This design comes from an exercise in tuning for small area on the open sky130 flow, not from production work.
Function was checked by simulation only, so behaviour that the tests miss may differ from the original.
Some runs may be left out. An edit can pass the tests and still lose a function that they never use.
No activity file was given, so power comes from the tool's default toggle rates.

### CTS result over the die, run 1

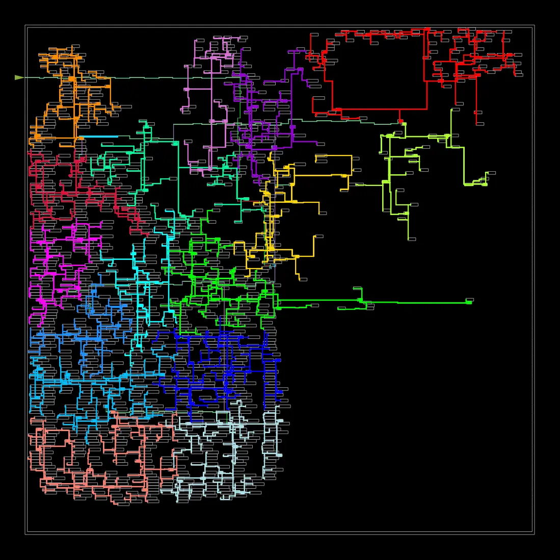
### Clock network drawn from the DEF, run 1

Bar = 100 um.
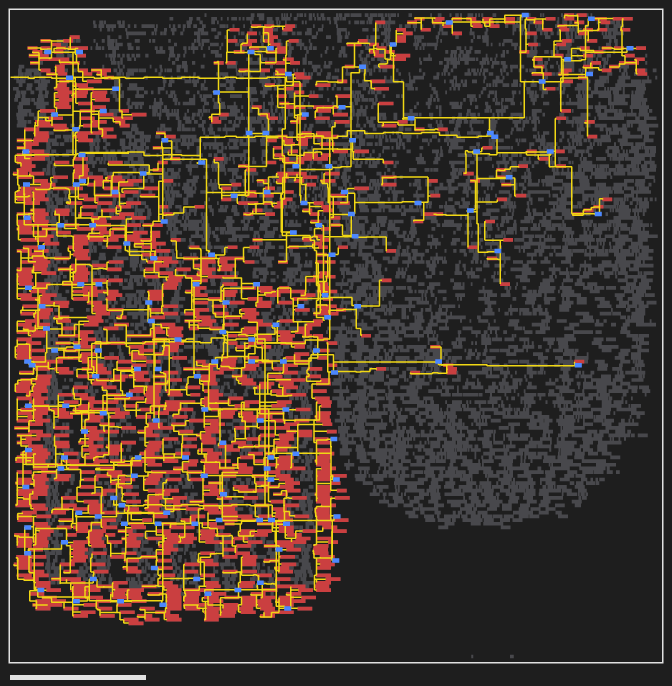
### Met2 routing, run 1

Bar = 100 um. Cells faint in the background.
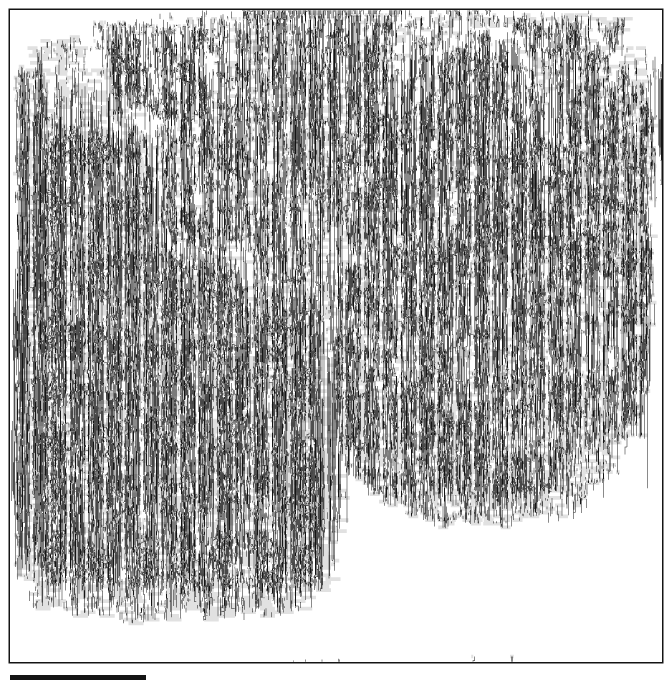
### Signal wires by layer, run 1

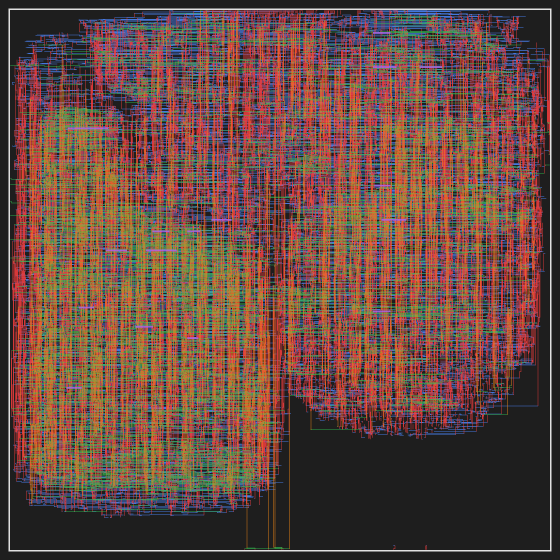
==> flow/design.v, too long to show whole: its modules and the start of the top module <==
// module fetcher: 12 lines
// module regfile: 38 lines
// module decoder: 383 lines
// module bkadd: 35 lines
// module executor: 119 lines
// module mul33: 8614 lines
// module accessor: 97 lines
// module writeback: 12 lines
// module littlecpu: 76 lines
module littlecpu(
  input  logic clk,
  input  logic reset,
  output logic [31:0] imem_addr,
  input  logic [31:0] imem_data,
  output logic [31:0] mem_addr,
  output logic [31:0] mem_wdata,
  output logic [3:0]  mem_wstrb,
  input  logic [31:0] mem_rdata,
  output logic trap
  );
  // ...
==> flow/flow/run.sh <==
#!/bin/bash
set -euo pipefail
W=$(pwd)
F=$W/flow
R=$W/orfs/results/$FLOW_PLATFORM/littlecpu/base
LIB=$FLOW_HOME/platforms/$FLOW_PLATFORM/lib/sky130_fd_sc_hd__tt_025C_1v80.lib
YBIN=$FLOW_HOME/../tools/install/yosys/bin
YOSYS=$(command -v yosys || echo $YBIN/yosys)
ABC=$(command -v yosys-abc || echo $YBIN/yosys-abc)
OPENROAD=$(command -v openroad || echo $FLOW_HOME/../tools/install/OpenROAD/bin/openroad)

bash standard.sh synth > $W/std_synth.log 2>&1
cp $R/1_2_yosys.v $W/std_synth.v

prep() {
  python3 $F/fapol.py $W/std_synth.v $W/fapol.v > $W/fapol.log 2>&1
  $YOSYS -p "read_liberty -ignore_miss_func $LIB; write_verilog -noattr $W/models_all.v" > $W/models.log 2>&1
  python3 $F/mkmodels.py $W/models_all.v $W/models_remap.v $W/models_eq.v >> $W/models.log 2>&1
  grep -oE "sky130_fd_sc_hd__[a-z0-9]*df[a-z0-9_]* +\S+" $W/std_synth.v | sort > $W/ff_std.txt
  python3 $F/cutff.py $W/std_synth.v $W/cut_std.v > $W/cut_std.log 2>&1
  $YOSYS -p "read_liberty -lib $LIB; read_verilog $W/cut_std.v; hierarchy -top $FLOW_TOP; \
    techmap -map $W/models_eq.v; techmap; opt_clean; flatten; write_blif $W/cut_std.blif" > $W/blif_std.log 2>&1
}

remap() {
  local t=$1 du
  du=$(grep -A40 "DONT_USE_CELLS +=" $FLOW_HOME/platforms/$FLOW_PLATFORM/config.mk | grep -o "sky130_fd_sc_hd__[a-z0-9_]*" | sed 's/^/-dont_use /' | tr '\n' ' ')
  $YOSYS -p "read_liberty -lib $LIB; read_verilog $W/fapol.v; hierarchy -top $FLOW_TOP; \
    techmap -map $W/models_remap.v; techmap; opt -purge; \
    abc -liberty $LIB $du -script $F/$t.abc; opt_clean -purge; \
    splitnets; opt_clean -purge; \
    hilomap -singleton -hicell sky130_fd_sc_hd__conb_1 HI -locell sky130_fd_sc_hd__conb_1 LO; \
    insbuf -buf sky130_fd_sc_hd__buf_1 A X; \
    write_verilog -noattr -nohex -nodec $W/abc_$t.v" > $W/remap_$t.log 2>&1
  # full-adder polarities again, now against the mapped cells around them
  python3 $F/fapol2.py $LIB $W/abc_$t.v $W/remap_$t.v > $W/fapol2_$t.log 2>&1
  $YOSYS -p "read_liberty -lib $LIB; read_verilog $W/remap_$t.v; hierarchy -top $FLOW_TOP; stat -liberty $LIB" > $W/stat_$t.log 2>&1
  grep -oE "sky130_fd_sc_hd__[a-z0-9]*df[a-z0-9_]* +\S+" $W/remap_$t.v | sort > $W/ff_$t.txt
  cmp $W/ff_std.txt $W/ff_$t.txt > $W/ff_cmp_$t.log 2>&1
  python3 $F/cutff.py $W/remap_$t.v $W/cut_$t.v > $W/cut_$t.log 2>&1
  $YOSYS -p "read_liberty -lib $LIB; read_verilog $W/cut_$t.v; hierarchy -top $FLOW_TOP; \
    techmap -map $W/models_eq.v; techmap; opt_clean; flatten; write_blif $W/cut_$t.blif" > $W/blif_$t.log 2>&1
  $ABC -c "cec $W/cut_std.blif $W/cut_$t.blif" > $W/cec_$t.log 2>&1
  grep -q "Networks are equivalent" $W/cec_$t.log
  NET=$W/remap_$t.v $OPENROAD -no_init -exit $F/sta.tcl > $W/sta_$t.log 2>&1
  local area slack
  area=$(grep "Chip area for module" $W/stat_$t.log | tail -1 | awk '{print $NF}')
  slack=$(grep "^SLACK" $W/sta_$t.log | awk '{print $2}')
  echo "$t $area $slack" >> $W/remap_results.txt
}

best=""
if prep; then
  : > $W/remap_results.txt
  for t in m1 m2 m3 m4 m5 m6; do remap $t || echo "$t failed" >> $W/remap_results.txt; done
  best=$(awk 'NF == 3 && $3 >= 2e-10 { print $2, $1 }' $W/remap_results.txt | sort -g | head -1 | awk '{print $2}')
fi
if [[ -n "$best" ]]; then
  cp $W/remap_$best.v $R/1_2_yosys.v
  echo "remap $best used" > $W/remap_status.txt
else
  echo "no remap used; standard netlist kept" > $W/remap_status.txt
fi
touch $R/1_2_yosys.v
bash standard.sh "BUFFER_PORTS_ARGS=-buffer_cell sky130_fd_sc_hd__buf_1" \
  "CTS_ARGS=-sink_clustering_enable -repair_clock_nets -buf_list sky130_fd_sc_hd__clkbuf_8 -sink_clustering_size 12 -sink_clustering_max_diameter 60 -dont_use_dummy_load" \
  finish > $W/layout.log 2>&1
==> flow/flow/cutff.py <==
#!/usr/bin/env python3
"""Cut a mapped netlist at its flip-flops for a combinational equivalence check: each flip-flop
instance is removed, its output becomes an input port and its inputs output ports, named after
the instance. usage: cutff.py IN.v OUT.v"""
import re, sys
src = open(sys.argv[1]).read()
inst_re = re.compile(r'^\s*(sky130_fd_sc_hd__\w+)\s+(\S+)\s*\((.*?)\);\n', re.S | re.M)
ports_in, ports_out, assigns = [], [], []
def keep(m):
    t, name, body = m.group(1), m.group(2), m.group(3)
    if not re.search(r'__(e|s|se)?df', t):
        return m.group(0)
    key = re.sub(r'[^A-Za-z0-9_]', '_', name.lstrip('\\'))
    for p, n in re.findall(r'\.(\w+)\((.*?)\)\s*(?:,|$)', body, re.S):
        n = n.strip()
        if p == 'CLK' or n == '': continue
        pn = f"ff_{key}_{p}"
        if p in ('Q', 'Q_N'):
            ports_in.append(pn); assigns.append(f"  assign {n} = {pn} ;\n")
        else:
            ports_out.append(pn); assigns.append(f"  assign {pn} = {n} ;\n")
    return ''
body = inst_re.sub(keep, src)
m = re.search(r'module\s+(\S+)\s*\((.*?)\);', body, re.S)
allp = m.group(2).strip() + ''.join(', ' + p for p in ports_in + ports_out)
body = body[:m.start()] + f"module {m.group(1)}({allp});\n" + ''.join(f"  input {p};\n" for p in ports_in) + ''.join(f"  output {p};\n" for p in ports_out) + body[m.end():]
i = body.rindex('endmodule')
body = body[:i] + ''.join(assigns) + body[i:]
open(sys.argv[2], 'w').write(body)
print(len(ports_in), 'flip-flop outputs cut')
==> flow/flow/fapol.py <==
#!/usr/bin/env python3
"""Flip the polarity of full adders in a mapped netlist to remove inverters between them.
A full adder is self-dual: FA(~a,~b,~c) = (~sum, ~cout). Flipping one means putting inverters
on its three inputs and two outputs, which leaves the logic unchanged; a later ABC pass folds
the inverter pairs this creates. usage: fapol.py IN.v OUT.v"""
import re, sys
src = open(sys.argv[1]).read()
inst_re = re.compile(r'^(\s*)(sky130_fd_sc_hd__\w+)\s+(\S+)\s*\((.*?)\);\n', re.S | re.M)
pin_re = re.compile(r'\.(\w+)\(\s*(.*?)\s*\)(?=\s*[,)]|\s*$)', re.S)
insts = []
for m in inst_re.finditer(src):
    pins = {}
    for pm in re.finditer(r'\.(\w+)\((.*?)\)\s*(?:,|$)', m.group(4), re.S):
        pins[pm.group(1)] = pm.group(2).strip()
    insts.append(dict(type=m.group(2), name=m.group(3), pins=pins, span=m.span()))
OUTP = {'X', 'Y', 'Q', 'Q_N', 'SUM', 'COUT', 'HI', 'LO'}
drv = {}
loads = {}
for k, it in enumerate(insts):
    for p, n in it['pins'].items():
        if p in OUTP: drv[n] = (k, p)
        else: loads.setdefault(n, []).append((k, p))
def kind(t):
    t = t.replace('sky130_fd_sc_hd__', '')
    if re.match(r'(clk)?inv', t): return 'inv'
    if re.match(r'(clk)?buf_|clkbuf', t): return 'buf'
    if re.match(r'fa_', t): return 'fa'
    if re.match(r'ha_', t): return 'ha'
    if re.match(r'(e|s)?df|sdf|dl', t): return 'ff'
    if t.startswith('conb'): return 'const'
    return 'logic'
kinds = [kind(it['type']) for it in insts]
def trace(n):
    par = 0
    while n in drv and kinds[drv[n][0]] in ('inv', 'buf'):
        k = drv[n][0]
        if kinds[k] == 'inv': par ^= 1
        n = insts[k]['pins']['A']
    if n in drv:
        k, p = drv[n]
        return n, par, kinds[k], k
    return n, par, 'pi', None
fas = [k for k in range(len(insts)) if kinds[k] == 'fa']
fa_index = {k: i for i, k in enumerate(fas)}
# input terms: for FA j pin: (src_fa or None, parity, fixed_cost_kind)
terms = []
for k in range(len(insts)):
    kd = kinds[k]
    if kd not in ('fa', 'ha'): continue
    for p in ('A', 'B', 'CIN'):
        if p not in insts[k]['pins']: continue
        root, par, rk, rkidx = trace(insts[k]['pins'][p])
        me = fa_index.get(k) if kd == 'fa' else None
        if rk in ('fa', 'ha'):
            terms.append((fa_index.get(rkidx) if rk == 'fa' else None, me, par, 1.0))
        elif rk in ('ff', 'pi', 'const'):
            terms.append((None, me, par, 1.0))
        else:
            terms.append((None, me, par, 0.0))
# FA outputs going (through inv/buf chains) to flops / outputs
for k in fas:
    for p in ('SUM', 'COUT'):
        n0 = insts[k]['pins'].get(p)
        stack = [(n0, 0)]
        while stack:
            n, par = stack.pop()
            for (l, lp) in loads.get(n, []):
                if kinds[l] in ('inv', 'buf'):
                    stack.append((insts[l]['pins'][kinds[l] == 'inv' and 'Y' or 'X'], par ^ (kinds[l] == 'inv')))
                elif kinds[l] == 'ff':
                    terms.append((fa_index[k], None, par, 1.0))
N = len(fas)
f = [0] * N
adj = [[] for _ in range(N)]
for t, (a, b, w, wt) in enumerate(terms):
    if wt == 0: continue
    if a is not None: adj[a].append(t)
    if b is not None and b != a: adj[b].append(t)
def tcost(t):
    a, b, w, wt = terms[t]
    v = w ^ (f[a] if a is not None else 0) ^ (f[b] if b is not None else 0)
    return wt * v
def total(): return sum(tcost(t) for t in range(len(terms)))
before = total()
changed = True
it = 0
while changed and it < 50:
    changed = False; it += 1
    for i in range(N):
        c0 = sum(tcost(t) for t in adj[i])
        f[i] ^= 1
        c1 = sum(tcost(t) for t in adj[i])
        if c1 < c0: changed = True
        else: f[i] ^= 1
after = total()
sys.stderr.write(f"fapol: {N} full adders, inverter cost {before:.0f} -> {after:.0f}, flipped {sum(f)}\n")
# emit
out = []
pos = 0
cnt = [0]
def newnet():
    cnt[0] += 1
    return f"fapol_n{cnt[0]}"
newwires = []
extra = []
for k, it_ in enumerate(insts):
    s, e = it_['span']
    out.append(src[pos:s]); pos = e
    if kinds[k] == 'fa' and f[fa_index[k]]:
        pins = dict(it_['pins'])
        for p in ('A', 'B', 'CIN'):
            nn = newnet(); newwires.append(nn)
            extra.append(f"  sky130_fd_sc_hd__inv_1 fapol_i{cnt[0]} (.A({pins[p]} ), .Y({nn}));\n")
            pins[p] = nn
        for p in ('SUM', 'COUT'):
            nn = newnet(); newwires.append(nn)
            extra.append(f"  sky130_fd_sc_hd__inv_1 fapol_i{cnt[0]} (.A({nn}), .Y({pins[p]} ));\n")
            pins[p] = nn
        body = ",\n".join(f"    .{p}({n} )" for p, n in pins.items())
        out.append(f"  {it_['type']} {it_['name']} (\n{body}\n  );\n")
    else:
        out.append(src[s:e])
out.append(src[pos:])
res = "".join(out)
i = res.rindex("endmodule")
res = res[:i] + "".join(f"  wire {w};\n" for w in newwires) + "".join(extra) + res[i:]
open(sys.argv[2], 'w').write(res)
==> flow/flow/fapol2.py <==
#!/usr/bin/env python3
"""Choose full-adder polarities in a mapped netlist, cell by cell.

A full adder is self-dual: FA(~a,~b,~c) = (~sum, ~cout). Flipping one puts inverters on its
inputs and outputs, which leaves the logic unchanged; the inverters then fold into the cells
around it: an inverter pair cancels, an inverter after a single-load gate turns the gate into
its complement (and2 -> nand2, ...). Flips are chosen by a local search on the area this saves.
usage: fapol2.py LIBERTY IN.v OUT.v"""
import itertools, re, sys

lib_path, src_path, out_path = sys.argv[1:4]
P = 'sky130_fd_sc_hd__'

# ---- cell areas and complement pairs (same inputs, inverted output) from the liberty file
lib = open(lib_path).read()
area, pinfo = {}, {}
for c in re.split(r'\n\s*cell\s*\(', lib)[1:]:
    n = re.match(r'\s*"?(\w+)"?', c).group(1)
    if not n.startswith(P): continue
    n = n[len(P):]
    a = re.search(r'\barea\s*:\s*([\d.]+)', c)
    if not a: continue
    area[n] = float(a.group(1))
    pins = {}
    for pm in re.finditer(r'\n\s*pin\s*\(\s*"?(\w+)"?\s*\)\s*\{(.*?)\n\s*\}', c, re.S):
        d = re.search(r'direction\s*:\s*"?(\w+)', pm.group(2))
        f = re.search(r'\bfunction\s*:\s*"([^"]*)"', pm.group(2))
        pins[pm.group(1)] = (d.group(1) if d else None, f.group(1) if f else None)
    pinfo[n] = pins

def truth(n):
    pins = pinfo[n]
    ins = sorted(p for p, (d, f) in pins.items() if d == 'input')
    outs = [(p, f) for p, (d, f) in pins.items() if d == 'output' and f]
    if len(outs) != 1 or len(ins) > 6: return None
    op, f = outs[0]
    e = f.replace('!', ' not ').replace('&', ' and ').replace('|', ' or ').replace('^', ' != ')
    t = []
    for v in itertools.product([False, True], repeat=len(ins)):
        env = dict(zip(ins, v))
        t.append(bool(eval(re.sub(r'\b([A-Z]\w*)\b', lambda m: str(env[m.group(1)]) if m.group(1) in env else m.group(1), e))))
    return tuple(ins), op, tuple(t)

SKIP = re.compile(r'lpflow|probe|clk|dly|conb|tap|fill|decap|diode|ebuf|einv|df|dl|sdf|fa_|ha_|buf|inv|mux4|maj')
tabs = {}
for n in area:
    if SKIP.search(n): continue
    try:
        r = truth(n)
    except Exception:
        r = None
    if r: tabs[n] = r
comp = {}
for x, (ins, op, t) in tabs.items():
    best = None
    for y, (ins2, op2, t2) in tabs.items():
        if ins2 == ins and all(a != b for a, b in zip(t, t2)):
            if best is None or area[y] < area[best]: best = y
    if best: comp[x] = (best, op, tabs[best][1])
INV = 'inv_1'
A_INV = area[INV]

# ---- netlist
src = open(src_path).read()
head_end = None
cells = []   # [type, name, {pin: net}] ; type None = deleted
for m in re.finditer(r'^\s*' + P + r'(\w+)\s+(\S+)\s*\((.*?)\);\n', src, re.S | re.M):
    pins = {p: v.strip() for p, v in re.findall(r'\.(\w+)\((.*?)\)\s*(?:,|$)', m.group(3), re.S)}
    cells.append([m.group(1), m.group(2), pins])
first = re.search(r'^\s*' + P, src, re.M).start()
last_m = None
for last_m in re.finditer(r'^\s*' + P + r'\w+\s+\S+\s*\(.*?\);\n', src, re.S | re.M): pass
prefix, suffix = src[:first], src[last_m.end():]
OUTP = {'X', 'Y', 'Q', 'Q_N', 'SUM', 'COUT', 'HI', 'LO'}
port_out = set()
for m in re.finditer(r'^\s*output\s+(?:\[(\d+):(\d+)\]\s*)?(\S+)\s*;', prefix, re.M):
    if m.group(1):
        for i in range(int(m.group(2)), int(m.group(1)) + 1): port_out.add(f"{m.group(3)}[{i}]")
    else: port_out.add(m.group(3))

def build():
    drv, loads = {}, {}
    for k, (t, nm, pins) in enumerate(cells):
        if t is None: continue
        for p, n in pins.items():
            if p in OUTP: drv[n] = (k, p)
            else: loads.setdefault(n, []).append((k, p))
    return drv, loads
drv, loads = build()
def is_inv(t): return t is not None and re.match(r'(clk)?inv_\d|clkinvlp', t) is not None
def fanout(n): return len(loads.get(n, [])) + (1 if n in port_out else 0)

fas = [k for k, c in enumerate(cells) if c[0] and c[0].startswith('fa_')]
idx = {k: i for i, k in enumerate(fas)}
N = len(fas)
unary = [0.0] * N
pairs = []
for k in fas:
    i = idx[k]
    for p in ('A', 'B', 'CIN'):
        n = cells[k][2][p]
        d = drv.get(n)
        if d is None:
            unary[i] += A_INV; continue
        dk, dp = d
        dt = cells[dk][0]
        if dk in idx:
            pairs.append((idx[dk], i, A_INV)); continue
        if is_inv(dt) and fanout(n) == 1:
            m = cells[dk][2]['A']
            s = drv.get(m)
            if s is not None and s[0] in idx:
                pairs.append((idx[s[0]], i, -A_INV))   # the inverter goes if the polarities differ
            else:
                unary[i] -= area[dt]
            continue
        if dt in comp and fanout(n) == 1:
            unary[i] += area[comp[dt][0]] - area[dt]; continue
        unary[i] += A_INV
    for p in ('SUM', 'COUT'):
        s = cells[k][2][p]
        need_inv = s in port_out
        for (l, lp) in loads.get(s, []):
            lt = cells[l][0]
            if l in idx: continue                      # counted as that adder's input
            if is_inv(lt):
                y = cells[l][2]['Y']
                if fanout(y) == 1 and loads.get(y) and loads[y][0][0] in idx: continue   # pair term
                unary[i] -= area[lt]; continue
            need_inv = True
        if need_inv: unary[i] += A_INV
f = [0] * N
adj = [[] for _ in range(N)]
for t, (a, b, w) in enumerate(pairs):
    adj[a].append(t); adj[b].append(t)
def local(i):
    c = unary[i] * f[i]
    for t in adj[i]:
        a, b, w = pairs[t]
        c += w * (f[a] ^ f[b])
    return c
import random
rng = random.Random(1)
def total():
    return sum(unary[i] * f[i] for i in range(N)) + sum(w * (f[a] ^ f[b]) for a, b, w in pairs)
def descend():
    changed, rounds = True, 0
    while changed and rounds < 100:
        changed = False; rounds += 1
        for i in range(N):
            c0 = local(i); f[i] ^= 1; c1 = local(i)
            if c1 < c0 - 1e-9: changed = True
            else: f[i] ^= 1
best_f, best_c = None, None
for start in (0, 1):
    f[:] = [start] * N
    descend()
    # annealing from there
    cur = total()
    T = 4.0
    steps = 40 * N
    for s_ in range(steps):
        i = rng.randrange(N)
        c0 = local(i); f[i] ^= 1; d = local(i) - c0
        if d <= 0 or rng.random() < pow(2.718281828, -d / T):
            cur += d
        else:
            f[i] ^= 1
        T = max(0.02, 4.0 * (1 - s_ / steps))
    descend()
    c = total()
    if best_c is None or c < best_c: best_c, best_f = c, list(f)
f[:] = best_f
est = sum(unary[i] * f[i] for i in range(N)) + sum(w * (f[a] ^ f[b]) for a, b, w in pairs)

# ---- rewrite: flipped adders get inverters on all pins, then inverters are folded
cnt = [0]
def newnet():
    cnt[0] += 1
    return f"fapol2_n{cnt[0]}"
newnets = []
for k in fas:
    if not f[idx[k]]: continue
    pins = cells[k][2]
    for p in ('A', 'B', 'CIN'):
        nn = newnet(); newnets.append(nn)
        cells.append([INV, f"fapol2_i{cnt[0]}", {'A': pins[p], 'Y': nn}])
        pins[p] = nn
    for p in ('SUM', 'COUT'):
        nn = newnet(); newnets.append(nn)
        cells.append([INV, f"fapol2_i{cnt[0]}", {'A': nn, 'Y': pins[p]}])
        pins[p] = nn

def rewire(old, new):
    for (l, lp) in loads.get(old, []):
        cells[l][2][lp] = new
        loads.setdefault(new, []).append((l, lp))
    loads[old] = []

def drop(k):
    c = cells[k]
    for p, n in c[2].items():
        if p in OUTP:
            if drv.get(n, (None,))[0] == k: del drv[n]
        else:
            loads[n] = [(l, lp) for (l, lp) in loads.get(n, []) if l != k]
    c[0] = None

def fold():
    global drv, loads
    drv, loads = build()
    work = [k for k, c in enumerate(cells) if is_inv(c[0])]
    while work:
        nxt = []
        for k in work:
            c = cells[k]
            if not is_inv(c[0]): continue
            a, y = c[2]['A'], c[2]['Y']
            if fanout(y) == 0:
                drop(k); continue
            if y in port_out: continue
            d = drv.get(a)
            if d is None: continue
            g = cells[d[0]]
            if is_inv(g[0]):
                # inverter fed by an inverter: its loads take the first inverter's input
                src_net = g[2]['A']
                moved = [l for (l, lp) in loads.get(y, [])]
                rewire(y, src_net); drop(k)
                nxt.extend(l for l in moved if is_inv(cells[l][0]))
                if fanout(a) == 0: drop(d[0])
                continue
            if g[0] in comp and fanout(a) == 1 and a not in port_out:
                # the only load of a gate with a complement: use the complement
                ct, op_old, op_new = comp[g[0]]
                drop(k)
                del drv[a]
                del g[2][op_old]
                g[2][op_new] = y
                g[0] = ct
                drv[y] = (d[0], op_new)
                nxt.extend(l for (l, lp) in loads.get(y, []) if is_inv(cells[l][0]))
                continue
        # two inverters on the same net: keep one
        seen = {}
        for k, c in enumerate(cells):
            if not is_inv(c[0]): continue
            a, y = c[2]['A'], c[2]['Y']
            if y in port_out: continue
            if a in seen:
                moved = [l for (l, lp) in loads.get(y, [])]
                rewire(y, seen[a]); drop(k)
                nxt.extend(l for l in moved if is_inv(cells[l][0]))
            else:
                seen[a] = y
        work = nxt
fold()

tot0 = 0.0
body = []
for t, nm, pins in cells:
    if t is None: continue
    pl = ",\n".join(f"    .{p}({n} )" for p, n in pins.items())
    body.append(f"  {P}{t} {nm} (\n{pl}\n  );\n")
used = set()
for t, nm, pins in cells:
    if t is None: continue
    used.update(pins.values())
decl = "".join(f"  wire {n};\n" for n in newnets if n in used)
open(out_path, 'w').write(prefix + decl + "".join(body) + suffix)
sys.stderr.write(f"fapol2: {N} full adders, {sum(f)} flipped, estimated change {est:.1f} um2\n")
==> flow/flow/m1.abc <==
strash
&get -n
&st
&dc2
&dc2
&syn2
&dch -f
&nf -a -R 1000
&put
topo
==> flow/flow/m2.abc <==
strash
&get -n
&st
&dc2
&syn3
&dch -f
&nf -a -R 1000
&put
topo
==> flow/flow/m3.abc <==
strash
&get -n
&st
&dc2
&syn2
&dch -f
&nf -a -R 1000
&put
strash
&get -n
&st
&dc2
&syn2
&dch -f
&nf -a -R 1000
&put
topo
==> flow/flow/m4.abc <==
strash
&get -n
&st
&dc2
&syn2
&dch -f
&nf -a -R 1000
&put
topo
==> flow/flow/m5.abc <==
strash
&get -n
&st
&dc2
&syn3
&dc2
&dch -f
&nf -a -R 1000
&put
topo
==> flow/flow/m6.abc <==
strash
dc2
&get -n
&st
&syn2
&dch -f
&nf -a -R 1000
&put
topo
==> flow/flow/mkmodels.py <==
#!/usr/bin/env python3
"""From a Yosys write_verilog of the liberty file, keep the combinational cell models as a techmap
file: without full/half adders for the remap (OUT_REMAP), with them for the equivalence check
(OUT_EQ). usage: mkmodels.py ALL.v OUT_REMAP.v OUT_EQ.v"""
import re, sys
s = open(sys.argv[1]).read()
remap, eq = [], []
for body, name in re.findall(r'(module (\S+)\(.*?endmodule\n)', s, re.S):
    if 'always' in body or 'reg ' in body: continue
    if re.search(r'tap|fill|decap|diode|probe|lpflow|ebuf|einv|dlclkp|sdlclkp', name): continue
    if 'assign' not in body: continue
    eq.append(body)
    if not re.search(r'__(fa|ha)_\d', name): remap.append(body)
open(sys.argv[2], 'w').write('\n'.join(remap))
open(sys.argv[3], 'w').write('\n'.join(eq))
print(len(remap), len(eq), 'models')
==> flow/flow/sta.tcl <==
# pre-layout setup slack of a mapped netlist (no wires)
set P $::env(FLOW_HOME)/platforms/$::env(FLOW_PLATFORM)
read_lef $P/lef/sky130_fd_sc_hd.tlef
read_lef $P/lef/sky130_fd_sc_hd_merged.lef
read_liberty $P/lib/sky130_fd_sc_hd__tt_025C_1v80.lib
read_verilog $::env(NET)
link_design $::env(FLOW_TOP)
read_sdc $::env(FLOW_SDC)
puts "SLACK [sta::worst_slack_cmd max]"
==> flow/standard.sh <==
#!/bin/bash
# synth_recipe.tcl (not shown) runs the flow's synth.tcl, then flattens the netlist and writes it again
# the make line also repeats each setting of config.mk as NAME=value (left out here)
make -C /OpenROAD-flow-scripts/flow DESIGN_CONFIG=/design/flow/config.mk WORK_HOME=/design/flow/orfs CLKGATE_MAP_FILE= SYNTH_SCRIPT=/design/flow/synth_recipe.tcl "${@:-finish}"
==> flow/config.mk <==
export PLATFORM = sky130hd
export DESIGN_NAME = littlecpu
export DESIGN_NICKNAME = littlecpu
export VERILOG_FILES = /design/flow/design.v
export SDC_FILE = /design/flow/constraint.sdc
export NUM_CORES = 4
export LEC_CHECK = 0
export CAP_MARGIN = 20
export CORE_MARGIN = 2
export CORE_UTILIZATION = 40
export SLEW_MARGIN = 20
==> flow/constraint.sdc <==
create_clock -name core_clock -period 12.0 [get_ports {clk}]
set_input_delay 2.4000 -clock core_clock [delete_from_list [all_inputs] [get_ports {clk}]]
set_output_delay 2.4000 -clock core_clock [all_outputs]
set_load 0.01 [all_outputs]
==> impl_summary.log, run 1 <==
[metrics] run status: no timing/DRC/antenna violations
[metrics] final-layout setup total negative slack: 0 ns
[metrics] mean routed wirelength per cell: 42.5 um
[metrics] reported leakage power: 40.2 nW
[metrics] share of total power in combinational logic: 51.3%
[metrics] area delta synth->final: 11.8%
[metrics] antenna violation net count after detailed routing: 0
[metrics] RePlAce Congestion: 1.04
[metrics] summed instance area of the synthesized netlist: 91000 um^2
[metrics] class of the tightest hold or removal check: register to register
[metrics] overflow left after global routing: 0
[metrics] sequential cell fraction of total power: 32.4%
[metrics] flip-flop count of the largest register, all copies and words added: 992
[metrics] CP Class: register to register
[metrics] number of nets at the end of the flow: 9875
[metrics] CP max-delay cell: nor2_1
[metrics] worst supply voltage drop on vdd: 0.000381 V
[metrics] pin count of the biggest net entering global routing: 69
[metrics] Pre-antenna DRT Iters: 14
[metrics] Floorplan Core Area: 227000 um^2
[metrics] Vert. Die Dim: 481 um
[metrics] Int Pwr: 9.25 mW
[metrics] syn avg cell area: 11.7 um^2
[metrics] number of input and output port buffers inserted: 163
[metrics] clock slew at the register clock pins of the worst setup and hold paths: 0.09 ns
[metrics] number of top-level pins: 167
[metrics] final-report setup violation count: 0
[metrics] total power divided by cell area: 171 nW/um^2
[metrics] slowest cell delay on critical path: 0.92 ns
[metrics] number of max-capacitance violations reported: 0
[metrics] post-route fraction of the period consumed by the critical path: 96.7%
[metrics] Min Clock Period, post-route: 11.60 ns
[metrics] CTS tree: done
-- 'CTS result over the die' (at the start) --
clock buffer count from CTS: 151
clock root buffer master: clkbuf_8
# clock sinks: 1386
htree depth: 4

-- 'Clock network drawn from the DEF' (at the start) --
Yellow marks clock wires, length 17800 um. Red marks flip-flops, count 1386. Blue marks clock drivers, count 151.
There are 152 routed clock nets.

-- 'Met2 routing' (at the start) --
8611 nets have wire on it. The layer carries 204 mm of wire. The longest straight run is 166 um. The wires run mostly vertical.

-- 'Signal wires by layer' (at the start) --
Blue marks metal 1, wire length 163 mm. Green marks metal 3, wire length 71.9 mm. Red marks metal 2, wire length 204 mm. Orange marks metal 4, wire length 48.9 mm. Purple marks metal 5, wire length 262 um.

-- run 1: per-stage QoR --
stage               std cells  utilization [%]  hold slack [ns]  area [um^2]  power (mW)
floorplan                7779                -            0.310        91000        9.96
global placement        11300             43.9            0.314        99500        14.1
detailed placement      11300             43.9            0.312        99500        14.2
CTS                     11500             44.8            0.280       102000        16.9
global route            11500             44.8            0.273       102000        17.9
finish                  11500             44.9            0.253       102000        17.4
-- run 1: power by group through the flow --
stage               Sequential, mW  Combinational, mW  Clock, mW
floorplan                     5.65               4.32          0
global placement              5.71               8.42          0
detailed placement            5.72               8.49          0
CTS                           5.61               8.53       2.79
global route                  5.64               9.26       2.95
finish                        5.63               8.92       2.82
-- run 1: critical path, delay by kind of cell, from the launching register on --
| family | cells | cell delay [ns] |
|---|---|---|
| fa+ha+maj | 10 | 4.83 |
| compound gates | 21 | 3.60 |
| simple gates | 9 | 2.06 |
| flops | 1 | 0.40 |
| buf+inv | 1 | 0.29 |
| mux | 1 | 0.18 |
-- run 1: placed cells by master, fill, tap and decap left out, types with 37 or more instances in the layout --
cell type / instances
dfxtp_1: 353
mux2i_1: 95
a221oi_1: 114
a222oi_1: 323
a22oi_1: 306
nor2_4: 93
ha_1: 311
a22o_1: 105
buf_1: 162
clkinv_1: 195
xor2_1: 66
clkbuf_8: 151
nor3_1: 113
a21o_1: 84
a21oi_1: 417
fa_1: 1038
o22ai_1: 47
nand2b_1: 37
xnor2_1: 82
nand3_1: 141
nor2_1: 1341
o21ai_0: 295
nand2_1: 472
a211oi_1: 42
nor2b_1: 74
buf_4: 388
edfxtp_1: 1024
and3_1: 57
nand4_1: 141
-- run 1: area by class of cell --
class	instances	area, um^2
diodes	30	75.1
well taps	3009	3760
fillers	21000	125000
repair buffers	580	4110
inverters	210	822
clock buffers	151	2080
multi-input cells	6131	52900
flip-flops and latches	1386	38000
-- run 1: layer usage --
metal	vias up	wire length (um)	GRT usage, %
met5	-	262	0.166
met4	32	48900	32.5
met3	2462	71900	14.7
met2	8155	204000	59.6
met1	40700	163000	50.1
li1	30600	-	-
-- run 1: timing repair --
action                                  in CTS  in global routing
endpoints found under the setup margin       0                  4
resized for setup                            0                 20
buffers inserted                             0                  7
## Run 2: what changed since run 1
--- a/flow/flow/run.sh
+++ b/flow/flow/run.sh
@@ -63,5 +63,5 @@
 fi
 touch $R/1_2_yosys.v
 bash standard.sh "BUFFER_PORTS_ARGS=-buffer_cell sky130_fd_sc_hd__buf_1" \
-  "CTS_ARGS=-sink_clustering_enable -repair_clock_nets -buf_list sky130_fd_sc_hd__clkbuf_8 -sink_clustering_size 12 -sink_clustering_max_diameter 60 -dont_use_dummy_load" \
+  "CTS_ARGS=-sink_clustering_enable -repair_clock_nets -buf_list sky130_fd_sc_hd__clkbuf_8 -sink_clustering_size 14 -sink_clustering_max_diameter 70 -dont_use_dummy_load" \
   finish > $W/layout.log 2>&1
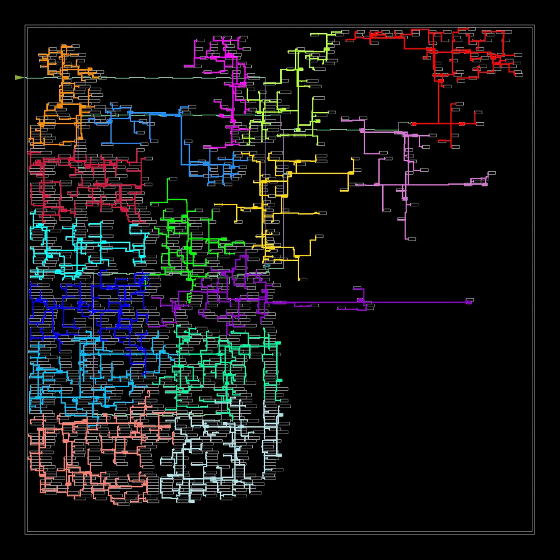
*CTS result over the die, run 2*
sequential cell count: 1386
clock buffer count from CTS: 132

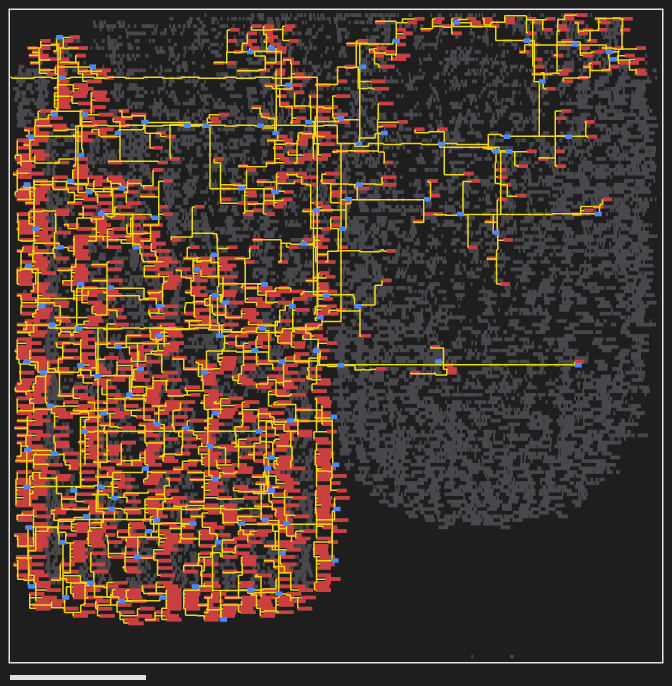
*Clock network drawn from the DEF, run 2*
Bar = 100 um.
Red marks flip-flops, count 1386. Blue marks clock drivers, count 132. Yellow marks clock wires, length 17300 um.
There are 133 routed clock nets.

==> run 2 against run 1 <==
Net effect:
- still clean
- critical path depth up 2
- cell area down 0.21%
- via count rose by 0.35%
- global-route usage about the same
- sequential cell count unchanged
- cell count fell by 0.16%
- hold slack got worse by 0.0075 ns
- clock-buffer cell count shrank 19
- fmax up 0.94%
- total power is 1.3% lower
- synthesized cell count unchanged
- non-clock buffer count grew 8
==> impl_summary.log, run 2 <==
[metrics] count of buffering cells on the critical path with inverters included: 1 (unchanged)
[metrics] logic depth of the worst path, buffers included: 44 (+4.8%)
[metrics] run status: no timing/DRC/antenna violations
[metrics] DP Area: 99500 um^2 (unchanged)
[metrics] most common cell after layout, fill and taps aside: nor2_1
[metrics] number of cells produced by synthesis: 7777
[metrics] CP Class: register to register
[metrics] number of top-level pins: 167 (unchanged)
[metrics] clock slew at the register clock pins of the worst setup and hold paths: 0.10 ns (about the same)
[metrics] top library cells by usage in the layout, fill and taps aside: nor2_1 (1341), fa_1 (1038), edfxtp_1 (1024)
[metrics] Min Clock Period, post-route: 11.49 ns (-0.107 ns)
[metrics] final-report setup violation count: 0 (unchanged)
[metrics] post-route fraction of the period consumed by the critical path: 95.8% (-0.90 points)
[metrics] Floorplan Core Area: 227000 um^2 (unchanged)
[metrics] worst supply voltage drop on vdd: 0.000358 V (-6.0%)
[metrics] mean routed wirelength per cell: 42.5 um (about the same)
[metrics] area delta synth->final: 11.6%
[metrics] overflow left after global routing: 0 (unchanged)
[metrics] top cell family by delay on the critical path: adder cells
[metrics] clock root buffer master: clkbuf_8
[metrics] syn avg cell area: 11.7 um^2 (unchanged)
[metrics] class of the tightest hold or removal check: register to register
[metrics] CP max-delay cell: fa_1
[metrics] area of all placed cells without fillers: 102000 um^2 (-0.21%)
[metrics] number of nets at the end of the flow: 9864 (-0.11%)
[metrics] slowest cell delay on critical path: 0.60 ns (-0.32 ns)
[metrics] reported leakage power: 40.1 nW (-0.25%)
[metrics] antenna violation net count after detailed routing: 0 (unchanged)
[metrics] # clock sinks: 1386 (unchanged)
[metrics] total power divided by cell area: 169 nW/um^2 (-1.1%)
[metrics] Layout Utilization: 44.8% (-0.095 points)
[metrics] detail-routed via count per cell: 7.17
[metrics] number of max-capacitance violations reported: 0 (unchanged)
[metrics] RePlAce Congestion: 1.04 (unchanged)
[metrics] worst hold margin: 0.245 ns (-0.00747 ns)
[metrics] Pre-antenna DRT Iters: 15 (+1)
[metrics] CTS tree: done
[metrics] pin count of the biggest net entering global routing: 69 (unchanged)
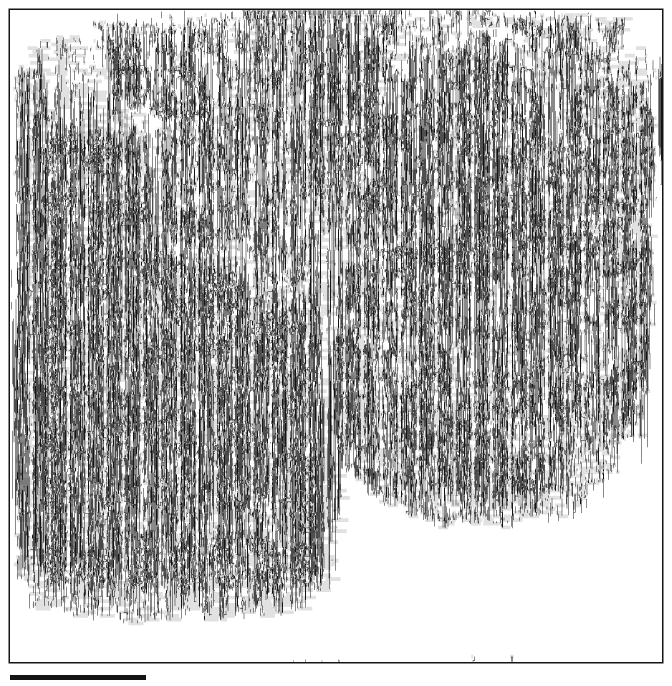
*Met2 routing, run 2*
Bar = 100 um. Cells faint in the background.
The longest straight run is 183 um. The layer carries 203 mm of wire. 8632 nets have wire on it.

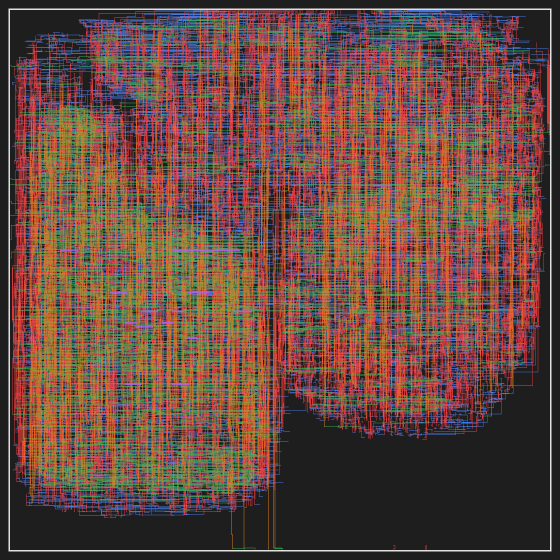
*Signal wires by layer, run 2*
Purple marks metal 5, wire length 254 um. Blue marks metal 1, wire length 164 mm. Green marks metal 3, wire length 71.2 mm. Orange marks metal 4, wire length 49.0 mm. Red marks metal 2, wire length 203 mm.

run 2: through the flow:
stage	instances	setup WS, ns	total power [mW]	TNS, ns
after floorplan	7779	0.662	9.96	0
after global placement	11300	-0.0164	14.1	-0.0164
final	11500	0.509	17.1	0
after global routing	11500	0.0515	17.6	0
after detailed placement	11300	-0.0109	14.2	-0.0109
after CTS	11400	0.0813	16.7	0
run 2: routing by layer:
layer	wire, um	track usage (%)	part of all wire [%]
met5	254	0.352	0.052
met3	71200	14.4	15
met4	49000	32.0	10
met1	164000	50.2	34
met2	203000	59.7	42
run 2: cell type report:
type,count,area (um^2)
multi-input combinational,6131,52900
clock buffer,132,1820
tap,3009,3760
fill,21100,125000
timing repair buffer,588,4170
sequential,1386,38000
antenna,23,57.6
inverter,210,828
run 2: repair_timing:
action / in CTS / in global routing
hold buffers: 0 / 0
setup endpoints to repair: 0 / 5
setup buffers: 0 / 14
resized for setup: 0 / 23
endpoints found under the hold margin: 0 / 0
run 2: where the power goes:
part	internal [mW]	switching, mW	leakage, nW
registers	5.36	0.276	12.5
clock network	0.980	1.66	0.949
logic	2.79	6.07	26.6
run 2: worst register-to-register path, delay by kind of cell (launching register included):
kind / cells / cell delay [ns]
AOI/OAI and AO/OA: 22 / 3.81
adders and majority gates: 10 / 4.89
buffers and inverters: 1 / 0.28
DFF: 1 / 0.34
muxes: 1 / 0.18
and+or+nand+nor: 10 / 1.86
## Run 3: what changed since run 2
--- a/flow/config.mk
+++ b/flow/config.mk
@@ -8,4 +8,5 @@
 export CAP_MARGIN = 20
 export CORE_MARGIN = 2
 export CORE_UTILIZATION = 40
+export GPL_ROUTABILITY_DRIVEN = 0
 export SLEW_MARGIN = 20
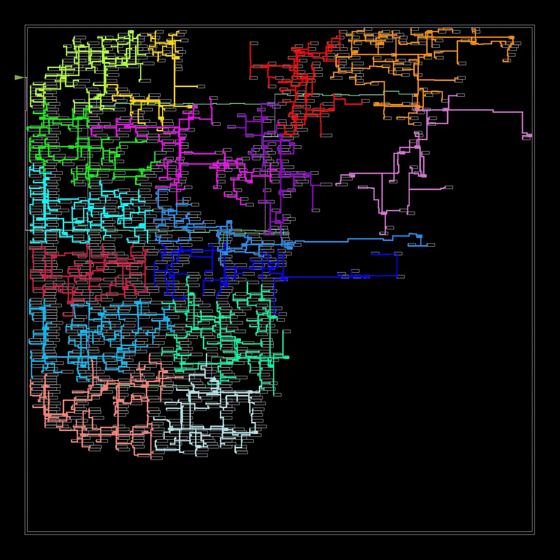
*CTS result over the die, run 3*

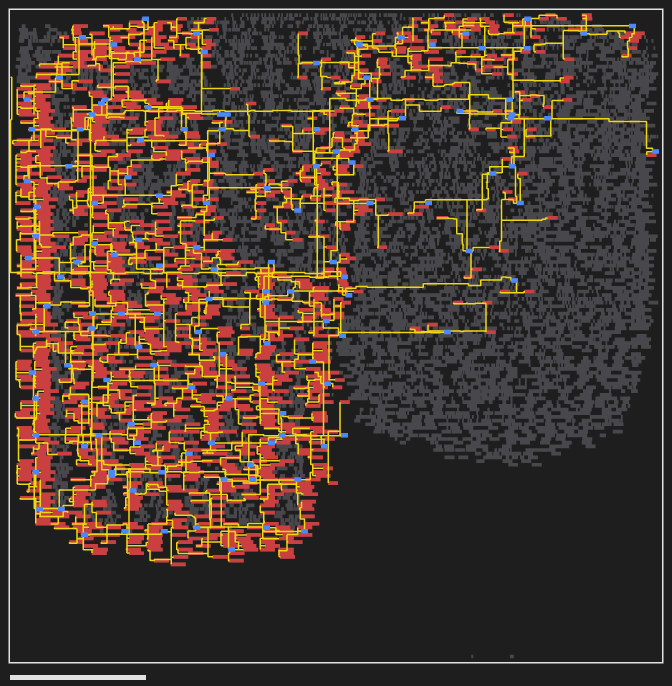
*Clock network drawn from the DEF, run 3*
Bar = 100 um.
Red marks flip-flops, count 1386. Yellow marks clock wires, length 17100 um. Blue marks clock drivers, count 132.
There are 133 routed clock nets.

==> run 3 against run 2 <==
Net effect:
- setup slack got worse by 0.016 ns
- clock-buffer cell count is the same
- core utilization shrank 0.19 points
- global-route usage is 3.3 points lower
- cell count fell by 0.24%
- routed wire length decreased by 7.7%
- hold slack improved by 0.018 ns
- fmax is 0.14% lower
- total power up 0.61%
- via count about the same
==> impl_summary.log, run 3 <==
[metrics] total power divided by cell area: 170 nW/um^2 (+1.0%)
[metrics] post-route fraction of the period consumed by the critical path: 95.9% (+0.13 points)
[metrics] mean routed wirelength per cell: 39.3 um (-7.5%)
[metrics] class of the tightest hold or removal check: register to register
[metrics] number of buffers on the longest clock path: 3
[metrics] number of nets at the end of the flow: 9828 (-0.36%)
[metrics] top library cells by usage in the layout, fill and taps aside: nor2_1 (1341), fa_1 (1038), edfxtp_1 (1024)
[metrics] FMAX: 86.9 MHz
[metrics] antenna violation net count after detailed routing: 0 (unchanged)
[metrics] number of top-level pins: 167 (unchanged)
[metrics] depth of the worst register-to-register path: 45
[metrics] Pre-antenna DRT Iters: 21 (+6)
[metrics] CP Class: register to register
[metrics] slowest cell delay on critical path: 0.62 ns (+0.02 ns)
[metrics] CTS tree: done
[metrics] unrepaired setup endpoints after global routing: false
[metrics] pin slew with the least headroom to its limit: 1.30 ns
[metrics] Min Clock Period, post-route: 11.51 ns (+0.0156 ns)
[metrics] die outline area: 231000 um^2
[metrics] Layout Utilization: 44.6% (-0.19 points)
[metrics] flip-flop count of the largest register, all copies and words added: 992
[metrics] global routing's busiest layer: met2
[metrics] wire length of the first global-routing pass: 616 mm
[metrics] Data arrival, critical path: 12.26 ns
[metrics] worst hold margin: 0.263 ns (+0.0183 ns)
[metrics] minimum setup slack among reg-to-reg paths: 0.49 ns
[metrics] final-layout setup total negative slack: 0 ns (unchanged)
[metrics] syn avg cell area: 11.7 um^2 (unchanged)
[metrics] maximum clock skew at final layout: 0.139 ns
[metrics] clock buffer count from CTS: 132 (unchanged)
[metrics] reported leakage power: 39.8 nW (-0.74%)
[metrics] worst supply voltage drop on vdd: 0.000361 V (+0.71%)
[metrics] # clock sinks: 1386 (unchanged)
[metrics] met3 global-route usage: 18.5% (+4.1 points)
[metrics] Floorplan Core Area: 227000 um^2 (unchanged)
[metrics] GRT met1 Usage: 43.7% (-6.5 points)
[metrics] clock latency reported for the late side of the worst-skew pair: 0.97 ns
[metrics] most common cell after layout, fill and taps aside: nor2_1
[metrics] final-report setup violation count: 0 (unchanged)
[metrics] critical path's most frequent cell: fa_1
[metrics] area delta synth->final: 11.1%
[metrics] overflow left after global routing: 0 (unchanged)
[metrics] vias in the first global route: 79800
[metrics] global routing usage on met2: 53.5% (-6.3 points)
[metrics] run status: no timing/DRC/antenna violations
[metrics] element type at the critical path end: register
[metrics] clock root buffer master: clkbuf_8
[metrics] kind of start point of the critical path: register
[metrics] endpoint required time on the critical path: 12.75 ns
[metrics] summed instance area of the synthesized netlist: 91000 um^2
[metrics] detail-routed via count per cell: 7.18 (+0.17%)
[metrics] clock slew at the register clock pins of the worst setup and hold paths: 0.09 ns (about the same)
[metrics] number of max-capacitance violations reported: 0 (unchanged)
[metrics] depth of the worst hold-timing path: 0
[metrics] CP max-delay cell: clkinv_1
[metrics] number of cells produced by synthesis: 7777 (unchanged)
[metrics] pin count of the biggest net entering global routing: 68 (-1.4%)
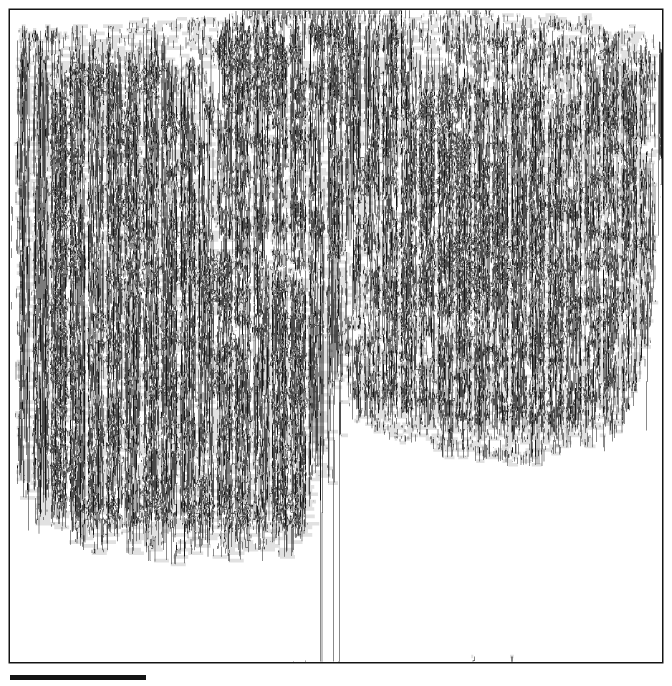
*Met2 routing, run 3*
Bar = 100 um. Cells faint in the background.
The wires run mostly vertical. The longest straight run is 207 um. 8596 nets have wire on it. The layer carries 181 mm of wire.

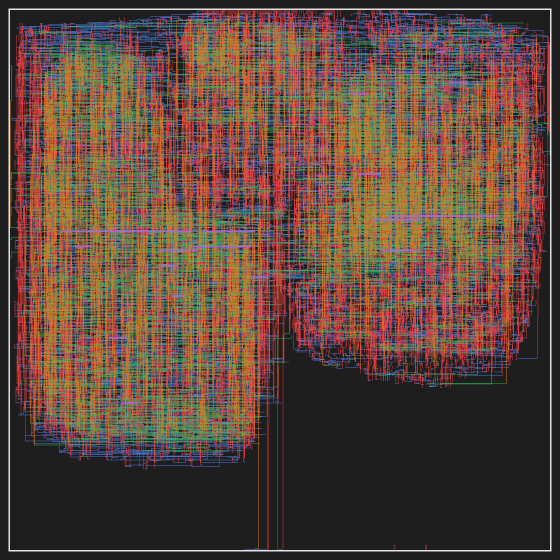
*Signal wires by layer, run 3*
Red marks metal 2, wire length 181 mm. Orange marks metal 4, wire length 48.1 mm. Purple marks metal 5, wire length 552 um. Blue marks metal 1, wire length 142 mm. Green marks metal 3, wire length 78.8 mm.

-- run 3: cell type report --
class,instances,area [um^2]
multi-input combinational,6131,52900
antenna,31,77.6
fill,21000,126000
clock buffer,132,1820
inverter,210,852
tap,3009,3760
timing repair buffer,552,3720
sequential,1386,38000
-- run 3: what timing repair did --
item                       in CTS  in global routing
hold buffers                    0                  0
resized for setup               0                 26
setup endpoints to repair       0                  4
setup buffers                   0                 25
-- run 3: routing by layer --
layer	vias to the layer above	part of all wire [%]
met5	-	0.12
met4	36	11
met3	2931	18
met2	8914	40
met1	39800	31
li1	30500	-
-- run 3: where the power goes --
group / internal [mW] / switching [mW]
combinational: 2.78 / 6.19
clock: 0.980 / 1.66
sequential: 5.36 / 0.267
-- run 3: stage by stage --
stage          instances  cell area (um^2)  worst slack (ns)  power (mW)
2_1_floorplan       7779             91000             0.662        9.96
3_3_place_gp       11300             98900             0.169        13.9
3_5_place_dp       11300             98900             0.231        14.0
4_1_cts            11400            101000             0.209        16.5
5_1_grt            11400            101000            0.0129        17.6
6_report           11500            101000             0.494        17.2
-- run 3: worst max-delay path: cells and delay by family (launching register included) --
family	cells	cell delay [ns]
multiplexers	1	0.18
buffers and inverters	1	0.62
flip-flops	1	0.35
AO/OA/AOI/OAI	24	4.37
AND/OR/NAND/NOR	10	1.53
adder cells (fa/ha/maj)	9	4.32
## Run 4: what changed since run 3
--- a/flow/flow/run.sh
+++ b/flow/flow/run.sh
@@ -63,5 +63,5 @@
 fi
 touch $R/1_2_yosys.v
 bash standard.sh "BUFFER_PORTS_ARGS=-buffer_cell sky130_fd_sc_hd__buf_1" \
-  "CTS_ARGS=-sink_clustering_enable -repair_clock_nets -buf_list sky130_fd_sc_hd__clkbuf_8 -sink_clustering_size 14 -sink_clustering_max_diameter 70 -dont_use_dummy_load" \
+  "CTS_ARGS=-sink_clustering_enable -repair_clock_nets -buf_list sky130_fd_sc_hd__clkbuf_8 -sink_clustering_size 16 -sink_clustering_max_diameter 60 -dont_use_dummy_load" \
   finish > $W/layout.log 2>&1
--- a/flow/config.mk
+++ b/flow/config.mk
@@ -8,5 +8,4 @@
 export CAP_MARGIN = 20
 export CORE_MARGIN = 2
 export CORE_UTILIZATION = 40
-export GPL_ROUTABILITY_DRIVEN = 0
 export SLEW_MARGIN = 20
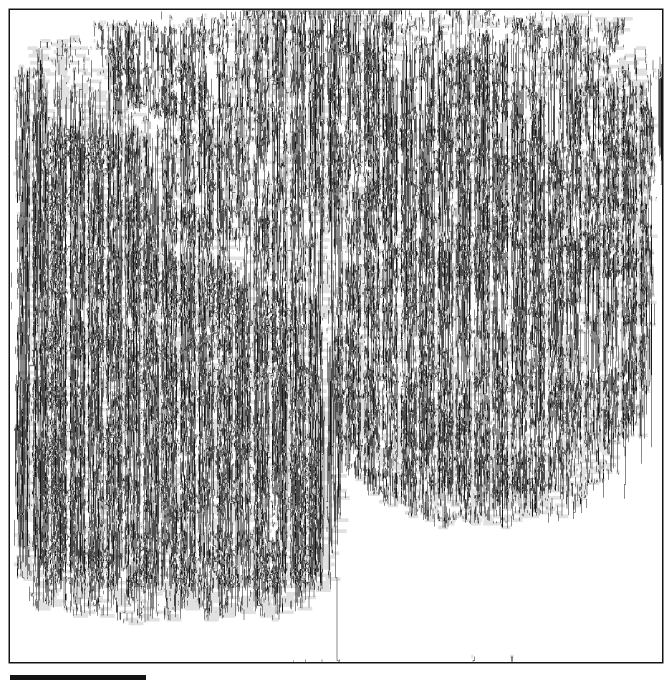
*Met2 routing, run 4*
Bar = 100 um. Cells faint in the background.
8588 nets have wire on it. The layer holds 42% of the routed length. The layer carries 204 mm of wire.

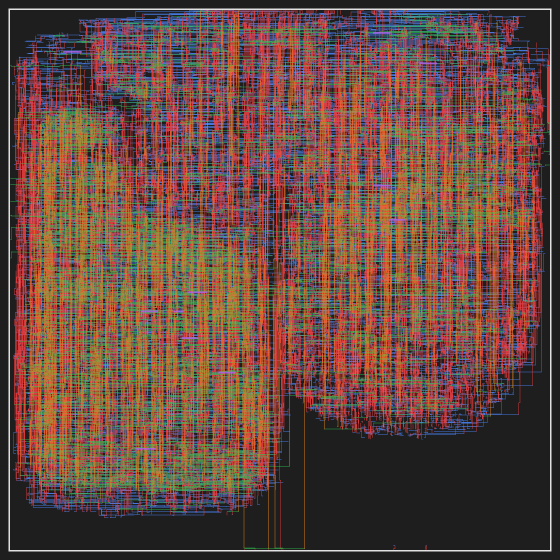
*Signal wires by layer, run 4*
Red marks metal 2, wire length 204 mm. Purple marks metal 5, wire length 150 um. Blue marks metal 1, wire length 162 mm. Green marks metal 3, wire length 71.7 mm. Orange marks metal 4, wire length 49.5 mm.

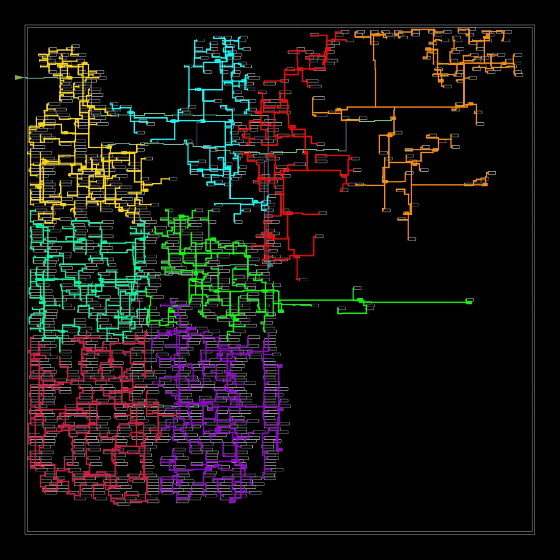
*CTS result over the die, run 4*
clock buffer count from CTS: 121
htree depth: 3

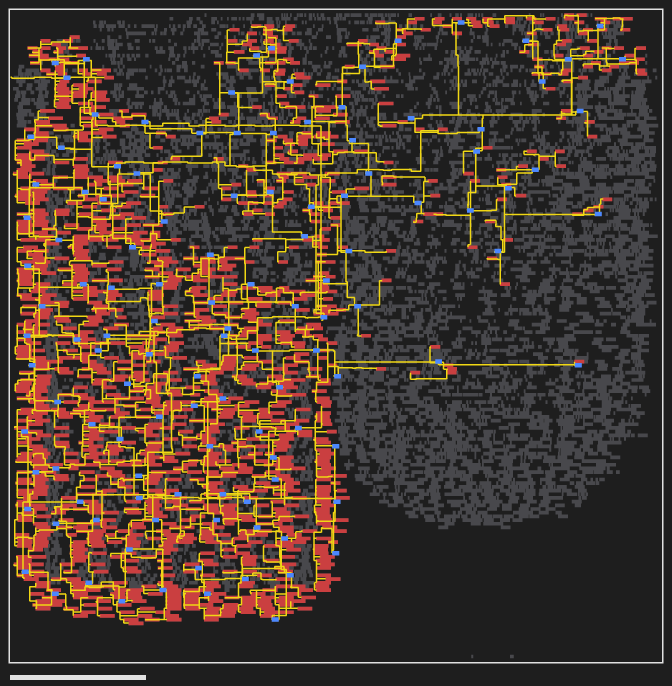
*Clock network drawn from the DEF, run 4*
Bar = 100 um.
Red marks flip-flops, count 1386. Yellow marks clock wires, length 17300 um. Blue marks clock drivers, count 121.
There are 122 routed clock nets.

==> run 4 against run 3 <==
Net effect:
- via count is essentially flat
- critical path depth is the same
- critical path type unchanged
- global-route usage grew 3.2 points
- setup slack gained 0.051 ns
- register-to-register slack gained 0.05 ns
- cell count grew 0.13%
- non-clock buffer count grew 31
==> impl_summary.log, run 4 <==
[metrics] run status: no timing/DRC/antenna violations
[metrics] post-route fraction of the period consumed by the critical path: 95.5% (-0.42 points)
[metrics] CP max-delay cell: dfxtp_2
[metrics] vias in the first global route: 79900 (+0.13%)
[metrics] syn avg cell area: 11.7 um^2 (unchanged)
[metrics] minimum setup slack among reg-to-reg paths: 0.54 ns (+0.05 ns)
[metrics] multi-input combinational cell area: 52900 um^2 (about the same)
[metrics] number of nets at the end of the flow: 9848 (+0.20%)
[metrics] met2 wire length: 204 mm (+12%)
[metrics] sequential cell fraction of total power: 33.0% (+0.4 points)
[metrics] overflow left after global routing: 0 (unchanged)
[metrics] top library cells by usage in the layout, fill and taps aside: nor2_1 (1340), fa_1 (1038), edfxtp_1 (1024)
[metrics] Final Power: 17.1 mW (-0.95%)
[metrics] pin slew with the least headroom to its limit: 1.34 ns (+0.0411 ns)
[metrics] Data arrival, critical path: 12.18 ns (-0.08 ns)
[metrics] depth of the worst hold-timing path: 0 (unchanged)
[metrics] met3 routed WL: 71.7 mm (-9.0%)
[metrics] Int Pwr: 9.03 mW (-1.0%)
[metrics] met1 wire length: 162 mm (+15%)
[metrics] mean routed wirelength per cell: 42.5 um (+8.1%)
[metrics] depth of the worst register-to-register path: 45 (unchanged)
[metrics] clock slew at the register clock pins of the worst setup and hold paths: 0.10 ns (about the same)
[metrics] maximum clock skew at final layout: 0.215 ns (+0.0759 ns)
[metrics] # clock sinks: 1386 (unchanged)
[metrics] worst hold margin: 0.236 ns (-0.0271 ns)
[metrics] endpoint required time on the critical path: 12.72 ns (-0.03 ns)
[metrics] pin count of the biggest net entering global routing: 69 (+1.5%)
[metrics] clock root buffer master: clkbuf_8
[metrics] number of max-capacitance violations reported: 0 (unchanged)
[metrics] Min Clock Period, post-route: 11.46 ns (-0.0507 ns)
[metrics] register cell area after layout: 38000 um^2 (about the same)
[metrics] die outline area: 231000 um^2 (unchanged)
[metrics] part of the power in the clock network: 14.9% (-0.4 points)
[metrics] total power divided by cell area: 168 nW/um^2 (-1.2%)
[metrics] Pre-antenna DRT Iters: 19 (-9.5%)
[metrics] area delta synth->final: 11.4%
[metrics] final-report setup violation count: 0 (unchanged)
[metrics] most common cell after layout, fill and taps aside: nor2_1
[metrics] number of filler cells placed in the layout: 21100 (+0.43%)
[metrics] count of hold buffers inserted by post-cts repair: 0 (unchanged)
[metrics] detail-routed via count per cell: 7.17 (-0.20%)
[metrics] top layer in use: met5
[metrics] slowest cell delay on critical path: 0.62 ns (about the same)
[metrics] kind of start point of the critical path: register
[metrics] worst supply voltage drop on vdd: 0.000367 V (+1.5%)
[metrics] wire length of the first global-routing pass: 658 mm (+6.9%)
[metrics] antenna violation net count after detailed routing: 0 (unchanged)
[metrics] CTS tree: done
==> run 4: changes by cell type in the layout (fill, tap and decap cells not counted), moves of 2 or more <==
cell        before  now
o21ai_0        297  293
diode_2         31   26
buf_6            2    0
nor3_2           6    8
clkinv_1       187  194
buf_4          373  390
clkinvlp_4      17   10
o21ai_1          7    9
o21ai_2          2    4
nor3_1         115  113
clkbuf_8       132  121
buf_12          14   30
==> run 4: power groups by stage <==
stage	clock [mW]	sequential, mW	combinational, mW
floorplan	0	5.65	4.32
global placement	0	5.71	8.42
detailed placement	0	5.72	8.49
CTS	2.50	5.61	8.53
global route	2.65	5.64	9.23
finish	2.54	5.63	8.91
==> run 4: what timing repair did <==
item / CTS / global route
setup buffers: 0 / 9
setup endpoints to repair: 0 / 7
gates resized for setup: 0 / 22
==> run 4: metrics by stage <==
| step | std cells | TNS, ns | utilization [%] | instance area (um^2) |
|---|---|---|---|---|
| final | 11500 | 0 | 44.7 | 101000 |
| after detailed placement | 11300 | -0.0109 | 43.9 | 99500 |
| after floorplan | 7779 | 0 | - | 91000 |
| after global routing | 11400 | -0.00884 | 44.7 | 101000 |
| after global placement | 11300 | -0.0164 | 43.9 | 99500 |
| after CTS | 11400 | 0 | 44.6 | 101000 |
==> run 4: critical path: cells and delay by family, from the launching register on <==
| family | cells | cell delay (ns) |
|---|---|---|
| and+or+nand+nor | 9 | 1.27 |
| AOI/OAI and AO/OA | 24 | 4.17 |
| adders and majority gates | 9 | 4.32 |
| DFF | 1 | 0.62 |
| buffers and inverters | 2 | 0.57 |
| muxes | 1 | 0.18 |
==> run 4: layer usage <==
layer,global-route usage (%),vias to the layer above
li1,-,30600
met3,14.4,2503
met4,32.4,22
met5,0.311,-
met2,59.6,8292
met1,49.8,40800
==> run 4: final cells by class <==
class                           instances  area share [%]
Sequential cell                      1386            37.5
Tap cell                             3009            3.71
Clock buffer                          121            1.64
Antenna cell                           26          0.0642
Multi-Input combinational cell       6131            52.2
Timing Repair Buffer                  583            4.09
Inverter                              210           0.814
## Run 5: what changed since run 4
--- a/flow/design.v
+++ b/flow/design.v
@@ -613,7 +613,7 @@
   assign rem_x = dx ^ {flip31, set30, 30'b0};
   logic [31:0] rd_data_next;
   always_comb begin
-    rd_data_next = out.rd_data;
+    rd_data_next = 0;
     if (!busy) rd_data_next = result;
     else if (counter == 0)
       case (1'b1)
@@ -626,32 +626,24 @@
   end
   always_ff @(posedge clk) begin
     out.rd_data <= rd_data_next;
+    out.is_lb <= !reset && !busy && in.is_lb;
+    out.is_lbu <= !reset && !busy && in.is_lbu;
+    out.is_lh <= !reset && !busy && in.is_lh;
+    out.is_lhu <= !reset && !busy && in.is_lhu;
+    out.is_lw <= !reset && !busy && in.is_lw;
+    out.is_sb <= !reset && !busy && in.is_sb;
+    out.is_sh <= !reset && !busy && in.is_sh;
+    out.is_sw <= !reset && !busy && in.is_sw;
     if (reset) begin
       busy <= 0;
       counter <= 0;
       out.rd <= 0;
       out.mem_addr <= 0;
       out.mem_data <= 0;
-      out.is_lb <= 0;
-      out.is_lbu <= 0;
-      out.is_lh <= 0;
-      out.is_lhu <= 0;
-      out.is_lw <= 0;
-      out.is_sb <= 0;
-      out.is_sh <= 0;
-      out.is_sw <= 0;
     end else if (!busy) begin
       out.rd <= in.rd;
       out.mem_addr <= in.mem_addr;
       out.mem_data <= in.rs2;
-      out.is_lb <= in.is_lb;
-      out.is_lbu <= in.is_lbu;
-      out.is_lh <= in.is_lh;
-      out.is_lhu <= in.is_lhu;
-      out.is_lw <= in.is_lw;
-      out.is_sb <= in.is_sb;
-      out.is_sh <= in.is_sh;
-      out.is_sw <= in.is_sw;
       if (starts_div) begin
         busy <= 1;
         counter <= 65;
--- a/flow/flow/run.sh
+++ b/flow/flow/run.sh
@@ -63,5 +63,5 @@
 fi
 touch $R/1_2_yosys.v
 bash standard.sh "BUFFER_PORTS_ARGS=-buffer_cell sky130_fd_sc_hd__buf_1" \
-  "CTS_ARGS=-sink_clustering_enable -repair_clock_nets -buf_list sky130_fd_sc_hd__clkbuf_8 -sink_clustering_size 16 -sink_clustering_max_diameter 60 -dont_use_dummy_load" \
+  "CTS_ARGS=-sink_clustering_enable -repair_clock_nets -buf_list sky130_fd_sc_hd__clkbuf_8 -sink_clustering_size 14 -sink_clustering_max_diameter 70 -dont_use_dummy_load" \
   finish > $W/layout.log 2>&1
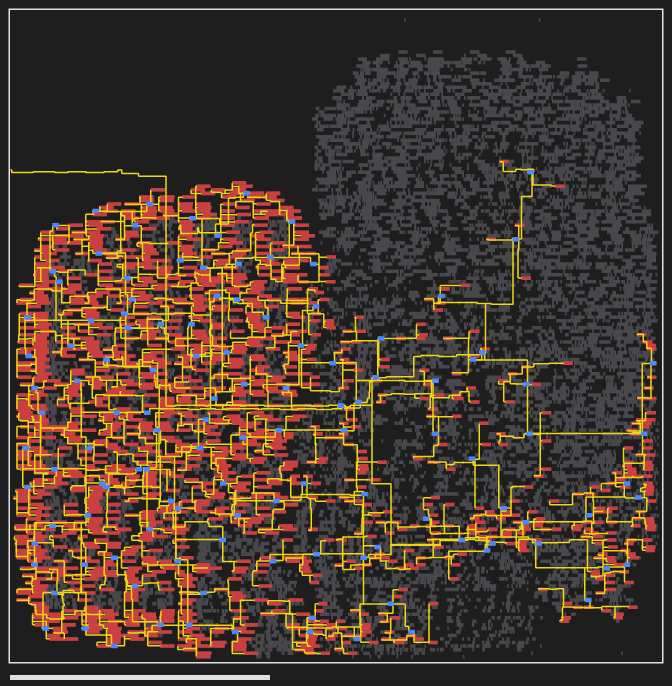
*Clock network drawn from the DEF, run 5*
Bar = 200 um.
Yellow marks clock wires, length 17400 um. Red marks flip-flops, count 1386. Blue marks clock drivers, count 121.
There are 122 routed clock nets.

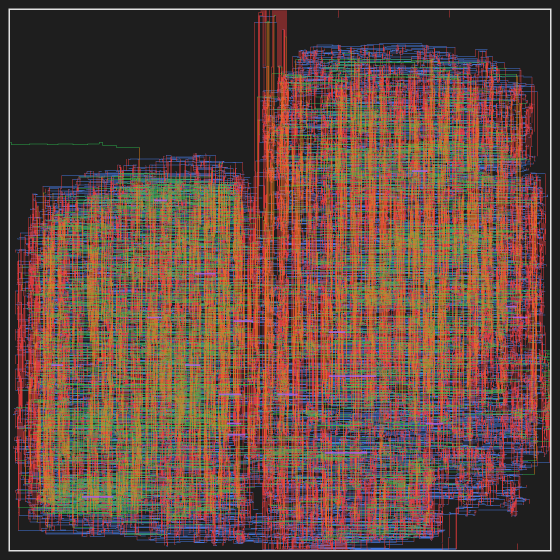
*Signal wires by layer, run 5*
Orange marks metal 4, wire length 53.7 mm. Red marks metal 2, wire length 207 mm. Blue marks metal 1, wire length 170 mm. Purple marks metal 5, wire length 311 um. Green marks metal 3, wire length 76.2 mm.

==> run 5 against run 4 <==
Net effect:
- register-to-register slack got worse by 0.14 ns
- still clean on timing, DRC and antenna
- sequential share of layout area fell by 2.0 points
- routed wire length increased by 4.1%
- die area is 8.6% higher
- cell count is 11% higher
- global-route usage is 1.6 points lower
- largest power group unchanged
- synthesized cell count increased by 21%
- largest cell class unchanged
- cell area rose by 4.8%
- clock-buffer cell count unchanged
- core utilization down 1.5 points
- first-iteration DRC count is 1.4% lower
==> impl_summary.log, run 5 <==
[metrics] mean routed wirelength per cell: 40.0 um (-5.9%)
[metrics] Data arrival, critical path: 12.40 ns (+0.22 ns)
[metrics] overflow left after global routing: 0 (unchanged)
[metrics] area delta synth->final: 7.37%
[metrics] register cell area after layout: 37700 um^2 (-0.81%)
[metrics] Min Clock Period, post-route: 11.59 ns (+0.137 ns)
[metrics] depth of the worst hold-timing path: 0 (unchanged)
[metrics] wire length of the first global-routing pass: 691 mm (+5.1%)
[metrics] # clock sinks: 1386 (unchanged)
[metrics] antenna violation net count after detailed routing: 0 (unchanged)
[metrics] pin count of the biggest net entering global routing: 67 (-2.9%)
[metrics] run status: no timing/DRC/antenna violations
[metrics] sequential cell fraction of total power: 33.9% (+0.9 points)
[metrics] area of all placed cells without fillers: 106000 um^2 (+4.8%)
[metrics] htree depth: 3 (unchanged)
[metrics] clock root buffer master: clkbuf_8
[metrics] total power divided by cell area: 159 nW/um^2 (-5.6%)
[metrics] die outline area: 251000 um^2 (+8.6%)
[metrics] Int Pwr: 8.98 mW (-0.54%)
[metrics] slowest cell delay on critical path: 1.02 ns (+0.40 ns)
[metrics] most common cell after layout, fill and taps aside: fa_1
[metrics] clock buffer count from CTS: 121 (unchanged)
[metrics] number of max-capacitance violations reported: 0 (unchanged)
[metrics] Pre-antenna DRT Iters: 17 (-2)
[metrics] minimum setup slack among reg-to-reg paths: 0.41 ns (-0.14 ns)
[metrics] final-report setup violation count: 0 (unchanged)
[metrics] final-layout setup total negative slack: 0 ns (unchanged)
[metrics] depth of the worst register-to-register path: 34 (-24%)
[metrics] post-route fraction of the period consumed by the critical path: 96.6% (+1.1 points)
[metrics] part of the power in the clock network: 15.0% (about the same)
[metrics] clock slew at the register clock pins of the worst setup and hold paths: 0.10 ns (about the same)
[metrics] DP Area: 104000 um^2 (+4.9%)
[metrics] pin slew with the least headroom to its limit: 1.39 ns (+0.0481 ns)
[metrics] number of filler cells placed in the layout: 23400 (+11%)
[metrics] number of nets at the end of the flow: 10800 (+9.9%)
[metrics] top library cells by usage in the layout, fill and taps aside: fa_1 (1038), inv_1 (998), edfxtp_1 (992)
[metrics] worst hold margin: 0.315 ns (+0.0792 ns)
[metrics] worst supply voltage drop on vdd: 0.000197 V (-46%)
[metrics] CP max-delay cell: dfxtp_2
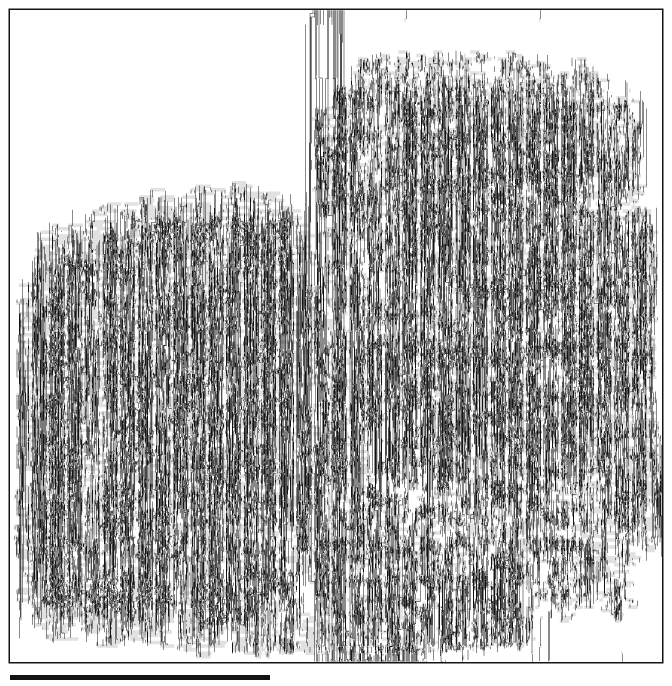
*Met2 routing, run 5*
Bar = 200 um. Cells faint in the background.
The layer carries 207 mm of wire. The longest straight run is 188 um. The wires run mostly vertical.

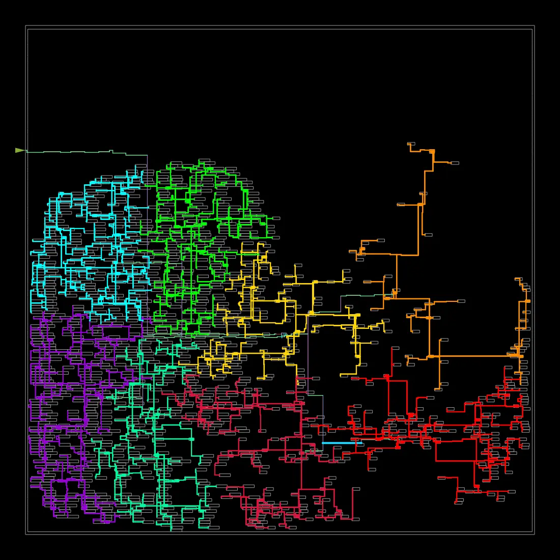
*CTS result over the die, run 5*

==> run 5: stage by stage <==
| stage | power [mW] | std cells | worst slack (ns) | util [%] |
|---|---|---|---|---|
| global route | 17.4 | 12700 | 0.137 | 43.2 |
| detailed placement | 14.0 | 12500 | 0.577 | 42.5 |
| finish | 16.9 | 12700 | 0.407 | 43.2 |
| CTS | 16.5 | 12600 | 0.517 | 43.1 |
| floorplan | 10.2 | 9446 | 1.69 | - |
| global placement | 13.9 | 12500 | 0.209 | 42.4 |
==> run 5: timing repair <==
| action | in CTS | in global routing |
|---|---|---|
| endpoints found under the setup margin | 0 | 1 |
| resized for setup | 0 | 1 |
| setup buffers | 0 | 0 |
==> run 5: per-layer routing <==
layer / vias up / share of wire [%] / GRT usage [%] / routed length (um)
met5: - / 0.061 / 0 / 310
met4: 36 / 11 / 32.5 / 53700
met3: 2737 / 15 / 15.6 / 76200
met2: 8597 / 41 / 56.5 / 207000
met1: 43000 / 33 / 46.8 / 170000
li1: 33000 / - / - / -
==> run 5: power by group through the flow <==
stage	clock network, mW	registers (mW)	logic [mW]
final	2.53	5.73	8.64
after global routing	2.66	5.73	9.01
after CTS	2.50	5.70	8.26
after detailed placement	0	5.80	8.17
after global placement	0	5.79	8.14
after floorplan	0	5.62	4.59
==> run 5: area by class of cell <==
class | count | area share, %
antenna | 56 | 0.132
multi-input combinational | 6366 | 52.3
timing repair buffer | 515 | 3.10
sequential | 1386 | 35.5
inverter | 1019 | 3.60
clock buffer | 121 | 1.57
tap | 3220 | 3.79
==> run 5: cells by family (layout without fill, tap and decap cells) <==
group	Yosys count	count (layout)	synth area share (%)
compound gates	2007	2007	14.7
xor+xnor	114	114	1.01
fa+ha+maj	1350	1350	24.9
buf+inv	1694	1655	6.52
flops	1386	1386	38.1
mux	217	217	2.68
other cells	1	59	0.00379
simple gates	2675	2675	12.1
==> run 5: worst max-delay path, delay by kind of cell, from the launching register on <==
| family | cells | cell delay, ns |
|---|---|---|
| xor+xnor | 2 | 0.40 |
| simple gates | 4 | 1.25 |
| buf+inv | 3 | 1.05 |
| mux | 1 | 0.19 |
| fa+ha+maj | 9 | 4.48 |
| flops | 1 | 1.02 |
| compound gates | 15 | 3.05 |

-- static timing again, ports no longer ideal --
The results above use ideal ports. As a check the final layouts listed here were re-extracted and re-timed, cells and wires unchanged.
Step 1, drivers: a clkbuf_16 drives clk and a buf_2 each remaining input, both assumed.
Step 2 adds t to the input delays and takes it off the output delays; t is the mean of the earliest and latest rising clock arrival at the registers after step 1. Input paths then give back, and output paths get back, about the clock's delay inside the block.
a / b / c = ideal / step 1 / step 2; a / b = the first two.
| run | t, ns | setup WS [ns] | worst data-port slew with drivers (ns) |
|---|---|---|---|
| run 1 | 1.010 | 0.402 / 0.402 / -0.223 | 0.11 |
| run 2 | 1.018 | 0.509 / 0.509 / -0.245 | 0.10 |
| run 3 | 0.990 | 0.494 / 0.494 / 0.176 | 0.04 |
| run 4 | 1.028 | 0.544 / 0.544 / -0.340 | 0.12 |
| run 5 | 1.028 | 0.407 / 0.407 / 0.407 | 0.35 |
Met with ideal ports but missed after step 2: setup timing in run 1, run 2 and run 4. The setup slack of run 4, which loses most, moves by 0.000 ns with the drivers and by -0.884 ns with both steps.
